Background: an optimization exercise with open tools, aiming at small area, a short achievable clock period and few clock cycles per item. Do not read the settings as production practice.
Where RTL was checked, it was by simulation tests only, not by an equivalence proof against the original.
Not every run is shown, and edits may drop behaviour that the tests do not exercise.
Function not checked in runs 2 and 3: the RTL went through the layout flow alone.

[design/flow/run.sh]
#!/bin/bash
# synth_recipe.tcl (not shown) runs the flow's synth.tcl, then flattens the netlist and writes it again
# the make line also repeats each setting of config.mk as NAME=value (left out here)
make -C /OpenROAD-flow-scripts/flow DESIGN_CONFIG=/design/flow/config.mk WORK_HOME=/design/flow/orfs CLKGATE_MAP_FILE= SYNTH_SCRIPT=/design/flow/synth_recipe.tcl finish
[design/flow/design.v]
`timescale 1ns / 1ps
module axilite_s_v(
    input  wire         s_axi_aclk,
    input  wire         s_axi_aresetn,
    input  wire         s_axi_awvalid,
    output reg          s_axi_awready,
    input  wire [31: 0] s_axi_awaddr,
    input  wire         s_axi_wvalid,
    output reg          s_axi_wready,
    input  wire [31: 0] s_axi_wdata,
    output reg          s_axi_bvalid,
    input  wire         s_axi_bready,
    output reg  [1: 0]  s_axi_bresp,
    input  wire         s_axi_arvalid,
    output reg          s_axi_arready,
    input  wire [31: 0] s_axi_araddr,
    output reg          s_axi_rvalid,
    input  wire         s_axi_rready,
    output reg [31: 0]  s_axi_rdata,
    output reg  [1: 0]  s_axi_rresp
);
localparam idle            = 0, 
           send_wready     = 1,
           send_wdata      = 2,
           update_mem      = 3,
           send_wr_resp    = 4,
           send_wr_err     = 5,
           check_araddr    = 6,
           pop_data        = 7,
           send_rd_err     = 8;
reg [3:0] state;
reg [1:0] count;
integer i;
reg [31:0] waddr, raddr, wdata, rdata;
reg [31:0] mem [0:127];
always @(posedge s_axi_aclk) begin
    if (s_axi_aresetn == 1'b0) begin
        state <= idle;
        for (i = 0; i < 128; i=i+1) begin
            mem[i] <= 0;
        end
        s_axi_awready <= 0;
        s_axi_wready  <= 0;
        s_axi_bvalid  <= 0;
        s_axi_bresp   <= 0;
        s_axi_arready <= 0;
        s_axi_rvalid  <= 0;
        s_axi_rdata   <= 0;
        s_axi_rresp   <= 0;
        waddr         <= 0;
        raddr         <= 0;
        wdata         <= 0;
        rdata         <= 0;
    end else begin
        case (state)
            idle: begin
                s_axi_awready <= 0;
                s_axi_wready  <= 0;
                s_axi_bvalid  <= 0;
                s_axi_bresp   <= 0;
                s_axi_arready <= 0;
                s_axi_rvalid  <= 0;
                s_axi_rdata   <= 0;
                s_axi_rresp   <= 0;
                waddr         <= 0;
                raddr         <= 0;
                wdata         <= 0;
                rdata         <= 0;
                count         <= 0;
                s_axi_rvalid  <= 1'b0;
                if (s_axi_awvalid == 1'b1) begin
                    state         <= send_wready;
                    waddr         <= s_axi_awaddr;
                    s_axi_awready <= 1'b1;
                end else if (s_axi_arvalid == 1'b1) begin
                    state         <= check_araddr;
                    raddr         <= s_axi_araddr;
                    s_axi_arready <= 1'b1;
                end else begin
                    state         <= idle;
                end
            end
            send_wready: begin
                s_axi_awready <= 1'b0;
                if (s_axi_wvalid) begin
                    wdata        <= s_axi_wdata;
                    s_axi_wready <= 1'b1;
                    state        <= send_wdata;
                end else begin
                    state        <= send_wready;
                end
            end
            send_wdata: begin
                s_axi_wready <= 1'b0;
                if (waddr < 128) begin
                    state      <= update_mem;
                    mem[waddr] <= wdata;
                end else begin
                    state        <= send_wr_err;
                    s_axi_bresp  <= 2'b11;
                    s_axi_bvalid <= 1'b1;
                end
            end
            update_mem: begin
                mem[waddr] <= wdata;
                state      <= send_wr_resp;
            end
            send_wr_resp: begin
                s_axi_bresp  <= 2'b00;
                s_axi_bvalid <= 1'b1;
                if (s_axi_bvalid && s_axi_bready) begin
                    s_axi_bvalid <= 1'b0;
                    state <= idle;
                end else begin
                    state <= send_wr_resp;
                end
            end
            send_wr_err: begin
                if (s_axi_bready) begin
                    s_axi_bvalid <= 1'b0;
                    state <= idle;
                end else begin
                    state <= send_wr_err;
                end
            end
            check_araddr: begin
                s_axi_arready <= 1'b0;
                if (raddr < 128) begin
                    state <= pop_data;
                end else begin
                    s_axi_rvalid <= 1'b1;  
                    state        <= send_rd_err;
                    s_axi_rdata  <= 0;
                    s_axi_rresp  <= 2'b11;
                end
            end
            pop_data: begin
                if (count < 2) begin
                    rdata <= mem[raddr];
                    state <= pop_data;
                    count <= count + 1;
                end else begin
                    s_axi_rvalid <= 1'b1;  
                    s_axi_rdata  <= rdata; 
                    s_axi_rresp  <= 2'b00;
                    if (s_axi_rvalid && s_axi_rready) begin
                        s_axi_rvalid <= 1'b0;
                        s_axi_rdata  <= 0;
                        state <= idle;
                    end else begin
                        state <= pop_data;
                    end
                end
            end
            send_rd_err: begin
                if (s_axi_rready) begin
                    s_axi_rvalid <= 1'b0;
                    state <= idle;
                end else begin
                    state <= send_rd_err;
                end
            end
            default: state <= idle;
        endcase
    end
end
endmodule
[design/flow/constraint.sdc]
create_clock -name core_clock -period 5.0 [get_ports {s_axi_aclk}]
set_input_delay 1.0000 -clock core_clock [delete_from_list [all_inputs] [get_ports {s_axi_aclk}]]
set_output_delay 1.0000 -clock core_clock [all_outputs]
set_load 0.01 [all_outputs]
[design/flow/config.mk]
export PLATFORM = sky130hd
export DESIGN_NAME = axilite_s_v
export DESIGN_NICKNAME = axilite_s_v
export VERILOG_FILES = /design/flow/design.v
export SDC_FILE = /design/flow/constraint.sdc
export NUM_CORES = 4
export LEC_CHECK = 0
export CAP_MARGIN = 20
export CORE_MARGIN = 2
export CORE_UTILIZATION = 45
export SLEW_MARGIN = 20
export SYNTH_MEMORY_MAX_BITS = 8192
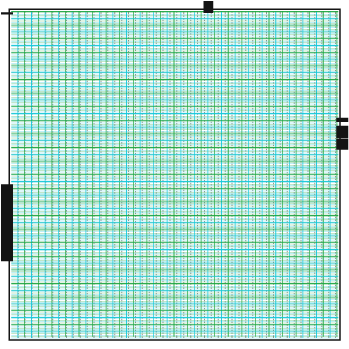
**Above:** run 1 (PDN straps and rails).
Drawn at 0.5 px/µm. Pins as bars on the die edge. Tap cells in gray.
| color | net |
|---|---|
| cyan | VSS |
| green | VDD |
met1 rails: 241
met4 straps: 48
rows: 240
tap cells: 5687
Die X: 658 µm
chip height: 658 µm
core area: 427000 µm²

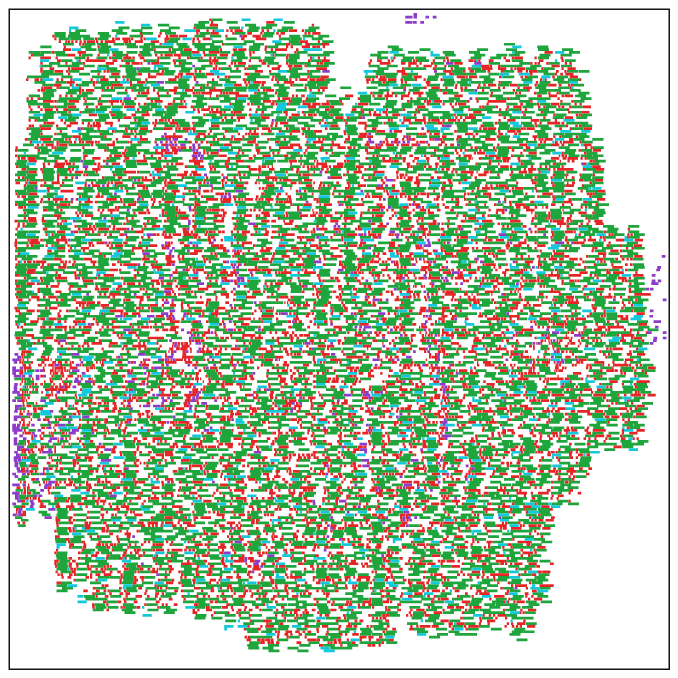
**Above:** run 1 (placed cells, one color a class).
Drawn at 1 px/µm.
| color | class | cells | share of their area |
|---|---|---|---|
| purple | other buffers and delay cells | 685 | 3.0% |
| cyan | clock drivers and dummy loads | 838 | 7.0% |
| red | all other logic | 7459 | 30% |
| green | flip-flops | 4276 | 60% |
Seq area share: 58.5%
Std-Cell Rows: 240
Final Cell Area: 217000 µm²
Util after Layout: 50.8%

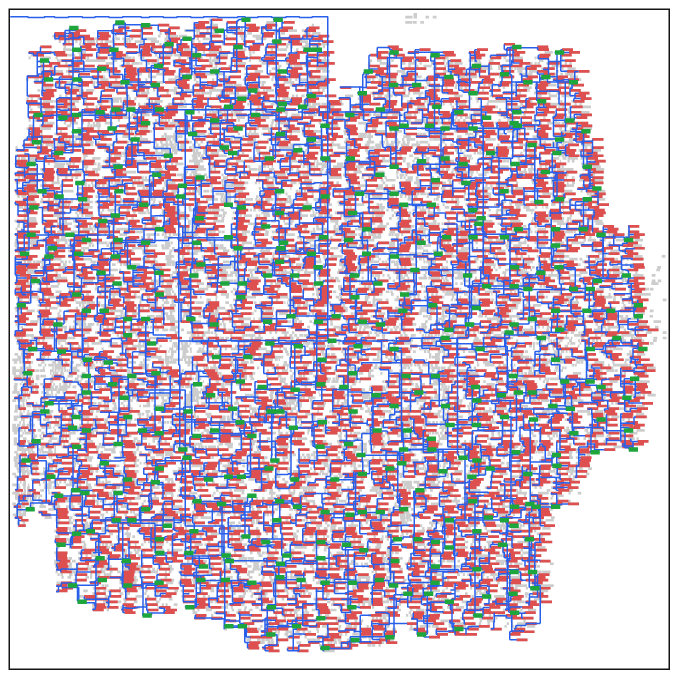
**Above:** run 1 (clock network drawn from the DEF).
Drawn at 1 px/µm.
[red] flip-flops | count: 4276
[green] cells driving clock nets | count: 456
[blue] clock wires | length: 52.0 mm
routed clock nets: 457
Clk Latency, worst-skew pair: 1.01 ns

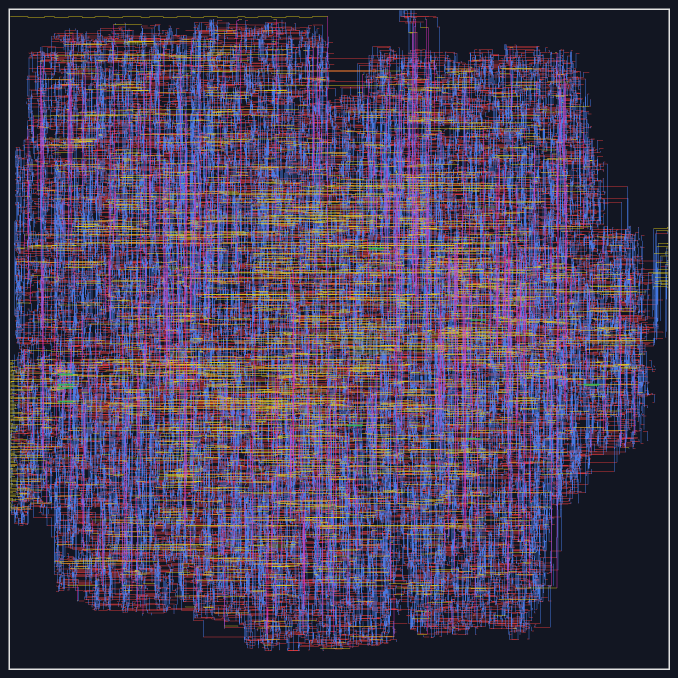
**Above:** run 1 (signal wires by layer).
Drawn at 1 px/µm.
| color | layer | wire length |
|---|---|---|
| green | met5 | 122 µm |
| red | met1 | 238 mm |
| blue | met2 | 284 mm |
| yellow | met3 | 56.1 mm |
| magenta | met4 | 28.9 mm |
WL/cell: 32.0 µm
drt total wl: 607 mm
All-Layer GR Usage: 27.6%

==> impl_results.md, run 1 <==
- Total grt overflow: 0
- # DRC: 0
- Port Buf Inserts: 143
- CTS Hold Bufs: 0
- Number of global-route vias before repair: 113612
- Non-clk bufs: 685
- Syn Nets: 13200
- Num CTS Buffers: 456
- First-pass GRT wire length: 856 mm
- Signal buffers share of area: 2.90%
- CP endpoint: rdata[3]$_SDFFE_PN0P_
- Yosys top cell by area: edfxtp_1
- Largest reg by FF count: mem
- Largest net degree at the start of global routing: 130
- Unique masters post-synth: 63
- Met2 Track Usage GR: 44.0%
- Met2 wire len: 284 mm
- Clock Path Buffers: 4
- Setup violations, final: 0
- Final WS setup: 0.305 ns
- Synth cell count leaders: 4102 x and2_1, 4098 x edfxtp_1, 968 x clkbuf_1
- Min-Delay Endpoint: s_axi_rvalid$_SDFFE_PN0P_
- Starting density of the core: 45.1%
- RSZ-0062 raised after global routing: no
- Initial antenna violation count: 47
- Met3 WL: 56.1 mm
- Mean Syn Cell Area: 14.7 µm²
- Invs w/o clock: 7
- Max Clk Rate: 213 MHz
- Clock buf/inv share: 6.73%
- Sequential cell area: 127000 µm²
- # IOs: 144
- Via density: 5.96
- Status: timing/DRC/antenna clean
- Tapcells: 5687
- TritonCTS clock tree: built
- Worst Hold Depth: 3
- GR peak layer: met2
- Primary FF master, synth: edfxtp_1
- Final period util: 93.9%
- Simple-gate share of the synthesized area: 15.7%
- Setup TNS: 0 ns
- Layout cells sized above 1: 16.6%
- Count of state elements after synthesis: 4276
- Met1 global-route usage: 37.2%
- Top Metal Used: met5
- CP Capture Type: flop
Testbench counts for the RTL of run 1, summed over its fixed seeds: cycles 96,000, items 16,000.
**Run 1: the routed nets**

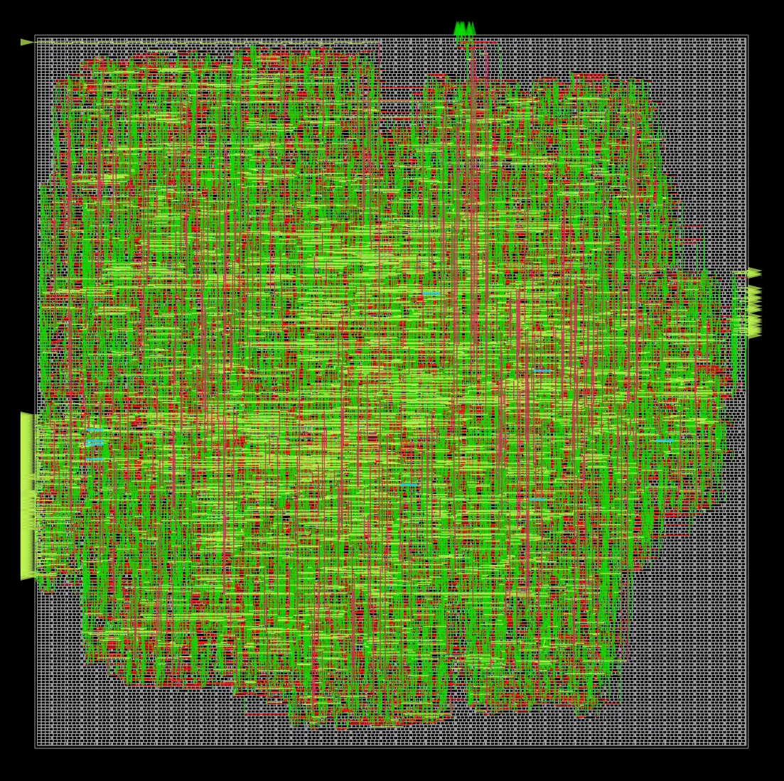

==> run 1 -> run 2 <==
==> design/flow/design.v (replaced) <==
`timescale 1ns / 1ps
module axilite_s_v(
    input  wire         s_axi_aclk,
    input  wire         s_axi_aresetn,
    input  wire         s_axi_awvalid,
    output reg          s_axi_awready,
    input  wire [31: 0] s_axi_awaddr,
    input  wire         s_axi_wvalid,
    output reg          s_axi_wready,
    input  wire [31: 0] s_axi_wdata,
    output reg          s_axi_bvalid,
    input  wire         s_axi_bready,
    output reg  [1: 0]  s_axi_bresp,
    input  wire         s_axi_arvalid,
    output reg          s_axi_arready,
    input  wire [31: 0] s_axi_araddr,
    output reg          s_axi_rvalid,
    input  wire         s_axi_rready,
    output reg [31: 0]  s_axi_rdata,
    output reg  [1: 0]  s_axi_rresp
);
wire rst = ~s_axi_aresetn;
reg  rst_q;                       
reg        awb_v;                 
reg  [6:0] awb_a;
reg        awb_oob;
reg        wb_v;                  
reg [31:0] wb_d;
reg        c_v;                   
reg  [6:0] c_a;
reg [31:0] c_d;
reg        b1_v;                  
reg        b1_err;
wire aw_hs  = s_axi_awvalid & s_axi_awready;
wire w_hs   = s_axi_wvalid  & s_axi_wready;
wire aw_oob = |s_axi_awaddr[31:7];
wire have_aw = awb_v | aw_hs;
wire have_w  = wb_v  | w_hs;
wire b_pop   = s_axi_bvalid & s_axi_bready;
wire b_room  = ~b1_v;             
wire pair    = have_aw & have_w & b_room;
wire        p_oob = awb_v ? awb_oob : aw_oob;
wire  [6:0] p_a   = awb_v ? awb_a   : s_axi_awaddr[6:0];
wire [31:0] p_d   = wb_v  ? wb_d    : s_axi_wdata;
always @(posedge s_axi_aclk) begin
    rst_q <= rst;
    if (rst) begin
        awb_v <= 1'b0;
        wb_v  <= 1'b0;
        c_v   <= 1'b0;
        s_axi_bvalid <= 1'b0;
        b1_v  <= 1'b0;
        s_axi_awready <= 1'b0;
        s_axi_wready  <= 1'b0;
    end else begin
        awb_v <= have_aw & ~pair;
        wb_v  <= have_w  & ~pair;
        s_axi_awready <= ~(have_aw & ~pair);
        s_axi_wready  <= ~(have_w  & ~pair);
        c_v   <= pair & ~p_oob;
        if (~s_axi_bvalid | b_pop) begin
            if (b1_v) begin
                s_axi_bvalid <= 1'b1;
                b1_v <= pair;
            end else begin
                s_axi_bvalid <= pair;
            end
        end else if (pair) begin
            b1_v <= 1'b1;
        end
    end
    if (aw_hs) begin
        awb_a   <= s_axi_awaddr[6:0];
        awb_oob <= aw_oob;
    end
    if (w_hs) wb_d <= s_axi_wdata;
    if (pair) begin
        c_a <= p_a;
        c_d <= p_d;
    end
    if (~s_axi_bvalid | b_pop) begin
        if (b1_v) s_axi_bresp <= {2{b1_err}};
        else      s_axi_bresp <= {2{p_oob}};
    end
    if (pair) b1_err <= p_oob;
end
reg  [4095:0] mem;
wire   [31:0] col_d = rst_q ? 32'd0 : c_d;
genvar g;
generate
    for (g = 0; g < 128; g = g + 1) begin : word
        always @(posedge s_axi_aclk)
            if (rst_q | (c_v & (c_a == g))) mem[g*32 +: 32] <= col_d;
    end
endgenerate
reg        q0_v, q1_v;            
reg  [6:0] q0_a, q1_a;
reg        q0_oob, q1_oob;
wire ar_hs  = s_axi_arvalid & s_axi_arready;
wire ar_oob = |s_axi_araddr[31:7];
wire r_take = q0_v & (~s_axi_rvalid | s_axi_rready);
wire [31:0] rd_word = mem[q0_a*32 +: 32];
always @(posedge s_axi_aclk) begin
    if (rst) begin
        q0_v <= 1'b0;
        q1_v <= 1'b0;
        s_axi_rvalid  <= 1'b0;
        s_axi_arready <= 1'b0;
    end else begin
        if (r_take)
            s_axi_rvalid <= 1'b1;
        else if (s_axi_rready)
            s_axi_rvalid <= 1'b0;
        if (r_take) begin
            q0_v <= q1_v | ar_hs;
            q1_v <= q1_v & ar_hs;
        end else begin
            q0_v <= q0_v | ar_hs;
            q1_v <= q1_v | (q0_v & ar_hs);
        end
        s_axi_arready <= r_take ? ~(q1_v & ar_hs) : ~(q1_v | (q0_v & ar_hs));
    end
    if (r_take) begin
        s_axi_rdata <= q0_oob ? 32'd0 : rd_word;
        s_axi_rresp <= {2{q0_oob}};
    end
    if (r_take) begin
        if (q1_v) begin
            q0_a <= q1_a; q0_oob <= q1_oob;
        end else begin
            q0_a <= s_axi_araddr[6:0]; q0_oob <= ar_oob;
        end
    end else if (~q0_v) begin
        q0_a <= s_axi_araddr[6:0]; q0_oob <= ar_oob;
    end
    if (ar_hs & (r_take ? q1_v : q0_v)) begin
        q1_a <= s_axi_araddr[6:0]; q1_oob <= ar_oob;
    end
end
endmodule
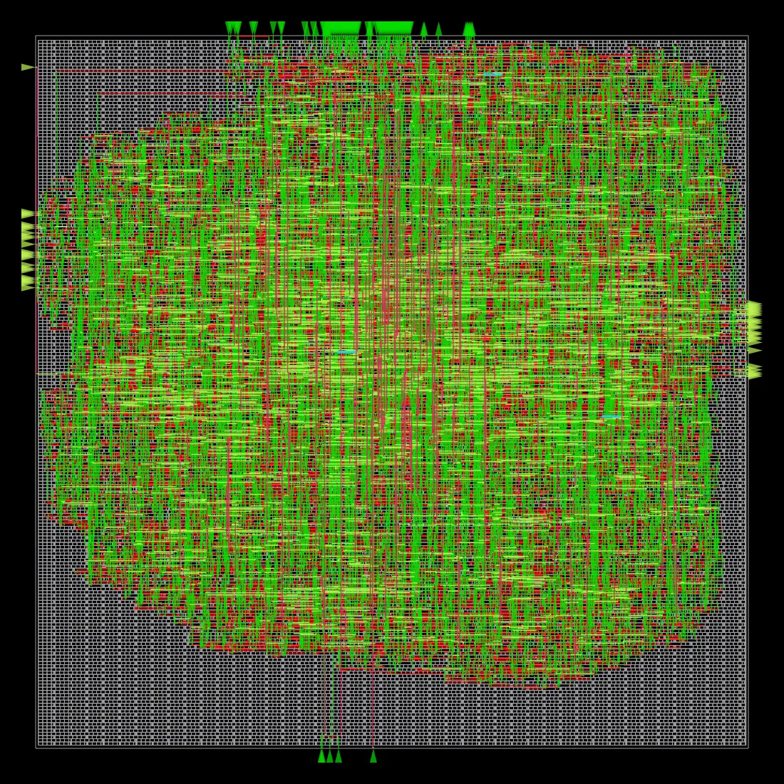
**Above:** run 2 (the routed nets).
All-Layer GR Usage: 24.5%
WL/cell: 34.4 µm

==> run 2 against run 1 <==
Effect of this change: die area shrank 16%; first-iteration DRC count shrank 23%; largest cell class unchanged; clock-buffer cell count shrank 55; critical path depth grew 1; final cell count shrank 31%; critical path type unchanged; area after synthesis shrank 16%.
==> impl_results.md, run 2 <==
- # DRC: 0
- Primary FF master, synth: edfxtp_1
- Chip height: 602 µm
- First-pass GRT wire length: 625 mm
- Die X: 602 µm
- Met2 Track Usage GR: 39.2%
- Syn Nets: 7484
- Signal buffers share of area: 2.97%
- GR peak layer: met2
- RSZ-0062 raised after global routing: no
- Non-clk bufs: 556
- Largest net degree at the start of global routing: 129
- Count of state elements after synthesis: 4238
- Status: timing/DRC/antenna clean
- Final WS setup: 0.443 ns
- Worst Hold Depth: 0
- Simple-gate share of the synthesized area: 1.89%
- Via density: 6.20
- Num CTS Buffers: 421
- CP Capture Type: flop
- Total grt overflow: 0
- CP endpoint: s_axi_rdata[20]$_SDFFCE_PP0P_
- Synth cell count leaders: 4226 x edfxtp_1, 823 x mux4_2, 474 x a22oi_1
- Min-Delay Endpoint: s_axi_rresp[0]$_DFFE_PP_
- Setup TNS: 0 ns
- Largest reg by FF count: mem
- Layout cells sized above 1: 24.0%
- Clock Path Buffers: 4
- CTS Hold Bufs: 0
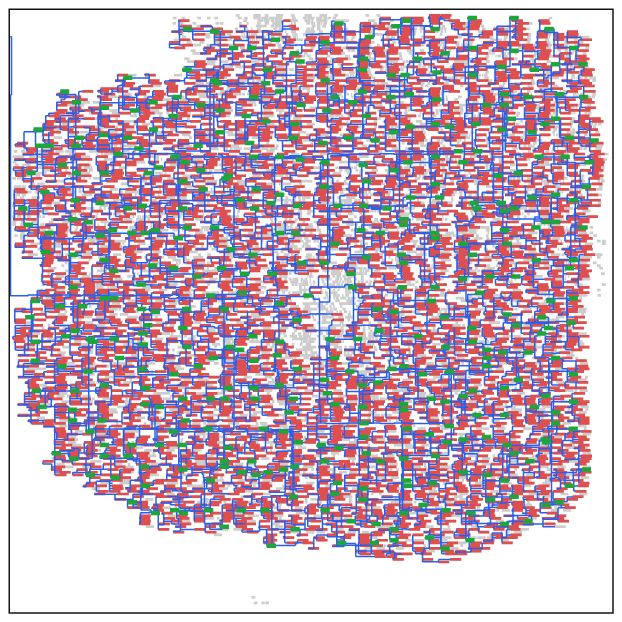
**Above:** run 2 (clock network drawn from the DEF).
Drawn at 1 px/µm.
[blue] clock wires | length: 46.9 mm
[green] cells driving clock nets | count: 421
[red] flip-flops | count: 4238
routed clock nets: 422
flops lie: spread over the die
Clk Latency, worst-skew pair: 0.99 ns

**Run 2: placed cells, one color a class**

Drawn at 1 px/µm.
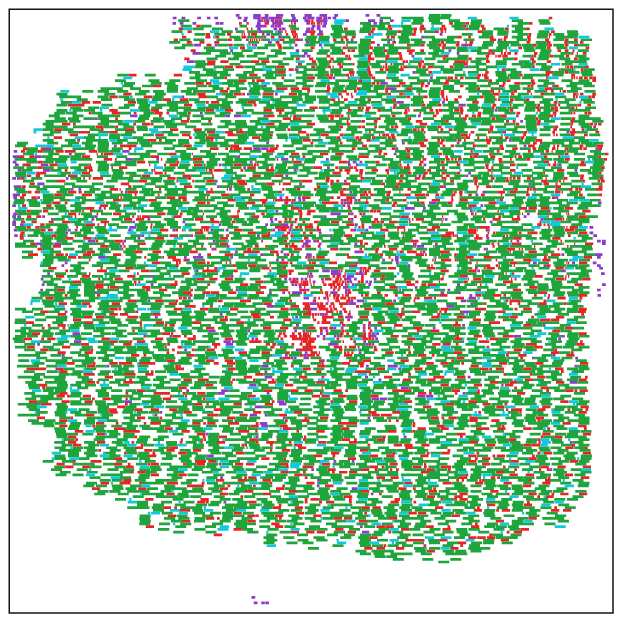

==> run 3: a larger rewrite; changed files in full <==
==> design/flow/design.v <==
`timescale 1ns / 1ps
module axilite_s_v(
    input  wire         s_axi_aclk,
    input  wire         s_axi_aresetn,
    input  wire         s_axi_awvalid,
    output reg          s_axi_awready,
    input  wire [31: 0] s_axi_awaddr,
    input  wire         s_axi_wvalid,
    output reg          s_axi_wready,
    input  wire [31: 0] s_axi_wdata,
    output reg          s_axi_bvalid,
    input  wire         s_axi_bready,
    output reg  [1: 0]  s_axi_bresp,
    output reg          s_axi_arready,
    input  wire         s_axi_arvalid,
    input  wire [31: 0] s_axi_araddr,
    output reg          s_axi_rvalid,
    input  wire         s_axi_rready,
    output reg [31: 0]  s_axi_rdata,
    output reg  [1: 0]  s_axi_rresp
);
localparam NP = 7;                
wire rst = ~s_axi_aresetn;
reg  [2:0] t;                     
reg  [2:0] clr_cnt;               
wire       clearing = (clr_cnt != 3'd0);
wire [2:0] clr_next = rst ? 3'd4 : (clearing ? clr_cnt - 3'd1 : 3'd0);
wire       busy_next = (clr_next != 3'd0);
always @(posedge s_axi_aclk) begin
    t       <= rst ? 3'd0 : t + 3'd1;
    clr_cnt <= clr_next;
end
reg        awb_v;                 
reg  [6:0] awb_a;
reg        awb_oob;
reg        wb_v;                  
reg [31:0] wb_d;
reg        b1_v;                  
reg        b1_err;
reg  [NP-1:0] pv;                 
reg     [6:0] pa [0:NP-1];
reg    [31:0] pd [0:NP-1];
wire aw_hs  = s_axi_awvalid & s_axi_awready;
wire w_hs   = s_axi_wvalid  & s_axi_wready;
wire aw_oob = |s_axi_awaddr[31:7];
wire        p_oob = awb_v ? awb_oob : aw_oob;
wire  [6:0] p_a   = awb_v ? awb_a   : s_axi_awaddr[6:0];
wire [31:0] p_d   = wb_v  ? wb_d    : s_axi_wdata;
reg  [NP-1:0] hit;
reg  [NP-1:0] ins;
reg           free_seen;
integer e;
always @* begin
    for (e = 0; e < NP; e = e + 1)
        hit[e] = pv[e] & (pa[e] == p_a);
    free_seen = 1'b0;
    for (e = 0; e < NP; e = e + 1) begin
        ins[e] = (|hit) ? hit[e] : (~pv[e] & ~free_seen);
        free_seen = free_seen | ~pv[e];
    end
end
reg  [NP-1:0] ca, cb;
reg    [15:0] ra, rb;
reg  [31:0] ca_d, cb_d;
always @* begin
    ca_d = 32'd0;
    cb_d = 32'd0;
    for (e = 0; e < NP; e = e + 1) begin
        ca_d = ca_d | ({32{ca[e]}} & pd[e]);
        cb_d = cb_d | ({32{cb[e]}} & pd[e]);
    end
end
wire have_aw = awb_v | aw_hs;
wire have_w  = wb_v  | w_hs;
wire b_pop   = s_axi_bvalid & s_axi_bready;
wire b_room  = ~b1_v;             
wire pair    = have_aw & have_w & b_room & (p_oob | (|ins));
wire p_ins   = pair & ~p_oob;
wire [NP-1:0] pv_n = (pv & ~ca & ~cb) | ({NP{p_ins}} & ins);
wire [NP-1:0] pv_k = pv & ~ca & ~cb;
wire    [2:0] t_n  = t + 3'd1;
reg  [NP-1:0] ca_n, cb_n;
reg    [15:0] ra_n, rb_n;
reg           sa, sb;
always @* begin
    sa = 1'b0;
    sb = 1'b0;
    ra_n = 16'd0;
    rb_n = 16'd0;
    for (e = 0; e < NP; e = e + 1) begin
        ca_n[e] = pv_k[e] & (pa[e][2:0] == ~t_n) & ~sa;
        cb_n[e] = pv_k[e] & (pa[e][2:0] == (~t_n ^ 3'd4)) & ~sb;
        sa = sa | ca_n[e];
        sb = sb | cb_n[e];
        ra_n = ra_n | ({16{ca_n[e]}} & (16'd1 << pa[e][6:3]));
        rb_n = rb_n | ({16{cb_n[e]}} & (16'd1 << pa[e][6:3]));
    end
end
always @(posedge s_axi_aclk) begin
    if (rst) begin
        awb_v <= 1'b0;
        wb_v  <= 1'b0;
        s_axi_bvalid <= 1'b0;
        b1_v  <= 1'b0;
        s_axi_awready <= 1'b0;
        s_axi_wready  <= 1'b0;
        pv    <= {NP{1'b0}};
        ca    <= {NP{1'b0}};
        cb    <= {NP{1'b0}};
        ra    <= 16'd0;
        rb    <= 16'd0;
    end else begin
        awb_v <= have_aw & ~pair;
        wb_v  <= have_w  & ~pair;
        s_axi_awready <= ~(have_aw & ~pair) & ~busy_next;
        s_axi_wready  <= ~(have_w  & ~pair) & ~busy_next;
        if (~s_axi_bvalid | b_pop) begin
            if (b1_v) begin
                s_axi_bvalid <= 1'b1;
                b1_v <= pair;
            end else begin
                s_axi_bvalid <= pair;
            end
        end else if (pair) begin
            b1_v <= 1'b1;
        end
        pv <= pv_n;
        ca <= ca_n;
        cb <= cb_n;
        ra <= ra_n;
        rb <= rb_n;
    end
    if (aw_hs) begin
        awb_a   <= s_axi_awaddr[6:0];
        awb_oob <= aw_oob;
    end
    if (w_hs) wb_d <= s_axi_wdata;
    if (~s_axi_bvalid | b_pop) begin
        if (b1_v) s_axi_bresp <= {2{b1_err}};
        else      s_axi_bresp <= {2{p_oob}};
    end
    if (pair) b1_err <= p_oob;
end
genvar g;
generate
    for (g = 0; g < NP; g = g + 1) begin : pend
        always @(posedge s_axi_aclk)
            if (p_ins & ins[g]) begin
                pa[g] <= p_a;
                pd[g] <= p_d;
            end
    end
endgenerate
reg  [4095:0] mem;
wire   [31:0] bus_a = clearing ? 32'd0 : ca_d;
wire   [31:0] bus_b = clearing ? 32'd0 : cb_d;
generate
    for (g = 0; g < 16; g = g + 1) begin : ring
        always @(posedge s_axi_aclk) begin
            mem[(g*8+1)*32 +: 32] <= mem[(g*8+0)*32 +: 32];
            mem[(g*8+2)*32 +: 32] <= mem[(g*8+1)*32 +: 32];
            mem[(g*8+3)*32 +: 32] <= mem[(g*8+2)*32 +: 32];
            mem[(g*8+5)*32 +: 32] <= mem[(g*8+4)*32 +: 32];
            mem[(g*8+6)*32 +: 32] <= mem[(g*8+5)*32 +: 32];
            mem[(g*8+7)*32 +: 32] <= mem[(g*8+6)*32 +: 32];
            if (clearing | ra[g])
                mem[(g*8+0)*32 +: 32] <= bus_a;
            else
                mem[(g*8+0)*32 +: 32] <= mem[(g*8+7)*32 +: 32];
            if (clearing | rb[g])
                mem[(g*8+4)*32 +: 32] <= bus_b;
            else
                mem[(g*8+4)*32 +: 32] <= mem[(g*8+3)*32 +: 32];
        end
    end
endgenerate
reg        q0_v, q1_v;            
reg [127:0] q0_sel;               
reg  [6:0] q0_a, q1_a;
reg        q0_oob, q1_oob;
wire ar_hs  = s_axi_arvalid & s_axi_arready;
wire ar_oob = |s_axi_araddr[31:7];
reg        a_v;                   
reg [31:0] a_lo, a_hi;
reg        a_oob;
wire b_take = a_v & (~s_axi_rvalid | s_axi_rready);
wire r_take = q0_v & (~a_v | b_take);
wire q0_load = r_take | ~q0_v;
wire  [6:0] nq_a   = (r_take & q1_v) ? q1_a   : s_axi_araddr[6:0];
wire        nq_oob = (r_take & q1_v) ? q1_oob : ar_oob;
wire  [2:0] nq_s   = nq_a[2:0] + t + 3'd1;
wire [127:0] nq_sel = {127'd0, ~nq_oob} << {nq_a[6:3], nq_s};
reg [127:0] q0_rot;
integer k;
always @* begin
    for (k = 0; k < 16; k = k + 1)
        q0_rot[k*8 +: 8] = {q0_sel[k*8 +: 7], q0_sel[k*8 + 7]};
end
reg [31:0] rd_lo, rd_hi;
reg [31:0] fw_d;
reg        fw_hit;
always @* begin
    rd_lo = 32'd0;
    rd_hi = 32'd0;
    for (k = 0; k < 64; k = k + 1) begin
        rd_lo = rd_lo | ({32{q0_sel[k]}} & mem[k*32 +: 32]);
        rd_hi = rd_hi | ({32{q0_sel[k+64]}} & mem[(k+64)*32 +: 32]);
    end
    fw_d = 32'd0;
    fw_hit = 1'b0;
    for (e = 0; e < NP; e = e + 1) begin
        fw_d   = fw_d | ({32{pv[e] & (pa[e] == q0_a)}} & pd[e]);
        fw_hit = fw_hit | (pv[e] & (pa[e] == q0_a));
    end
end
always @(posedge s_axi_aclk) begin
    if (rst) begin
        q0_v <= 1'b0;
        q1_v <= 1'b0;
        a_v  <= 1'b0;
        s_axi_rvalid  <= 1'b0;
        s_axi_arready <= 1'b0;
    end else begin
        if (b_take)
            s_axi_rvalid <= 1'b1;
        else if (s_axi_rready)
            s_axi_rvalid <= 1'b0;
        if (r_take)
            a_v <= 1'b1;
        else if (b_take)
            a_v <= 1'b0;
        if (r_take) begin
            q0_v <= q1_v | ar_hs;
            q1_v <= q1_v & ar_hs;
        end else begin
            q0_v <= q0_v | ar_hs;
            q1_v <= q1_v | (q0_v & ar_hs);
        end
        s_axi_arready <= (r_take ? ~(q1_v & ar_hs) : ~(q1_v | (q0_v & ar_hs))) & ~busy_next;
    end
    if (r_take) begin
        a_lo  <= (fw_hit | q0_oob) ? 32'd0 : rd_lo;
        a_hi  <= (fw_hit & ~q0_oob) ? fw_d : rd_hi;
        a_oob <= q0_oob;
    end
    if (b_take) begin
        s_axi_rdata <= a_lo | a_hi;
        s_axi_rresp <= {2{a_oob}};
    end
    if (q0_load) begin
        q0_sel <= nq_sel; q0_a <= nq_a; q0_oob <= nq_oob;
    end else begin
        q0_sel <= q0_rot;
    end
    if (ar_hs & (r_take ? q1_v : q0_v)) begin
        q1_a <= s_axi_araddr[6:0]; q1_oob <= ar_oob;
    end
end
endmodule
==> design/flow/config.mk <==
export PLATFORM = sky130hd
export DESIGN_NAME = axilite_s_v
export DESIGN_NICKNAME = axilite_s_v
export VERILOG_FILES = /design/flow/design.v
export SDC_FILE = /design/flow/constraint.sdc
export NUM_CORES = 4
export LEC_CHECK = 0
export CAP_MARGIN = 20
export CORE_MARGIN = 2
export CORE_UTILIZATION = 35
export CTS_CLUSTER_DIAMETER = 70
export CTS_CLUSTER_SIZE = 24
export PLACE_DENSITY = 0.45
export SETUP_SLACK_MARGIN = 2.4
export SLEW_MARGIN = 20
export SYNTH_MEMORY_MAX_BITS = 8192
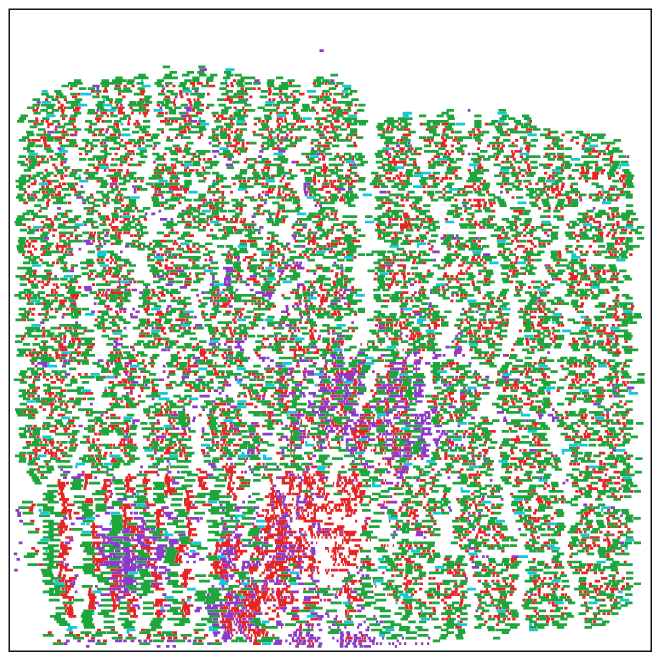
**Above:** run 3 (placed cells, one color a class).
Drawn at 1 px/µm.
| color | class | cells | share of their area |
|---|---|---|---|
| red | all other logic | 5028 | 27% |
| green | flip-flops | 4723 | 60% |
| purple | other buffers and delay cells | 1360 | 9.6% |
| cyan | clock drivers and dummy loads | 345 | 4.3% |
Final Cell Area: 174000 µm²
Seq area share: 57.2%
core area: 403000 µm²
Std-Cell Rows: 233

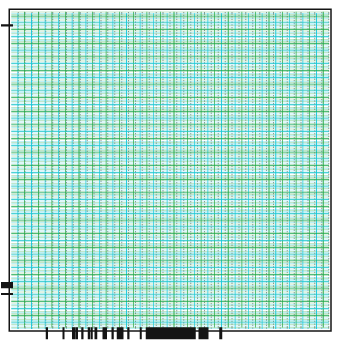
**Above:** run 3 (PDN straps and rails).
Drawn at 0.5 px/µm. Pins as bars on the die edge. Tap cells in gray.
| color | net |
|---|---|
| green | VDD |
| cyan | VSS |
tap cells: 5405
signal pins: 144
rows: 233
chip height: 640 µm
Die X: 640 µm

==> run 3 against run 2 <==
Effect of this change: global-route usage increased by 15 points; via count increased by 45%; worst setup slack improved by 1.5 ns; sequential cell count increased by 485; area after synthesis decreased by 12%; synthesized cell count increased by 44%; clock-buffer cell count decreased by 244; first-iteration DRC count increased by 88%; register-to-register slack improved by 1.5 ns; critical endpoint is now pd[4][27]$_DFFE_PP_; highest routed layer unchanged.
==> impl_results.md, run 3 <==
- Setup violations, final: 0
- Synth cell count leaders: 4294 x dfxtp_1, 1962 x a22o_1, 866 x a221oi_1
- Layout cells sized above 1: 20.8%
- Util after Layout: 43.2%
- WL/cell: 49.8 µm
- Sequential cell area: 99500 µm²
- Max Clk Rate: 332 MHz
- Clock Path Buffers: 4
- Total grt overflow: 0
- Num CTS Buffers: 240
- Clock buf/inv share: 4.11%
- # DRC: 0
- Initial antenna violation count: 116
- Largest net degree at the start of global routing: 73
- Status: timing/DRC/antenna clean
- Worst Hold Depth: 0
- Yosys top cell by area: dfxtp_1
- Mean Syn Cell Area: 13.3 µm²
- Min-Delay Endpoint: mem[1604]$_DFF_P_
- Critical Path Stages: 16
- Invs w/o clock: 38
- Simple-gate share of the synthesized area: 4.10%
- Setup TNS: 0 ns
- Via density: 6.91
- Primary FF master, synth: dfxtp_1
- Clk Latency, worst-skew pair: 1.07 ns
- Port Buf Inserts: 143
- CP Capture Type: flop
- Drt total wl: 842 mm
- GR peak layer: met2
- Met3 WL: 113 mm
- RSZ-0062 raised after global routing: yes
- Count of state elements after synthesis: 4723
- Top Metal Used: met5
- All-Layer GR Usage: 39.3%
- Final WS setup: 1.98 ns
- Met1 global-route usage: 47.9%
- Non-clk bufs: 1360
- Number of global-route vias before repair: 109600
- Largest reg by FF count: mem
- Unique masters post-synth: 88
- CP endpoint: pd[4][27]$_DFFE_PP_
- # IOs: 144
- Met2 wire len: 344 mm
**Run 3: the routed nets**

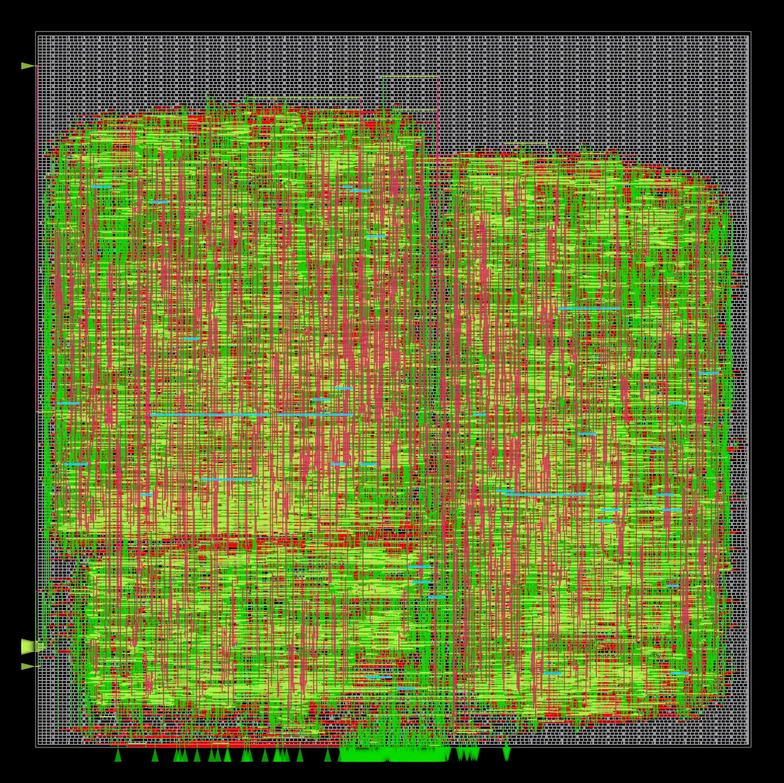

==> run 3 -> run 4 <==
--- a/design/flow/design.v
+++ b/design/flow/design.v
@@ -55,7 +55,7 @@
         hit[e] = pv[e] & (pa[e] == p_a);
     free_seen = 1'b0;
     for (e = 0; e < NP; e = e + 1) begin
-        ins[e] = (|hit) ? hit[e] : (~pv[e] & ~free_seen);
+        ins[e] = ~pv[e] & ~free_seen;
         free_seen = free_seen | ~pv[e];
     end
 end
@@ -74,9 +74,9 @@
 wire have_w  = wb_v  | w_hs;
 wire b_pop   = s_axi_bvalid & s_axi_bready;
 wire b_room  = ~b1_v;             
-wire pair    = have_aw & have_w & b_room & (p_oob | (|ins));
+wire pair    = have_aw & have_w & b_room & (p_oob | free_seen);
 wire p_ins   = pair & ~p_oob;
-wire [NP-1:0] pv_n = (pv & ~ca & ~cb) | ({NP{p_ins}} & ins);
+wire [NP-1:0] pv_n = (pv & ~ca & ~cb & ~({NP{p_ins}} & hit)) | ({NP{p_ins}} & ins);
 wire [NP-1:0] pv_k = pv & ~ca & ~cb;
 wire    [2:0] t_n  = t + 3'd1;
 reg  [NP-1:0] ca_n, cb_n;
@@ -175,7 +175,8 @@
     end
 endgenerate
 reg        q0_v, q1_v;            
-reg [127:0] q0_sel;               
+reg  [15:0] q0_ring;              
+reg   [7:0] q0_slot;              
 reg  [6:0] q0_a, q1_a;
 reg        q0_oob, q1_oob;
 wire ar_hs  = s_axi_arvalid & s_axi_arready;
@@ -189,22 +190,24 @@
 wire  [6:0] nq_a   = (r_take & q1_v) ? q1_a   : s_axi_araddr[6:0];
 wire        nq_oob = (r_take & q1_v) ? q1_oob : ar_oob;
 wire  [2:0] nq_s   = nq_a[2:0] + t + 3'd1;
-wire [127:0] nq_sel = {127'd0, ~nq_oob} << {nq_a[6:3], nq_s};
-reg [127:0] q0_rot;
+wire [15:0] nq_ring = {15'd0, ~nq_oob} << nq_a[6:3];
+wire  [7:0] nq_slot = 8'd1 << nq_s;
 integer k;
-always @* begin
-    for (k = 0; k < 16; k = k + 1)
-        q0_rot[k*8 +: 8] = {q0_sel[k*8 +: 7], q0_sel[k*8 + 7]};
-end
+reg [31:0] ring_q [0:15];
 reg [31:0] rd_lo, rd_hi;
 reg [31:0] fw_d;
 reg        fw_hit;
 always @* begin
+    for (k = 0; k < 16; k = k + 1) begin
+        ring_q[k] = 32'd0;
+        for (e = 0; e < 8; e = e + 1)
+            ring_q[k] = ring_q[k] | ({32{q0_slot[e]}} & mem[(k*8+e)*32 +: 32]);
+    end
     rd_lo = 32'd0;
     rd_hi = 32'd0;
-    for (k = 0; k < 64; k = k + 1) begin
-        rd_lo = rd_lo | ({32{q0_sel[k]}} & mem[k*32 +: 32]);
-        rd_hi = rd_hi | ({32{q0_sel[k+64]}} & mem[(k+64)*32 +: 32]);
+    for (k = 0; k < 8; k = k + 1) begin
+        rd_lo = rd_lo | ({32{q0_ring[k]}} & ring_q[k]);
+        rd_hi = rd_hi | ({32{q0_ring[k+8]}} & ring_q[k+8]);
     end
     fw_d = 32'd0;
     fw_hit = 1'b0;
@@ -248,9 +251,9 @@
         s_axi_rresp <= {2{a_oob}};
     end
     if (q0_load) begin
-        q0_sel <= nq_sel; q0_a <= nq_a; q0_oob <= nq_oob;
+        q0_ring <= nq_ring; q0_slot <= nq_slot; q0_a <= nq_a; q0_oob <= nq_oob;
     end else begin
-        q0_sel <= q0_rot;
+        q0_slot <= {q0_slot[6:0], q0_slot[7]};
     end
     if (ar_hs & (r_take ? q1_v : q0_v)) begin
         q1_a <= s_axi_araddr[6:0]; q1_oob <= ar_oob;
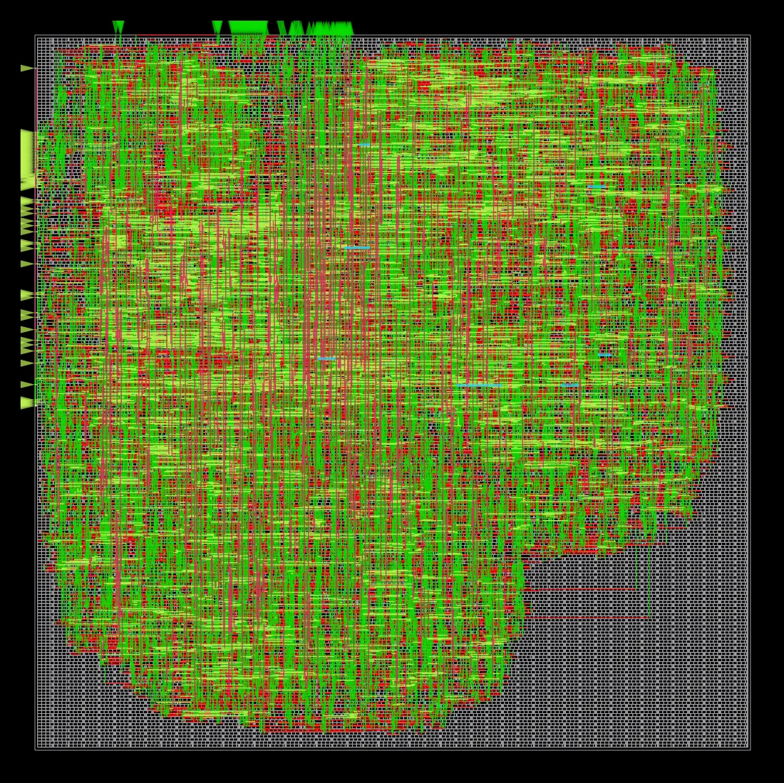
**Above:** run 4 (the routed nets).
WL/cell: 37.9 µm
drt total wl: 628 mm
M1 WL: 256 mm
Top Metal Used: met5

==> run 4 against run 3 <==
Effect of this change: final area is 3.0% lower; core utilization is 0.87 points lower; fmax is 1.9% lower; worst setup slack worse by 0.057 ns; via count is 11% lower; clock-buffer cell count is 41 higher; register-to-register slack worse by 0.06 ns; sequential cell count is 104 lower; synthesized cell count is 1.5% higher; critical endpoint is now a_hi[31]$_DFFE_PP_.
==> impl_results.md, run 4 <==
- CP Capture Type: flop
- GR peak layer: met2
- Met2 Track Usage GR: 45.7%
- Unique masters post-synth: 77
- Util after Layout: 42.3%
- CP endpoint: a_hi[31]$_DFFE_PP_
- CTS Hold Bufs: 0
- Starting density of the core: 35.1%
- Std-Cell Rows: 232
- All-Layer GR Usage: 29.4%
- Max Clk Rate: 325 MHz
- Status: timing/DRC/antenna clean
- Simple-gate share of the synthesized area: 4.75%
- Largest net degree at the start of global routing: 107
- Signal buffers share of area: 7.83%
- Initial antenna violation count: 44
- # IOs: 144
- Setup TNS: 0 ns
- RSZ-0062 raised after global routing: yes
- Critical Path Stages: 7
- Min-Delay Endpoint: mem[1490]$_DFF_P_
- Layout cells sized above 1: 17.7%
- Synth cell count leaders: 4174 x dfxtp_1, 2436 x a22oi_1, 1059 x a22o_1
- Yosys top cell by area: dfxtp_1
- Final period util: 61.5%
- Total grt overflow: 0
- Clk Latency, worst-skew pair: 0.97 ns
- Via density: 6.30
- Sequential cell area: 97100 µm²
Testbench counts for the RTL of run 4, summed over its fixed seeds: cycles 9,673, items 16,000.
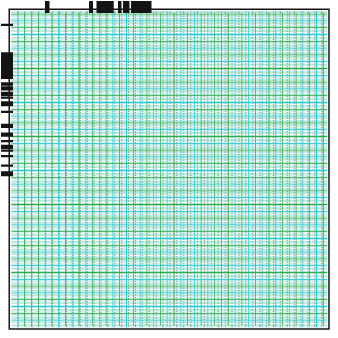
**Above:** run 4 (PDN straps and rails).
Drawn at 0.5 px/µm. Pins as bars on the die edge. Tap cells in gray.
| color | net |
|---|---|
| cyan | VSS |
| green | VDD |
met5 straps: 46
rows: 232
met4 straps: 46
tap cells: 5265
signal pins: 144
Die X: 636 µm
chip height: 636 µm

**Run 4: placed cells, one color a class**

Drawn at 1 px/µm.
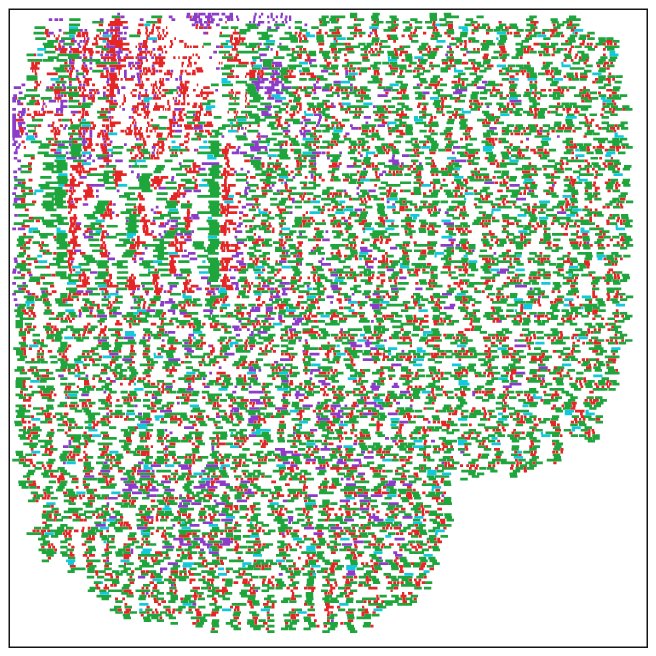

==> run 4 -> run 5 <==
--- a/design/flow/design.v
+++ b/design/flow/design.v
@@ -181,11 +181,7 @@
 reg        q0_oob, q1_oob;
 wire ar_hs  = s_axi_arvalid & s_axi_arready;
 wire ar_oob = |s_axi_araddr[31:7];
-reg        a_v;                   
-reg [31:0] a_lo, a_hi;
-reg        a_oob;
-wire b_take = a_v & (~s_axi_rvalid | s_axi_rready);
-wire r_take = q0_v & (~a_v | b_take);
+wire r_take = q0_v & (~s_axi_rvalid | s_axi_rready);
 wire q0_load = r_take | ~q0_v;
 wire  [6:0] nq_a   = (r_take & q1_v) ? q1_a   : s_axi_araddr[6:0];
 wire        nq_oob = (r_take & q1_v) ? q1_oob : ar_oob;
@@ -194,7 +190,7 @@
 wire  [7:0] nq_slot = 8'd1 << nq_s;
 integer k;
 reg [31:0] ring_q [0:15];
-reg [31:0] rd_lo, rd_hi;
+reg [31:0] rd_word;
 reg [31:0] fw_d;
 reg        fw_hit;
 always @* begin
@@ -203,12 +199,9 @@
         for (e = 0; e < 8; e = e + 1)
             ring_q[k] = ring_q[k] | ({32{q0_slot[e]}} & mem[(k*8+e)*32 +: 32]);
     end
-    rd_lo = 32'd0;
-    rd_hi = 32'd0;
-    for (k = 0; k < 8; k = k + 1) begin
-        rd_lo = rd_lo | ({32{q0_ring[k]}} & ring_q[k]);
-        rd_hi = rd_hi | ({32{q0_ring[k+8]}} & ring_q[k+8]);
-    end
+    rd_word = 32'd0;
+    for (k = 0; k < 16; k = k + 1)
+        rd_word = rd_word | ({32{q0_ring[k]}} & ring_q[k]);
     fw_d = 32'd0;
     fw_hit = 1'b0;
     for (e = 0; e < NP; e = e + 1) begin
@@ -220,18 +213,13 @@
     if (rst) begin
         q0_v <= 1'b0;
         q1_v <= 1'b0;
-        a_v  <= 1'b0;
         s_axi_rvalid  <= 1'b0;
         s_axi_arready <= 1'b0;
     end else begin
-        if (b_take)
+        if (r_take)
             s_axi_rvalid <= 1'b1;
         else if (s_axi_rready)
             s_axi_rvalid <= 1'b0;
-        if (r_take)
-            a_v <= 1'b1;
-        else if (b_take)
-            a_v <= 1'b0;
         if (r_take) begin
             q0_v <= q1_v | ar_hs;
             q1_v <= q1_v & ar_hs;
@@ -242,13 +230,8 @@
         s_axi_arready <= (r_take ? ~(q1_v & ar_hs) : ~(q1_v | (q0_v & ar_hs))) & ~busy_next;
     end
     if (r_take) begin
-        a_lo  <= (fw_hit | q0_oob) ? 32'd0 : rd_lo;
-        a_hi  <= (fw_hit & ~q0_oob) ? fw_d : rd_hi;
-        a_oob <= q0_oob;
-    end
-    if (b_take) begin
-        s_axi_rdata <= a_lo | a_hi;
-        s_axi_rresp <= {2{a_oob}};
+        s_axi_rdata <= (fw_hit & ~q0_oob) ? fw_d : rd_word;
+        s_axi_rresp <= {2{q0_oob}};
     end
     if (q0_load) begin
         q0_ring <= nq_ring; q0_slot <= nq_slot; q0_a <= nq_a; q0_oob <= nq_oob;
--- a/design/flow/config.mk
+++ b/design/flow/config.mk
@@ -11,6 +11,6 @@
 export CTS_CLUSTER_DIAMETER = 70
 export CTS_CLUSTER_SIZE = 24
 export PLACE_DENSITY = 0.45
-export SETUP_SLACK_MARGIN = 2.4
+export SETUP_SLACK_MARGIN = 2.2
 export SLEW_MARGIN = 20
 export SYNTH_MEMORY_MAX_BITS = 8192
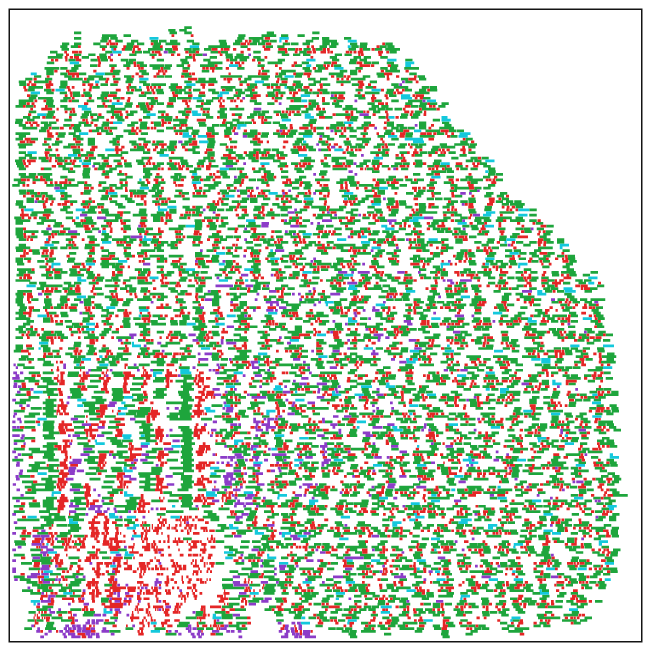
**Above:** run 5 (placed cells, one color a class).
Drawn at 1 px/µm.
| color | class | cells | share of their area |
|---|---|---|---|
| purple | other buffers and delay cells | 801 | 6.0% |
| cyan | clock drivers and dummy loads | 421 | 5.6% |
| red | all other logic | 5242 | 27% |
| green | flip-flops | 4553 | 62% |
Std-Cell Rows: 230
Util after Layout: 40.9%
Final Cell Area: 160000 µm²
Seq area share: 59.3%
core area: 392000 µm²

==> run 5 against run 4 <==
Effect of this change: final area down 4.9%; worst hold slack better by 0.0092 ns; sequential share of layout area is 1.8 points higher; area after synthesis shrank 1.8%; core utilization decreased by 1.4 points; clock-buffer cell count decreased by 17; first-iteration DRC count increased by 4.6%; worst setup slack lost 0.095 ns; fmax down 3.0%; register-to-register slack lost 0.095 ns; critical path depth is 2 higher; critical endpoint is now s_axi_rdata[7]$_DFFE_PP_.
==> impl_results.md, run 5 <==
- Status: timing/DRC/antenna clean
- Drt total wl: 606 mm
- Mean Syn Cell Area: 12.8 µm²
- Die X: 631 µm
- Total grt overflow: 0
- Simple-gate share of the synthesized area: 4.81%
- Chip height: 631 µm
- CP endpoint: s_axi_rdata[7]$_DFFE_PP_
- First-pass GRT wire length: 819 mm
- Via density: 6.29
- GR peak layer: met2
- Setup violations, final: 0
- Number of global-route vias before repair: 100182
- # DRC: 0
- M1 WL: 253 mm
- Largest reg by FF count: mem
- Min-Delay Endpoint: mem[1732]$_DFF_P_
- TritonCTS clock tree: built
- # IOs: 144
- Yosys top cell by area: dfxtp_1
- Met2 wire len: 267 mm
- Final period util: 63.4%
- Final WS setup: 1.83 ns
- Met2 Track Usage GR: 45.0%
- Signal buffers share of area: 5.80%
- CTS Hold Bufs: 0
- Met3 WL: 56.4 mm
- Primary FF master, synth: dfxtp_1
- Port Buf Inserts: 143
Testbench counts for the RTL of run 5, summed over its fixed seeds: cycles 9,393, items 16,000.
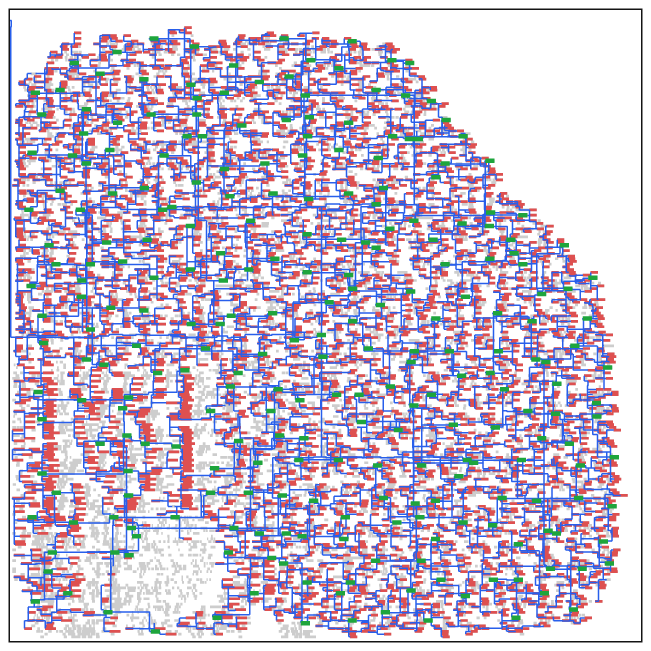
**Above:** run 5 (clock network drawn from the DEF).
Drawn at 1 px/µm.
[red] flip-flops | count: 4553
[blue] clock wires | length: 48.5 mm
[green] cells driving clock nets | count: 264
routed clock nets: 265
flops lie: spread over the die
Final Skew: 0.0499 ns

**Run 5: the routed nets**

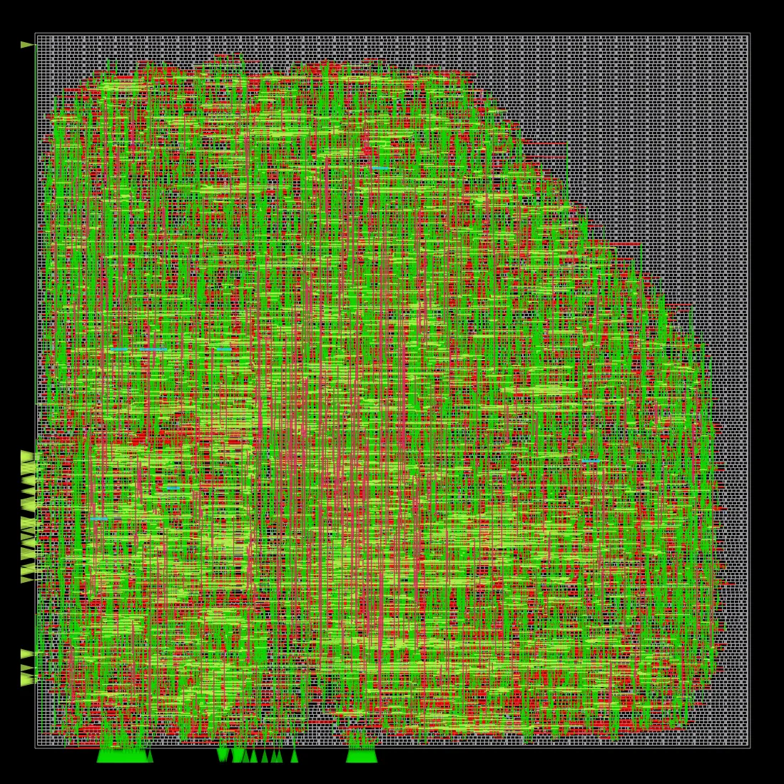

==> run 5 -> run 6 <==
--- a/design/flow/design.v
+++ b/design/flow/design.v
@@ -22,12 +22,14 @@
 localparam NP = 7;                
 wire rst = ~s_axi_aresetn;
 reg  [2:0] t;                     
+reg  [2:0] t_n;                   
 reg  [2:0] clr_cnt;               
 wire       clearing = (clr_cnt != 3'd0);
 wire [2:0] clr_next = rst ? 3'd4 : (clearing ? clr_cnt - 3'd1 : 3'd0);
 wire       busy_next = (clr_next != 3'd0);
 always @(posedge s_axi_aclk) begin
-    t       <= rst ? 3'd0 : t + 3'd1;
+    t       <= rst ? 3'd0 : t_n;
+    t_n     <= rst ? 3'd1 : t_n + 3'd1;
     clr_cnt <= clr_next;
 end
 reg        awb_v;                 
@@ -77,8 +79,7 @@
 wire pair    = have_aw & have_w & b_room & (p_oob | free_seen);
 wire p_ins   = pair & ~p_oob;
 wire [NP-1:0] pv_n = (pv & ~ca & ~cb & ~({NP{p_ins}} & hit)) | ({NP{p_ins}} & ins);
-wire [NP-1:0] pv_k = pv & ~ca & ~cb;
-wire    [2:0] t_n  = t + 3'd1;
+wire [NP-1:0] pv_k = pv;
 reg  [NP-1:0] ca_n, cb_n;
 reg    [15:0] ra_n, rb_n;
 reg           sa, sb;
@@ -177,7 +178,9 @@
 reg        q0_v, q1_v;            
 reg  [15:0] q0_ring;              
 reg   [7:0] q0_slot;              
-reg  [6:0] q0_a, q1_a;
+reg   [7:0] q0_slot_n;            
+reg  [31:0] q0_fwd;               
+reg  [6:0] q1_a;
 reg        q0_oob, q1_oob;
 wire ar_hs  = s_axi_arvalid & s_axi_arready;
 wire ar_oob = |s_axi_araddr[31:7];
@@ -186,28 +189,33 @@
 wire  [6:0] nq_a   = (r_take & q1_v) ? q1_a   : s_axi_araddr[6:0];
 wire        nq_oob = (r_take & q1_v) ? q1_oob : ar_oob;
 wire  [2:0] nq_s   = nq_a[2:0] + t + 3'd1;
-wire [15:0] nq_ring = {15'd0, ~nq_oob} << nq_a[6:3];
 wire  [7:0] nq_slot = 8'd1 << nq_s;
+reg  [31:0] nq_fwd;
+reg         nq_hit;
 integer k;
+always @* begin
+    nq_fwd = 32'd0;
+    nq_hit = 1'b0;
+    for (e = 0; e < NP; e = e + 1) begin
+        nq_fwd = nq_fwd | ({32{pv[e] & (pa[e] == nq_a)}} & pd[e]);
+        nq_hit = nq_hit | (pv[e] & (pa[e] == nq_a));
+    end
+end
+wire [15:0] nq_ring = {15'd0, ~nq_oob & ~nq_hit} << nq_a[6:3];
 reg [31:0] ring_q [0:15];
 reg [31:0] rd_word;
-reg [31:0] fw_d;
-reg        fw_hit;
-always @* begin
-    for (k = 0; k < 16; k = k + 1) begin
+always @* begin
+    for (k = 0; k < 8; k = k + 1) begin
         ring_q[k] = 32'd0;
-        for (e = 0; e < 8; e = e + 1)
-            ring_q[k] = ring_q[k] | ({32{q0_slot[e]}} & mem[(k*8+e)*32 +: 32]);
-    end
-    rd_word = 32'd0;
+        ring_q[k+8] = 32'd0;
+        for (e = 0; e < 8; e = e + 1) begin
+            ring_q[k]   = ring_q[k]   | ({32{ q0_slot[e]}}   & mem[(k*8+e)*32 +: 32]);
+            ring_q[k+8] = ring_q[k+8] | ({32{~q0_slot_n[e]}} & mem[((k+8)*8+e)*32 +: 32]);
+        end
+    end
+    rd_word = q0_fwd;
     for (k = 0; k < 16; k = k + 1)
         rd_word = rd_word | ({32{q0_ring[k]}} & ring_q[k]);
-    fw_d = 32'd0;
-    fw_hit = 1'b0;
-    for (e = 0; e < NP; e = e + 1) begin
-        fw_d   = fw_d | ({32{pv[e] & (pa[e] == q0_a)}} & pd[e]);
-        fw_hit = fw_hit | (pv[e] & (pa[e] == q0_a));
-    end
 end
 always @(posedge s_axi_aclk) begin
     if (rst) begin
@@ -230,13 +238,15 @@
         s_axi_arready <= (r_take ? ~(q1_v & ar_hs) : ~(q1_v | (q0_v & ar_hs))) & ~busy_next;
     end
     if (r_take) begin
-        s_axi_rdata <= (fw_hit & ~q0_oob) ? fw_d : rd_word;
+        s_axi_rdata <= rd_word;
         s_axi_rresp <= {2{q0_oob}};
     end
     if (q0_load) begin
-        q0_ring <= nq_ring; q0_slot <= nq_slot; q0_a <= nq_a; q0_oob <= nq_oob;
+        q0_ring <= nq_ring; q0_slot <= nq_slot; q0_slot_n <= ~nq_slot;
+        q0_oob <= nq_oob; q0_fwd <= (nq_hit & ~nq_oob) ? nq_fwd : 32'd0;
     end else begin
-        q0_slot <= {q0_slot[6:0], q0_slot[7]};
+        q0_slot   <= {q0_slot[6:0], q0_slot[7]};
+        q0_slot_n <= {q0_slot_n[6:0], q0_slot_n[7]};
     end
     if (ar_hs & (r_take ? q1_v : q0_v)) begin
         q1_a <= s_axi_araddr[6:0]; q1_oob <= ar_oob;
--- a/design/flow/config.mk
+++ b/design/flow/config.mk
@@ -11,6 +11,6 @@
 export CTS_CLUSTER_DIAMETER = 70
 export CTS_CLUSTER_SIZE = 24
 export PLACE_DENSITY = 0.45
-export SETUP_SLACK_MARGIN = 2.2
+export SETUP_SLACK_MARGIN = 2.3
 export SLEW_MARGIN = 20
 export SYNTH_MEMORY_MAX_BITS = 8192
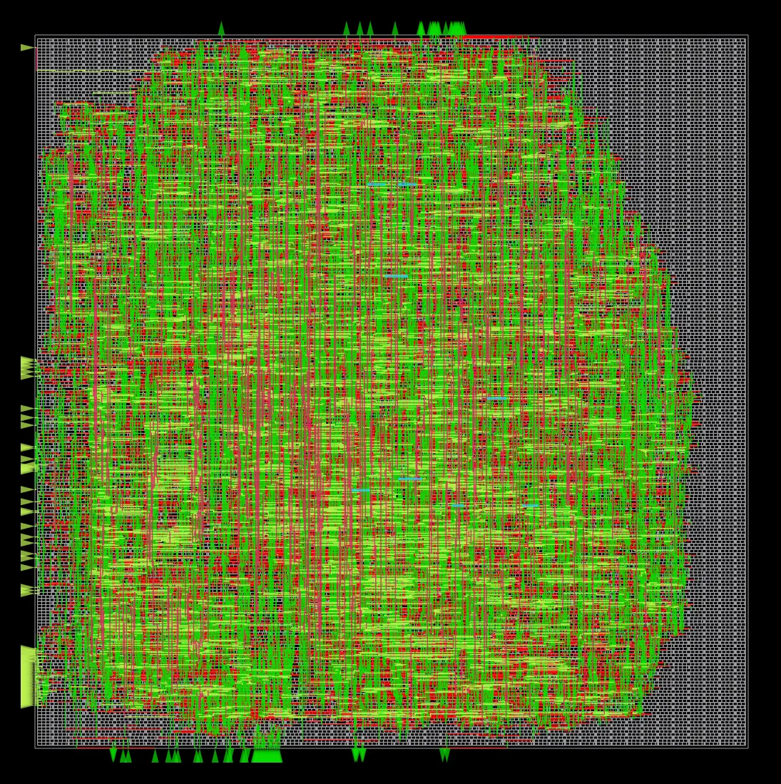
**Above:** run 6 (the routed nets).
M1 WL: 265 mm
All-Layer GR Usage: 30.9%

==> run 6 against run 5 <==
Effect of this change: first-iteration DRC count rose by 7.0%; routed wire length rose by 6.9%; worst setup slack improved by 0.10 ns; area after synthesis rose by 1.1%; sequential cell count rose by 36; sequential share of layout area rose by 0.63 points; critical endpoint is now s_axi_rdata[14]; highest routed layer unchanged.
==> impl_results.md, run 6 <==
- Status: timing/DRC/antenna clean
- Layout cells sized above 1: 13.3%
- TritonCTS clock tree: built
- Min-Delay Endpoint: mem[2231]$_DFF_P_
- Syn Nets: 10901
- CP Capture Type: output pin
- Delay-heaviest family, CP: flip-flops
- Final WS setup: 1.93 ns
- Initial antenna violation count: 61
- Sequential cell area: 96100 µm²
- Core area: 396000 µm²
- Worst Hold Depth: 0
- Primary FF master, synth: dfxtp_1
- Clk Latency, worst-skew pair: 1.02 ns
- # IOs: 144
- Total grt overflow: 0
- Signal buffers share of area: 5.44%
- GR peak layer: met2
- Critical Path Stages: 1
- Num CTS Buffers: 238
- Largest net degree at the start of global routing: 67
- First-pass GRT wire length: 871 mm
- Count of state elements after synthesis: 4589
- Met3 WL: 59.0 mm
- Setup violations, final: 0
- CTS Hold Bufs: 0
- Std-Cell Rows: 231
- WL/cell: 39.7 µm
- Non-clk bufs: 797
- # DRC: 0
- Setup TNS: 0 ns
- Via density: 6.41
- Met1 global-route usage: 40.9%
- Syn Std Cell Area: 139000 µm²
- Chip height: 634 µm
- Invs w/o clock: 72
- Final Skew: 0.0834 ns
- Yosys top cell by area: dfxtp_1
- Met2 Track Usage GR: 48.1%
- Util after Layout: 40.5%
- Tapcells: 5242
- Starting density of the core: 35.2%
- Clock buf/inv share: 4.57%
- Die X: 634 µm
- Largest reg by FF count: mem
- CP endpoint: s_axi_rdata[14]
- Port Buf Inserts: 143
Testbench counts for the RTL of run 6, summed over its fixed seeds: cycles 9,393, items 16,000.
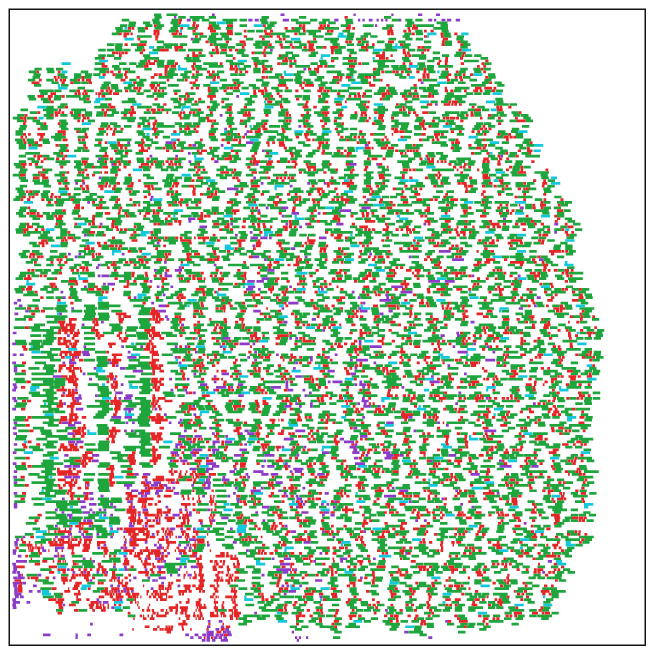
**Above:** run 6 (placed cells, one color a class).
Drawn at 1 px/µm.
| color | class | cells | share of their area |
|---|---|---|---|
| cyan | clock drivers and dummy loads | 380 | 4.8% |
| purple | other buffers and delay cells | 797 | 5.7% |
| red | all other logic | 5238 | 27% |
| green | flip-flops | 4589 | 63% |
Final Cell Area: 160000 µm²
Seq area share: 59.9%

**Run 6: PDN straps and rails**

Drawn at 0.5 px/µm. Pins as bars on the die edge. Tap cells in gray.
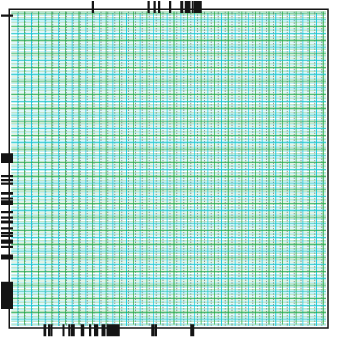

==> run 6 -> run 7 <==
--- a/design/flow/design.v
+++ b/design/flow/design.v
@@ -39,6 +39,7 @@
 reg [31:0] wb_d;
 reg        b1_v;                  
 reg        b1_err;
+reg        b_err;                 
 reg  [NP-1:0] pv;                 
 reg     [6:0] pa [0:NP-1];
 reg    [31:0] pd [0:NP-1];
@@ -46,6 +47,7 @@
 wire w_hs   = s_axi_wvalid  & s_axi_wready;
 wire aw_oob = |s_axi_awaddr[31:7];
 wire        p_oob = awb_v ? awb_oob : aw_oob;
+wire        b_new = b1_v ? b1_err : p_oob;
 wire  [6:0] p_a   = awb_v ? awb_a   : s_axi_awaddr[6:0];
 wire [31:0] p_d   = wb_v  ? wb_d    : s_axi_wdata;
 reg  [NP-1:0] hit;
@@ -75,8 +77,9 @@
 wire have_aw = awb_v | aw_hs;
 wire have_w  = wb_v  | w_hs;
 wire b_pop   = s_axi_bvalid & s_axi_bready;
+wire b_load  = ~s_axi_bvalid | b_pop;
 wire b_room  = ~b1_v;             
-wire pair    = have_aw & have_w & b_room & (p_oob | free_seen);
+wire pair    = have_aw & have_w & b_room & free_seen;
 wire p_ins   = pair & ~p_oob;
 wire [NP-1:0] pv_n = (pv & ~ca & ~cb & ~({NP{p_ins}} & hit)) | ({NP{p_ins}} & ins);
 wire [NP-1:0] pv_k = pv;
@@ -136,17 +139,15 @@
         awb_oob <= aw_oob;
     end
     if (w_hs) wb_d <= s_axi_wdata;
-    if (~s_axi_bvalid | b_pop) begin
-        if (b1_v) s_axi_bresp <= {2{b1_err}};
-        else      s_axi_bresp <= {2{p_oob}};
-    end
+    if (b_load) b_err <= b_new;
+    s_axi_bresp <= {2{b_load ? (b_new & (b1_v | pair)) : b_err}};
     if (pair) b1_err <= p_oob;
 end
 genvar g;
 generate
     for (g = 0; g < NP; g = g + 1) begin : pend
         always @(posedge s_axi_aclk)
-            if (p_ins & ins[g]) begin
+            if (pair & ins[g]) begin
                 pa[g] <= p_a;
                 pd[g] <= p_d;
             end
@@ -177,15 +178,17 @@
 endgenerate
 reg        q0_v, q1_v;            
 reg  [15:0] q0_ring;              
-reg   [7:0] q0_slot;              
-reg   [7:0] q0_slot_n;            
+reg  [31:0] q0_slot;              
 reg  [31:0] q0_fwd;               
 reg  [6:0] q1_a;
 reg        q0_oob, q1_oob;
+reg [31:0] r_hold;                
+reg        r_err;                 
 wire ar_hs  = s_axi_arvalid & s_axi_arready;
 wire ar_oob = |s_axi_araddr[31:7];
 wire r_take = q0_v & (~s_axi_rvalid | s_axi_rready);
 wire q0_load = r_take | ~q0_v;
+wire r_keep  = s_axi_rvalid & ~s_axi_rready;
 wire  [6:0] nq_a   = (r_take & q1_v) ? q1_a   : s_axi_araddr[6:0];
 wire        nq_oob = (r_take & q1_v) ? q1_oob : ar_oob;
 wire  [2:0] nq_s   = nq_a[2:0] + t + 3'd1;
@@ -205,13 +208,10 @@
 reg [31:0] ring_q [0:15];
 reg [31:0] rd_word;
 always @* begin
-    for (k = 0; k < 8; k = k + 1) begin
+    for (k = 0; k < 16; k = k + 1) begin
         ring_q[k] = 32'd0;
-        ring_q[k+8] = 32'd0;
-        for (e = 0; e < 8; e = e + 1) begin
-            ring_q[k]   = ring_q[k]   | ({32{ q0_slot[e]}}   & mem[(k*8+e)*32 +: 32]);
-            ring_q[k+8] = ring_q[k+8] | ({32{~q0_slot_n[e]}} & mem[((k+8)*8+e)*32 +: 32]);
-        end
+        for (e = 0; e < 8; e = e + 1)
+            ring_q[k] = ring_q[k] | ({32{q0_slot[(k/4)*8 + e]}} & mem[(k*8+e)*32 +: 32]);
     end
     rd_word = q0_fwd;
     for (k = 0; k < 16; k = k + 1)
@@ -238,15 +238,17 @@
         s_axi_arready <= (r_take ? ~(q1_v & ar_hs) : ~(q1_v | (q0_v & ar_hs))) & ~busy_next;
     end
     if (r_take) begin
-        s_axi_rdata <= rd_word;
-        s_axi_rresp <= {2{q0_oob}};
-    end
+        r_hold <= rd_word;
+        r_err  <= q0_oob;
+    end
+    s_axi_rdata <= r_take ? rd_word : (r_hold & {32{r_keep}});
+    s_axi_rresp <= {2{r_take ? q0_oob : (r_err & r_keep)}};
     if (q0_load) begin
-        q0_ring <= nq_ring; q0_slot <= nq_slot; q0_slot_n <= ~nq_slot;
+        q0_ring <= nq_ring; q0_slot <= {4{nq_slot}};
         q0_oob <= nq_oob; q0_fwd <= (nq_hit & ~nq_oob) ? nq_fwd : 32'd0;
     end else begin
-        q0_slot   <= {q0_slot[6:0], q0_slot[7]};
-        q0_slot_n <= {q0_slot_n[6:0], q0_slot_n[7]};
+        for (k = 0; k < 4; k = k + 1)
+            q0_slot[k*8 +: 8] <= {q0_slot[k*8 +: 7], q0_slot[k*8 + 7]};
     end
     if (ar_hs & (r_take ? q1_v : q0_v)) begin
         q1_a <= s_axi_araddr[6:0]; q1_oob <= ar_oob;
--- a/design/flow/config.mk
+++ b/design/flow/config.mk
@@ -11,6 +11,6 @@
 export CTS_CLUSTER_DIAMETER = 70
 export CTS_CLUSTER_SIZE = 24
 export PLACE_DENSITY = 0.45
-export SETUP_SLACK_MARGIN = 2.3
+export SETUP_SLACK_MARGIN = 2.35
 export SLEW_MARGIN = 20
 export SYNTH_MEMORY_MAX_BITS = 8192
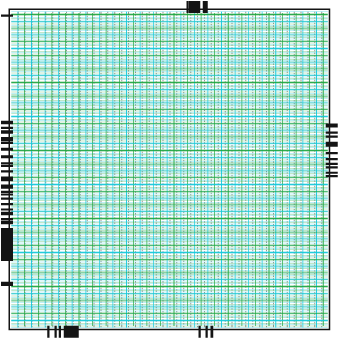
**Above:** run 7 (PDN straps and rails).
Drawn at 0.5 px/µm. Pins as bars on the die edge. Tap cells in gray.
| color | net |
|---|---|
| green | VDD |
| cyan | VSS |
met1 rails: 233
met5 straps: 46
signal pins: 144
met4 straps: 46
tap cells: 5265
chip height: 637 µm
core area: 399000 µm²

==> run 7 against run 6 <==
Effect of this change: still clean; register-to-register slack worse by 0.24 ns; non-clock buffer count decreased by 39; area after synthesis grew 0.91%; final area rose by 1.1%; fmax grew 0.72%; sequential cell count up 50; first-iteration DRC count increased by 5.7%; global-route usage fell by 0.50 points; sequential share of layout area is essentially flat; highest routed layer unchanged.
==> impl_results.md, run 7 <==
- M1 WL: 262 mm
- # DRC: 0
- CP endpoint: q0_fwd[26]$_SDFFCE_PN0N_
- Final WS setup: 1.96 ns
- Unique masters post-synth: 76
- Largest net degree at the start of global routing: 66
- Final period util: 60.9%
- Met2 wire len: 278 mm
- Largest reg by FF count: mem
- Sequential cell area: 97200 µm²
- Setup violations, final: 0
- Final Cell Area: 162000 µm²
- Mean Syn Cell Area: 12.9 µm²
- Die X: 637 µm
- TritonCTS clock tree: built
- Hpwl dp: 370 mm
- Critical Path Stages: 10
- Setup TNS: 0 ns
- Drt total wl: 643 mm
- Count of state elements after synthesis: 4639
- First-pass GRT wire length: 871 mm
- Delay-heaviest family, CP: compound AO/OA/AOI/OAI gates
- Seq area share: 59.9%
- GR peak layer: met2
- Layout cells sized above 1: 12.9%
- Synth cell count leaders: 4234 x dfxtp_1, 2350 x a22oi_1, 1091 x a22o_1
- Non-clk bufs: 758
- Worst Hold Depth: 0
- Initial antenna violation count: 68
- Via density: 6.46
- WL/cell: 39.3 µm
- Total grt overflow: 0
- Syn Nets: 10990
- Num CTS Buffers: 266
- Syn Std Cell Area: 140000 µm²
- All-Layer GR Usage: 30.4%
- Clock buf/inv share: 5.35%
- Clock Path Buffers: 4
- Invs w/o clock: 53
- Number of global-route vias before repair: 103421
- Status: timing/DRC/antenna clean
- RSZ-0062 raised after global routing: yes
- Simple-gate share of the synthesized area: 4.36%
- Primary FF master, synth: dfxtp_1
- Signal buffers share of area: 5.12%
Testbench counts for the RTL of run 7, summed over its fixed seeds: cycles 9,393, items 16,000.
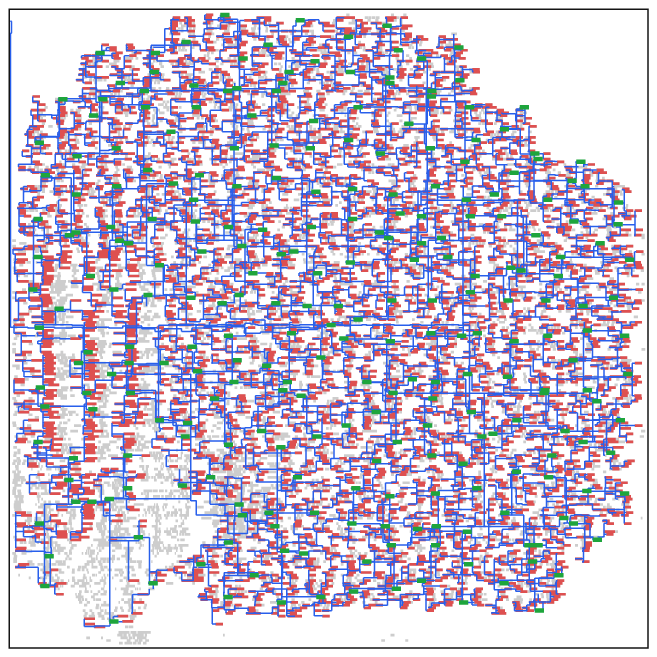
**Above:** run 7 (clock network drawn from the DEF).
Drawn at 1 px/µm.
[green] cells driving clock nets | count: 266
[red] flip-flops | count: 4639
[blue] clock wires | length: 50.0 mm
flops lie: spread over the die
Final Skew: 0.0778 ns
Clk Latency, worst-skew pair: 1.00 ns

**Run 7: the routed nets**

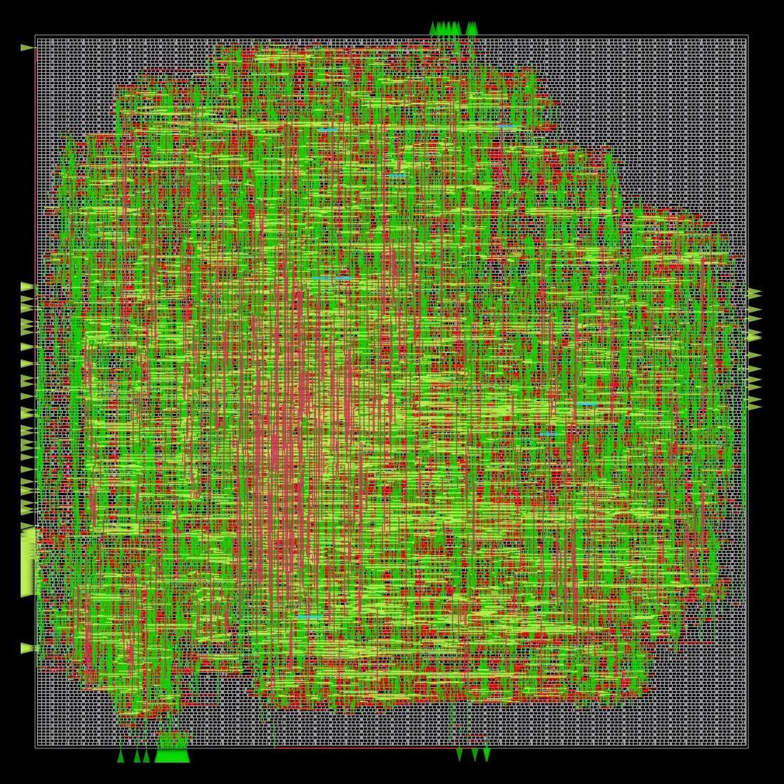

==> run 7 -> run 8 <==
--- a/design/flow/design.v
+++ b/design/flow/design.v
@@ -24,13 +24,14 @@
 reg  [2:0] t;                     
 reg  [2:0] t_n;                   
 reg  [2:0] clr_cnt;               
-wire       clearing = (clr_cnt != 3'd0);
+reg        clearing;              
 wire [2:0] clr_next = rst ? 3'd4 : (clearing ? clr_cnt - 3'd1 : 3'd0);
 wire       busy_next = (clr_next != 3'd0);
 always @(posedge s_axi_aclk) begin
     t       <= rst ? 3'd0 : t_n;
     t_n     <= rst ? 3'd1 : t_n + 3'd1;
     clr_cnt <= clr_next;
+    clearing <= busy_next;
 end
 reg        awb_v;                 
 reg  [6:0] awb_a;
@@ -189,8 +190,8 @@
 wire r_take = q0_v & (~s_axi_rvalid | s_axi_rready);
 wire q0_load = r_take | ~q0_v;
 wire r_keep  = s_axi_rvalid & ~s_axi_rready;
-wire  [6:0] nq_a   = (r_take & q1_v) ? q1_a   : s_axi_araddr[6:0];
-wire        nq_oob = (r_take & q1_v) ? q1_oob : ar_oob;
+wire  [6:0] nq_a   = q1_v ? q1_a   : s_axi_araddr[6:0];
+wire        nq_oob = q1_v ? q1_oob : ar_oob;
 wire  [2:0] nq_s   = nq_a[2:0] + t + 3'd1;
 wire  [7:0] nq_slot = 8'd1 << nq_s;
 reg  [31:0] nq_fwd;
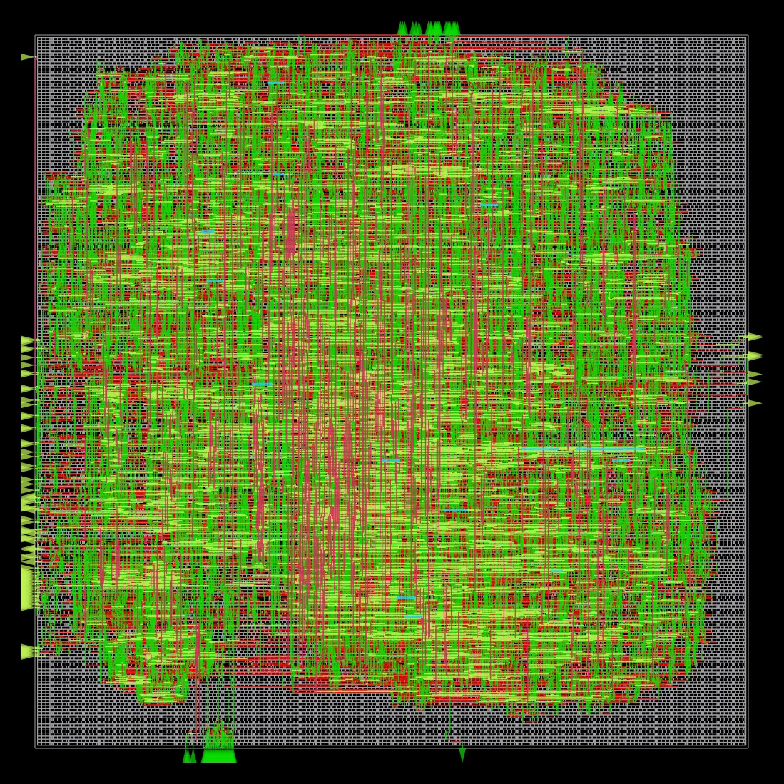
**Above:** run 8 (the routed nets).
met3 WL: 69.8 mm
All-Layer GR Usage: 31.0%
WL/cell: 40.2 µm

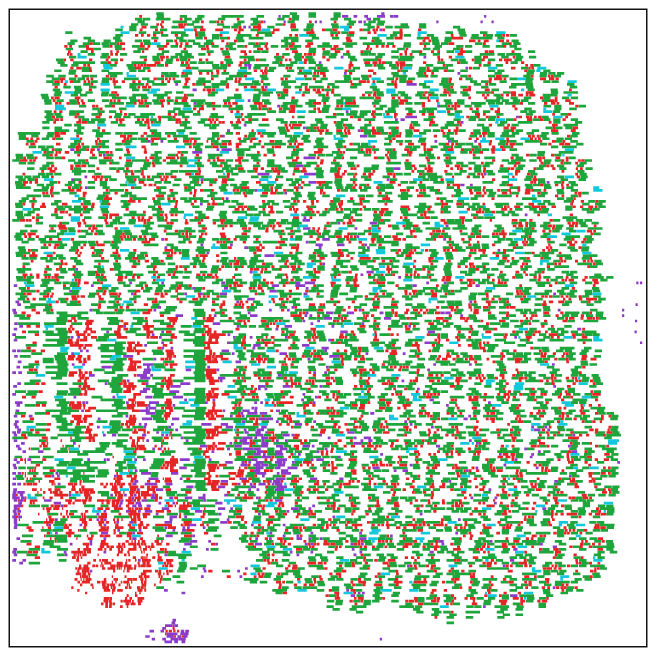
**Above:** run 8 (placed cells, one color a class).
Drawn at 1 px/µm.
| color | class | cells | share of their area |
|---|---|---|---|
| purple | other buffers and delay cells | 757 | 5.4% |
| cyan | clock drivers and dummy loads | 438 | 5.6% |
| green | flip-flops | 4640 | 63% |
| red | all other logic | 5174 | 26% |
Std-Cell Rows: 232
Final Cell Area: 162000 µm²

==> run 8 against run 7 <==
Effect of this change: global-route usage rose by 0.54 points; sequential share of layout area about the same; first-iteration DRC count grew 1.2%; clock skew is essentially flat; routed wire length increased by 1.8%; core utilization is 0.098 points higher; critical endpoint is now mem[2335]$_DFF_P_; largest cell class unchanged.
==> impl_results.md, run 8 <==
- Number of global-route vias before repair: 102419
- Clk Latency, worst-skew pair: 0.98 ns
- Signal buffers share of area: 5.16%
- Min-Delay Endpoint: mem[450]$_DFF_P_
- Num CTS Buffers: 268
- Starting density of the core: 35.1%
- Initial antenna violation count: 71
- TritonCTS clock tree: built
- Non-clk bufs: 757
- Clock Path Buffers: 4
- Largest net degree at the start of global routing: 72
- Synth cell count leaders: 4235 x dfxtp_1, 2358 x a22oi_1, 1102 x a22o_1
- M1 WL: 264 mm
- Worst Hold Depth: 0
- Met1 global-route usage: 41.1%
- Via density: 6.48
- Syn Nets: 10865
- Unique masters post-synth: 61
- Mean Syn Cell Area: 13.0 µm²
- Yosys top cell by area: dfxtp_1
- Drt total wl: 655 mm
- Simple-gate share of the synthesized area: 4.33%
- Met2 Track Usage GR: 46.7%
- CP Capture Type: flop
- Status: timing/DRC/antenna clean
- Hpwl dp: 375 mm
- Setup violations, final: 0
Testbench counts for the RTL of run 8, summed over its fixed seeds: cycles 9,393, items 16,000.
**Run 8: signal wires by layer**

Drawn at 1 px/µm.
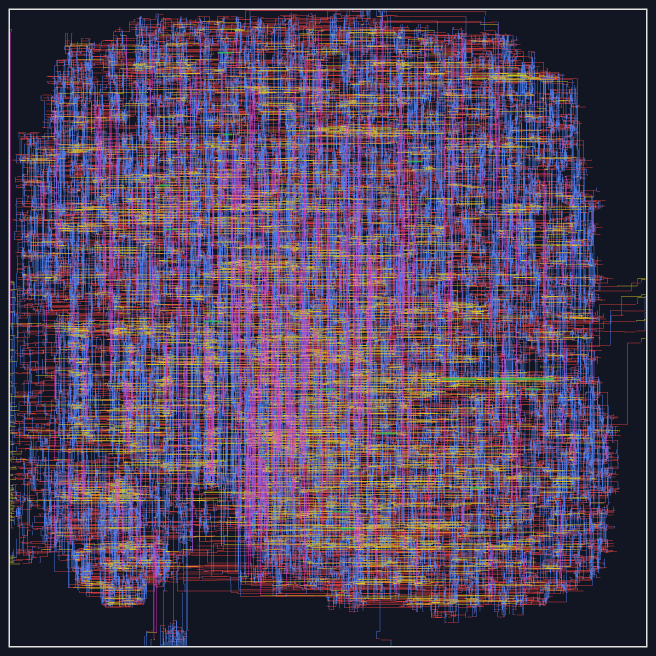

==> run 8 -> run 9 <==
--- a/design/flow/design.v
+++ b/design/flow/design.v
@@ -110,10 +110,6 @@
         s_axi_awready <= 1'b0;
         s_axi_wready  <= 1'b0;
         pv    <= {NP{1'b0}};
-        ca    <= {NP{1'b0}};
-        cb    <= {NP{1'b0}};
-        ra    <= 16'd0;
-        rb    <= 16'd0;
     end else begin
         awb_v <= have_aw & ~pair;
         wb_v  <= have_w  & ~pair;
@@ -130,11 +126,11 @@
             b1_v <= 1'b1;
         end
         pv <= pv_n;
-        ca <= ca_n;
-        cb <= cb_n;
-        ra <= ra_n;
-        rb <= rb_n;
-    end
+    end
+    ca <= ca_n;
+    cb <= cb_n;
+    ra <= ra_n;
+    rb <= rb_n;
     if (aw_hs) begin
         awb_a   <= s_axi_awaddr[6:0];
         awb_oob <= aw_oob;
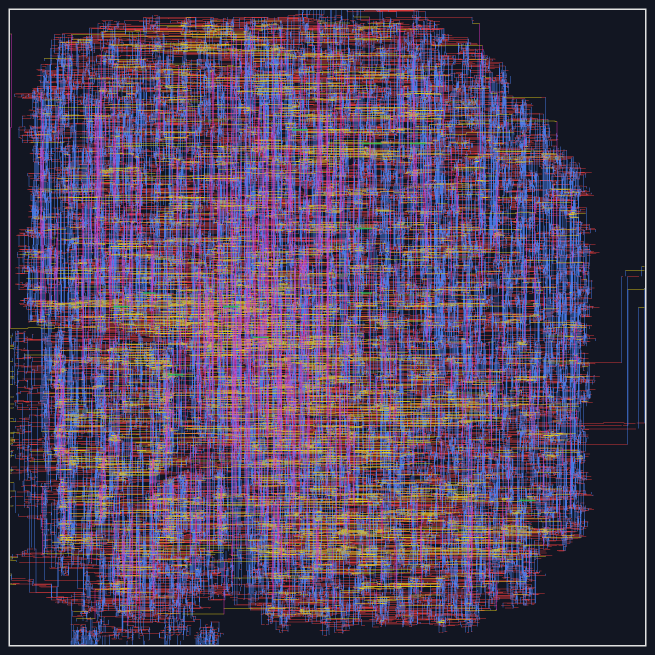
**Above:** run 9 (signal wires by layer).
Drawn at 1 px/µm.
| color | layer | wire length |
|---|---|---|
| blue | met2 | 283 mm |
| red | met1 | 257 mm |
| magenta | met4 | 40.8 mm |
| yellow | met3 | 65.9 mm |
| green | met5 | 152 µm |
WL/cell: 40.5 µm
All-Layer GR Usage: 30.3%
via count: 103113
drt total wl: 646 mm

==> run 9 against run 8 <==
Effect of this change: area after synthesis shrank 0.34%; sequential cell count did not move; first-iteration DRC count down 9.6%; clock-buffer cell count down 42; fmax rose by 1.0%; final area is 2.5% lower; sequential share of layout area increased by 1.5 points; global-route usage fell by 0.66 points; final cell count fell by 2.1%; still clean on timing, DRC and antenna; register-to-register slack better by 0.03 ns; largest cell class unchanged; worst hold slack got worse by 0.0089 ns.
==> impl_results.md, run 9 <==
- Status: timing/DRC/antenna clean
- Met2 wire len: 283 mm
- Clock Path Buffers: 4
- CP Capture Type: flop
- Min-Delay Endpoint: mem[637]$_DFF_P_
- Met1 global-route usage: 39.1%
- Number of global-route vias before repair: 100707
- Met3 WL: 65.9 mm
- Seq area share: 61.5%
- M1 WL: 257 mm
- Top Metal Used: met5
- Unique masters post-synth: 62
- # DRC: 0
- Final Skew: 0.119 ns
- Met2 Track Usage GR: 47.0%
- Final Cell Area: 158000 µm²
- Std-Cell Rows: 231
- CTS Hold Bufs: 0
- Num CTS Buffers: 239
- Layout cells sized above 1: 11.4%
- Yosys top cell by area: dfxtp_1
- Sequential cell area: 97300 µm²
- Final period util: 54.8%
- Largest net degree at the start of global routing: 71
- Syn Std Cell Area: 139000 µm²
Testbench counts for the RTL of run 9, summed over its fixed seeds: cycles 9,393, items 16,000.
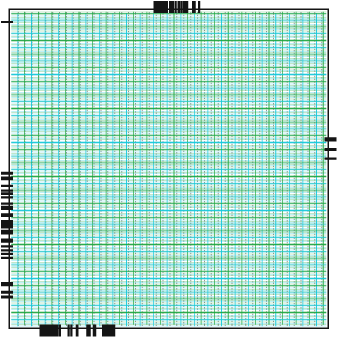
**Above:** run 9 (PDN straps and rails).
Drawn at 0.5 px/µm. Pins as bars on the die edge. Tap cells in gray.
| color | net |
|---|---|
| cyan | VSS |
| green | VDD |
rows: 231
met5 straps: 46
met1 rails: 232
core area: 396000 µm²
Die X: 635 µm
chip height: 635 µm

**Run 9: the routed nets**

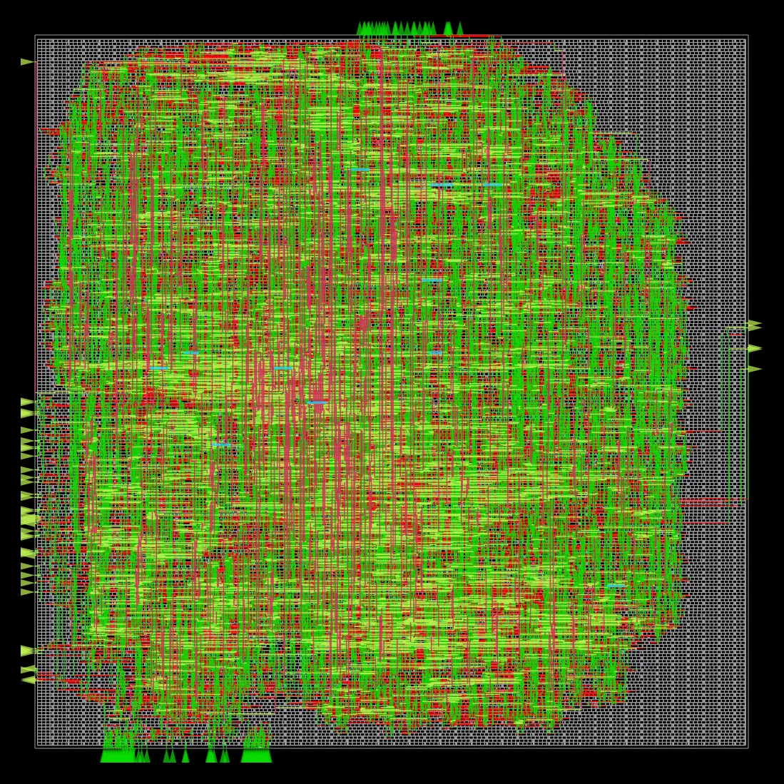

==> run 9 -> run 10 <==
--- a/design/flow/config.mk
+++ b/design/flow/config.mk
@@ -11,6 +11,6 @@
 export CTS_CLUSTER_DIAMETER = 70
 export CTS_CLUSTER_SIZE = 24
 export PLACE_DENSITY = 0.45
-export SETUP_SLACK_MARGIN = 2.35
+export SETUP_SLACK_MARGIN = 2.5
 export SLEW_MARGIN = 20
 export SYNTH_MEMORY_MAX_BITS = 8192
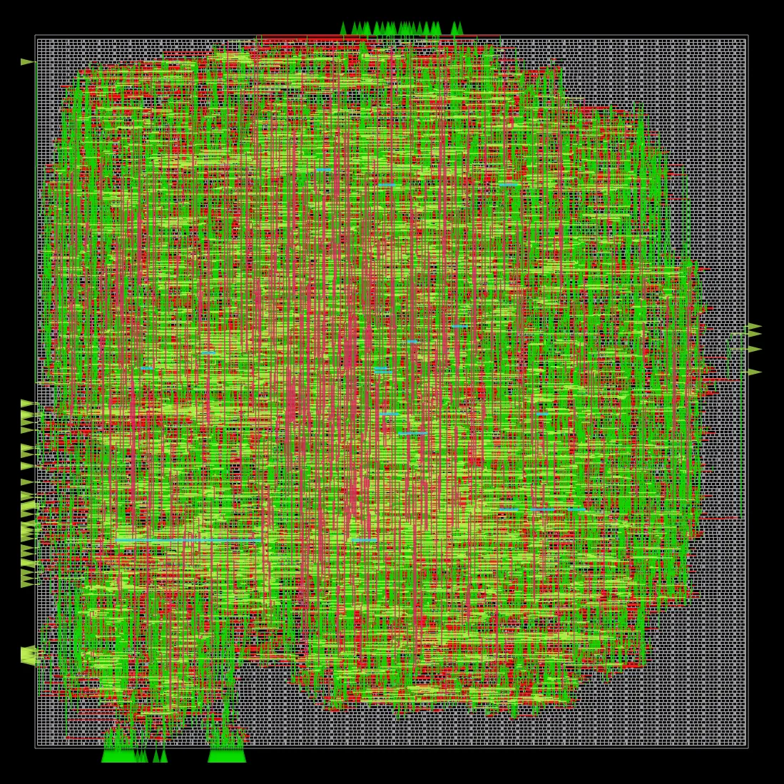
**Above:** run 10 (the routed nets).
M1 WL: 269 mm
drt total wl: 690 mm
All-Layer GR Usage: 32.3%

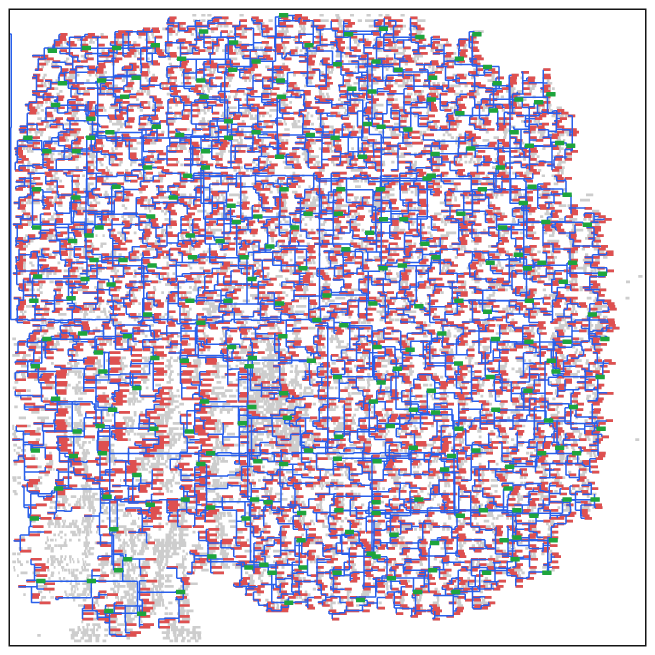
**Above:** run 10 (clock network drawn from the DEF).
Drawn at 1 px/µm.
[red] flip-flops | count: 4640
[blue] clock wires | length: 49.7 mm
[green] cells driving clock nets | count: 264
routed clock nets: 265
flops lie: spread over the die
Final Skew: 0.0513 ns

==> run 10 against run 9 <==
Effect of this change: worst setup slack worse by 0.013 ns; final cell count up 2.5%; critical endpoint is now q0_fwd[22]$_SDFFCE_PN0N_; core utilization rose by 1.9 points; critical path type unchanged; highest routed layer unchanged; clock-buffer cell count up 35; largest cell class unchanged; sequential cell count unchanged; register-to-register slack about the same; routed wire length rose by 6.7%; worst hold slack better by 0.039 ns; still clean; first-iteration DRC count grew 15%.
==> impl_results.md, run 10 <==
- Status: timing/DRC/antenna clean
- Total grt overflow: 0
- Num CTS Buffers: 264
- TritonCTS clock tree: built
- Unique masters post-synth: 62
- Top Metal Used: met5
- Met3 WL: 77.2 mm
- Layout cells sized above 1: 16.6%
- # IOs: 144
- Simple-gate share of the synthesized area: 4.10%
- Non-clk bufs: 933
- Initial antenna violation count: 66
- Core area: 396000 µm²
- Max Clk Rate: 363 MHz
- Delay-heaviest family, CP: buffers and inverters
- Yosys top cell by area: dfxtp_1
- Via density: 6.55
- Clock Path Buffers: 4
- Setup TNS: 0 ns
- Met1 global-route usage: 41.8%
- First-pass GRT wire length: 909 mm
- Count of state elements after synthesis: 4640
- Starting density of the core: 35.2%
- Met2 wire len: 294 mm
- Met2 Track Usage GR: 48.0%
- Setup violations, final: 0
- Clk Latency, worst-skew pair: 1.00 ns
- Port Buf Inserts: 143
- Clock buf/inv share: 5.19%
- RSZ-0062 raised after global routing: yes
- Largest net degree at the start of global routing: 78
- Final WS setup: 2.25 ns
- Invs w/o clock: 30
- Primary FF master, synth: dfxtp_1
- Std-Cell Rows: 231
- Largest reg by FF count: mem
- Seq area share: 58.7%
- Via count: 107073
- Hpwl dp: 387 mm
- Signal buffers share of area: 6.98%
- CTS Hold Bufs: 0
**Run 10: placed cells, one color a class**

Drawn at 1 px/µm.
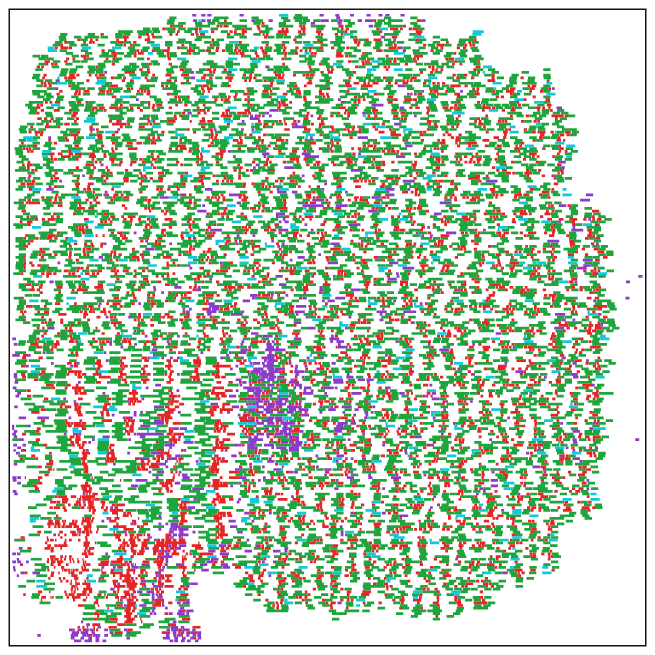

==> run 10 -> run 11 <==
--- a/design/flow/config.mk
+++ b/design/flow/config.mk
@@ -11,6 +11,6 @@
 export CTS_CLUSTER_DIAMETER = 70
 export CTS_CLUSTER_SIZE = 24
 export PLACE_DENSITY = 0.45
-export SETUP_SLACK_MARGIN = 2.5
+export SETUP_SLACK_MARGIN = 2.25
 export SLEW_MARGIN = 20
 export SYNTH_MEMORY_MAX_BITS = 8192
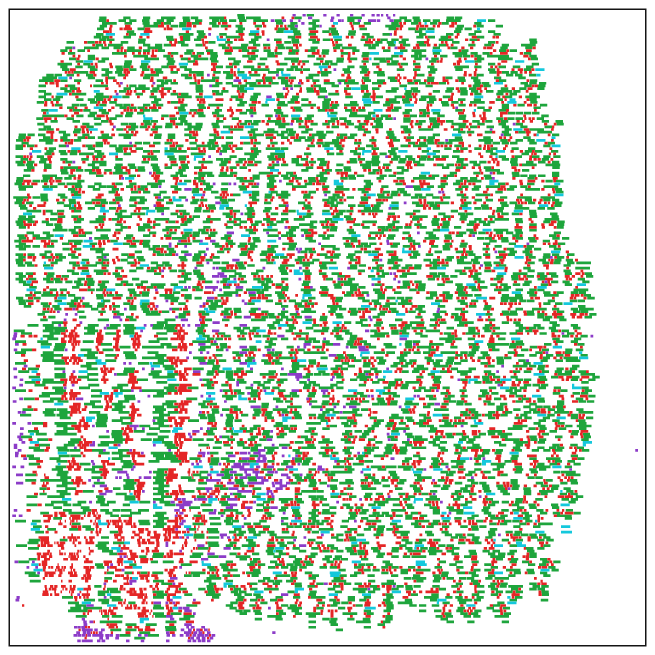
**Above:** run 11 (placed cells, one color a class).
Drawn at 1 px/µm.
| color | class | cells | share of their area |
|---|---|---|---|
| purple | other buffers and delay cells | 652 | 4.4% |
| red | all other logic | 5084 | 26% |
| cyan | clock drivers and dummy loads | 385 | 5.1% |
| green | flip-flops | 4640 | 64% |
Std-Cell Rows: 231
Final Cell Area: 158000 µm²
Seq area share: 61.4%

==> run 11 against run 10 <==
Effect of this change: first-iteration DRC count fell by 6.1%; clock-buffer cell count fell by 28; worst hold slack got worse by 0.0055 ns; final area fell by 4.5%; clock skew rose by 0.027 ns; critical path depth fell by 4; area after synthesis did not move; sequential share of layout area rose by 2.7 points; routed wire length fell by 3.7%; largest cell class unchanged; highest routed layer unchanged.
==> impl_results.md, run 11 <==
- Port Buf Inserts: 143
- Status: timing/DRC/antenna clean
- Primary FF master, synth: dfxtp_1
- Die X: 635 µm
- # IOs: 144
- DRT iter0 DRCs: 15789
- CP endpoint: s_axi_rdata[18]$_DFF_P_
- Util after Layout: 40.0%
- Clk Latency, worst-skew pair: 1.05 ns
- Syn Std Cell Area: 139000 µm²
- Clock Path Buffers: 4
- Final Skew: 0.0783 ns
- Setup violations, final: 0
- Via count: 104836
- Critical Path Stages: 7
- Simple-gate share of the synthesized area: 4.10%
- WL/cell: 41.4 µm
- First-pass GRT wire length: 882 mm
- Synth cell count leaders: 4235 x dfxtp_1, 2368 x a22oi_1, 1091 x a22o_1
- Layout cells sized above 1: 11.3%
- Worst Hold Depth: 0
- Final period util: 56.8%
- Largest net degree at the start of global routing: 67
- Top Metal Used: met5
- Via density: 6.53
- Min-Delay Endpoint: mem[1275]$_DFF_P_
- Yosys top cell by area: dfxtp_1
- Sequential cell area: 97300 µm²
- Invs w/o clock: 30
- Count of state elements after synthesis: 4640
- Signal buffers share of area: 4.24%
- Met2 wire len: 282 mm
- Final WS setup: 2.16 ns
- Chip height: 635 µm
- Met3 WL: 73.5 mm
- Syn Nets: 10784
- Num CTS Buffers: 241
- Non-clk bufs: 652
- Largest reg by FF count: mem
- Total grt overflow: 0
- Met1 global-route usage: 41.2%
- TritonCTS clock tree: built
- Initial antenna violation count: 84
- CP Capture Type: flop
- Core area: 396000 µm²
- Starting density of the core: 35.2%
- Setup TNS: 0 ns
- Unique masters post-synth: 62
- Hpwl dp: 388 mm
- Mean Syn Cell Area: 13.0 µm²
- Number of global-route vias before repair: 101831
- Clock buf/inv share: 4.86%
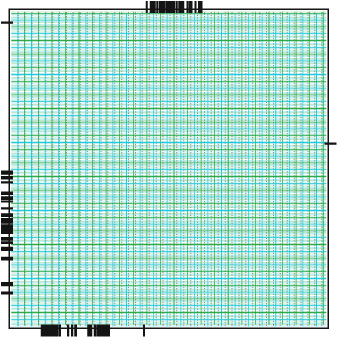
**Above:** run 11 (PDN straps and rails).
Drawn at 0.5 px/µm. Pins as bars on the die edge. Tap cells in gray.
| color | net |
|---|---|
| green | VDD |
| cyan | VSS |
met5 straps: 46
rows: 231
met4 straps: 46
tap cells: 5242


==> layout pictures side by side <==
Signal wires by layer.
Drawn at 1 px/µm.
shot_01.png
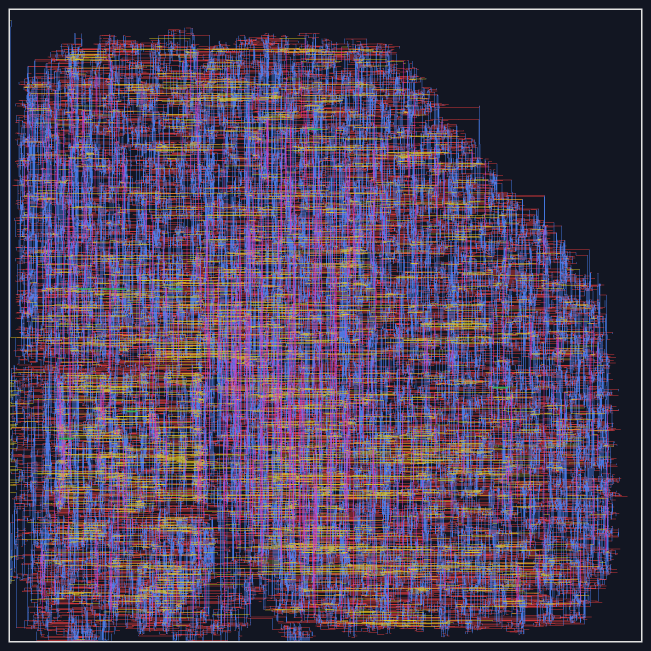
shot_02.png
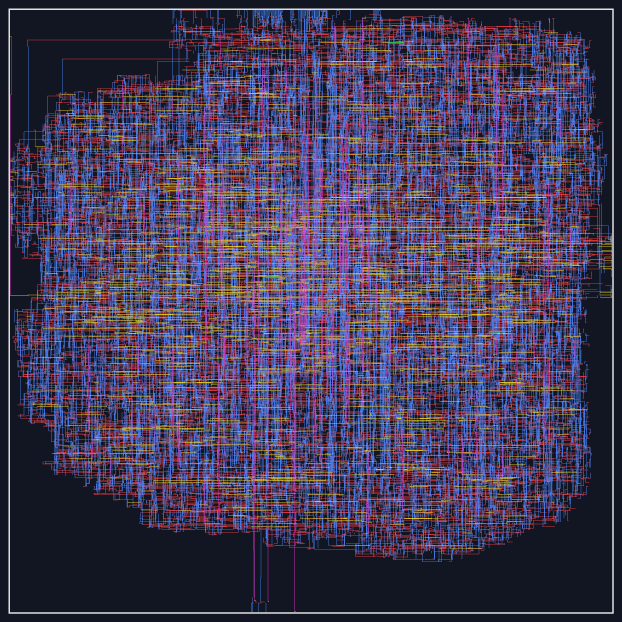
shot_03.png
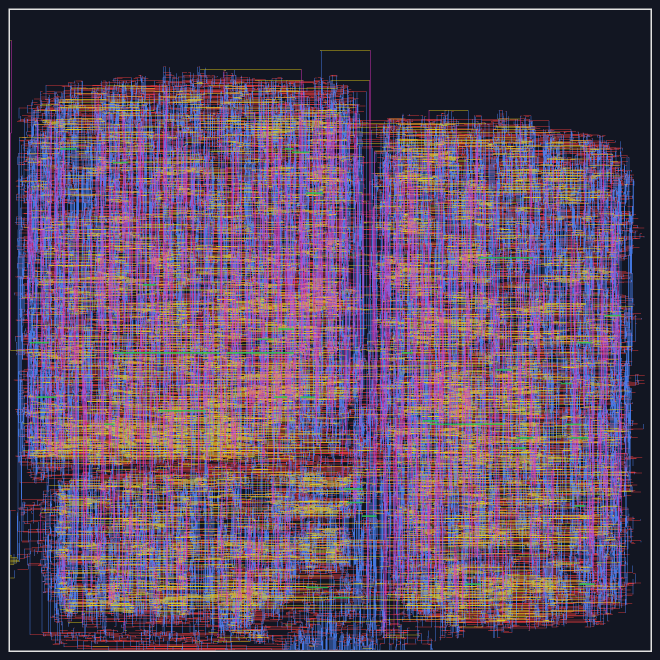
shot_04.png
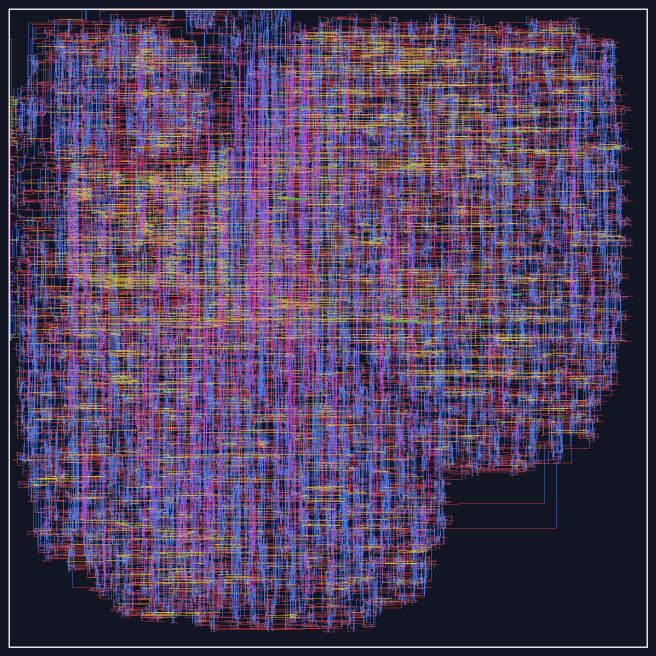
shot_05.png
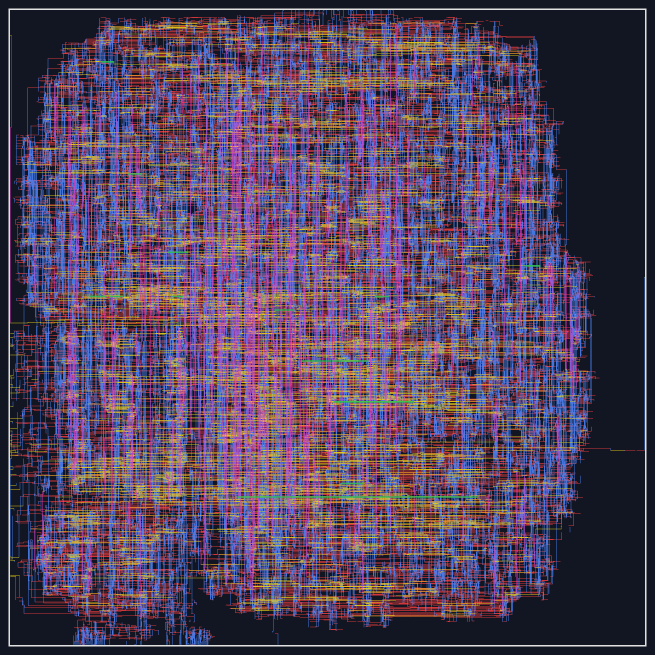
shot_06.png
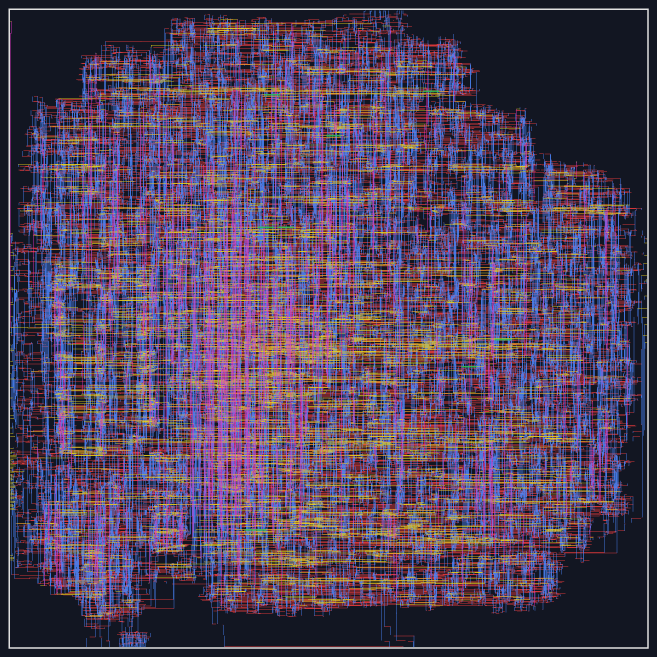
shot_02.png comes from run 2.
shot_03.png comes from run 3.
shot_04.png comes from run 4.
shot_06.png comes from run 7.
shot_01.png comes from run 5.
shot_05.png comes from run 11.
- most wire: shot_03.png

Key to shot_03.png:
| color | layer | wire length |
|---|---|---|
| green | met5 | 761 µm |
| yellow | met3 | 113 mm |
| blue | met2 | 344 mm |
| magenta | met4 | 79.9 mm |
| red | met1 | 304 mm |

-- separate check: timing with driven ports --
No port has a modelled driver above. Below, the same layouts with a new extraction and two added sets of constraints. Step 1 assumes that a clkbuf_16 drives the clock port and a buf_2 every other input. Step 2 moves the port delays by t, midway between the first and last clock arrival at a register: inputs arrive t later, outputs are due t later. That takes back most of the time a late clock gives input paths. Three values: ideal, step 1, step 2; two values: the first two.
| run | t, ns | setup WS [ns] | slew at the worst register clock pin (ns) |
|---|---|---|---|
| run 1 | 1.105 | 0.305 / 0.305 / 0.305 | 0.07 / 0.07 |
| run 2 | 1.074 | 0.443 / 0.443 / 0.443 | 0.07 / 0.07 |
| run 3 | 1.155 | 1.983 / 1.983 / 0.989 | 0.11 / 0.11 |
| run 4 | 1.050 | 1.926 / 1.926 / 1.500 | 0.10 / 0.10 |
| run 5 | 1.051 | 1.831 / 1.831 / 1.147 | 0.10 / 0.10 |
| run 6 | 1.098 | 1.934 / 1.809 / 1.300 | 0.10 / 0.10 |
| run 7 | 1.065 | 1.956 / 1.956 / 1.038 | 0.10 / 0.10 |
| run 8 | 1.051 | 2.232 / 2.232 / 1.289 | 0.10 / 0.10 |
| run 9 | 1.095 | 2.260 / 2.219 / 1.375 | 0.10 / 0.10 |
| run 10 | 1.070 | 2.247 / 2.242 / 1.334 | 0.10 / 0.10 |
| run 11 | 1.111 | 2.161 / 2.158 / 1.259 | 0.10 / 0.10 |
After both steps setup and hold are still met in every run listed. The setup slack of run 3, which loses most, moves by 0.000 ns with the drivers and by -0.994 ns with both steps.
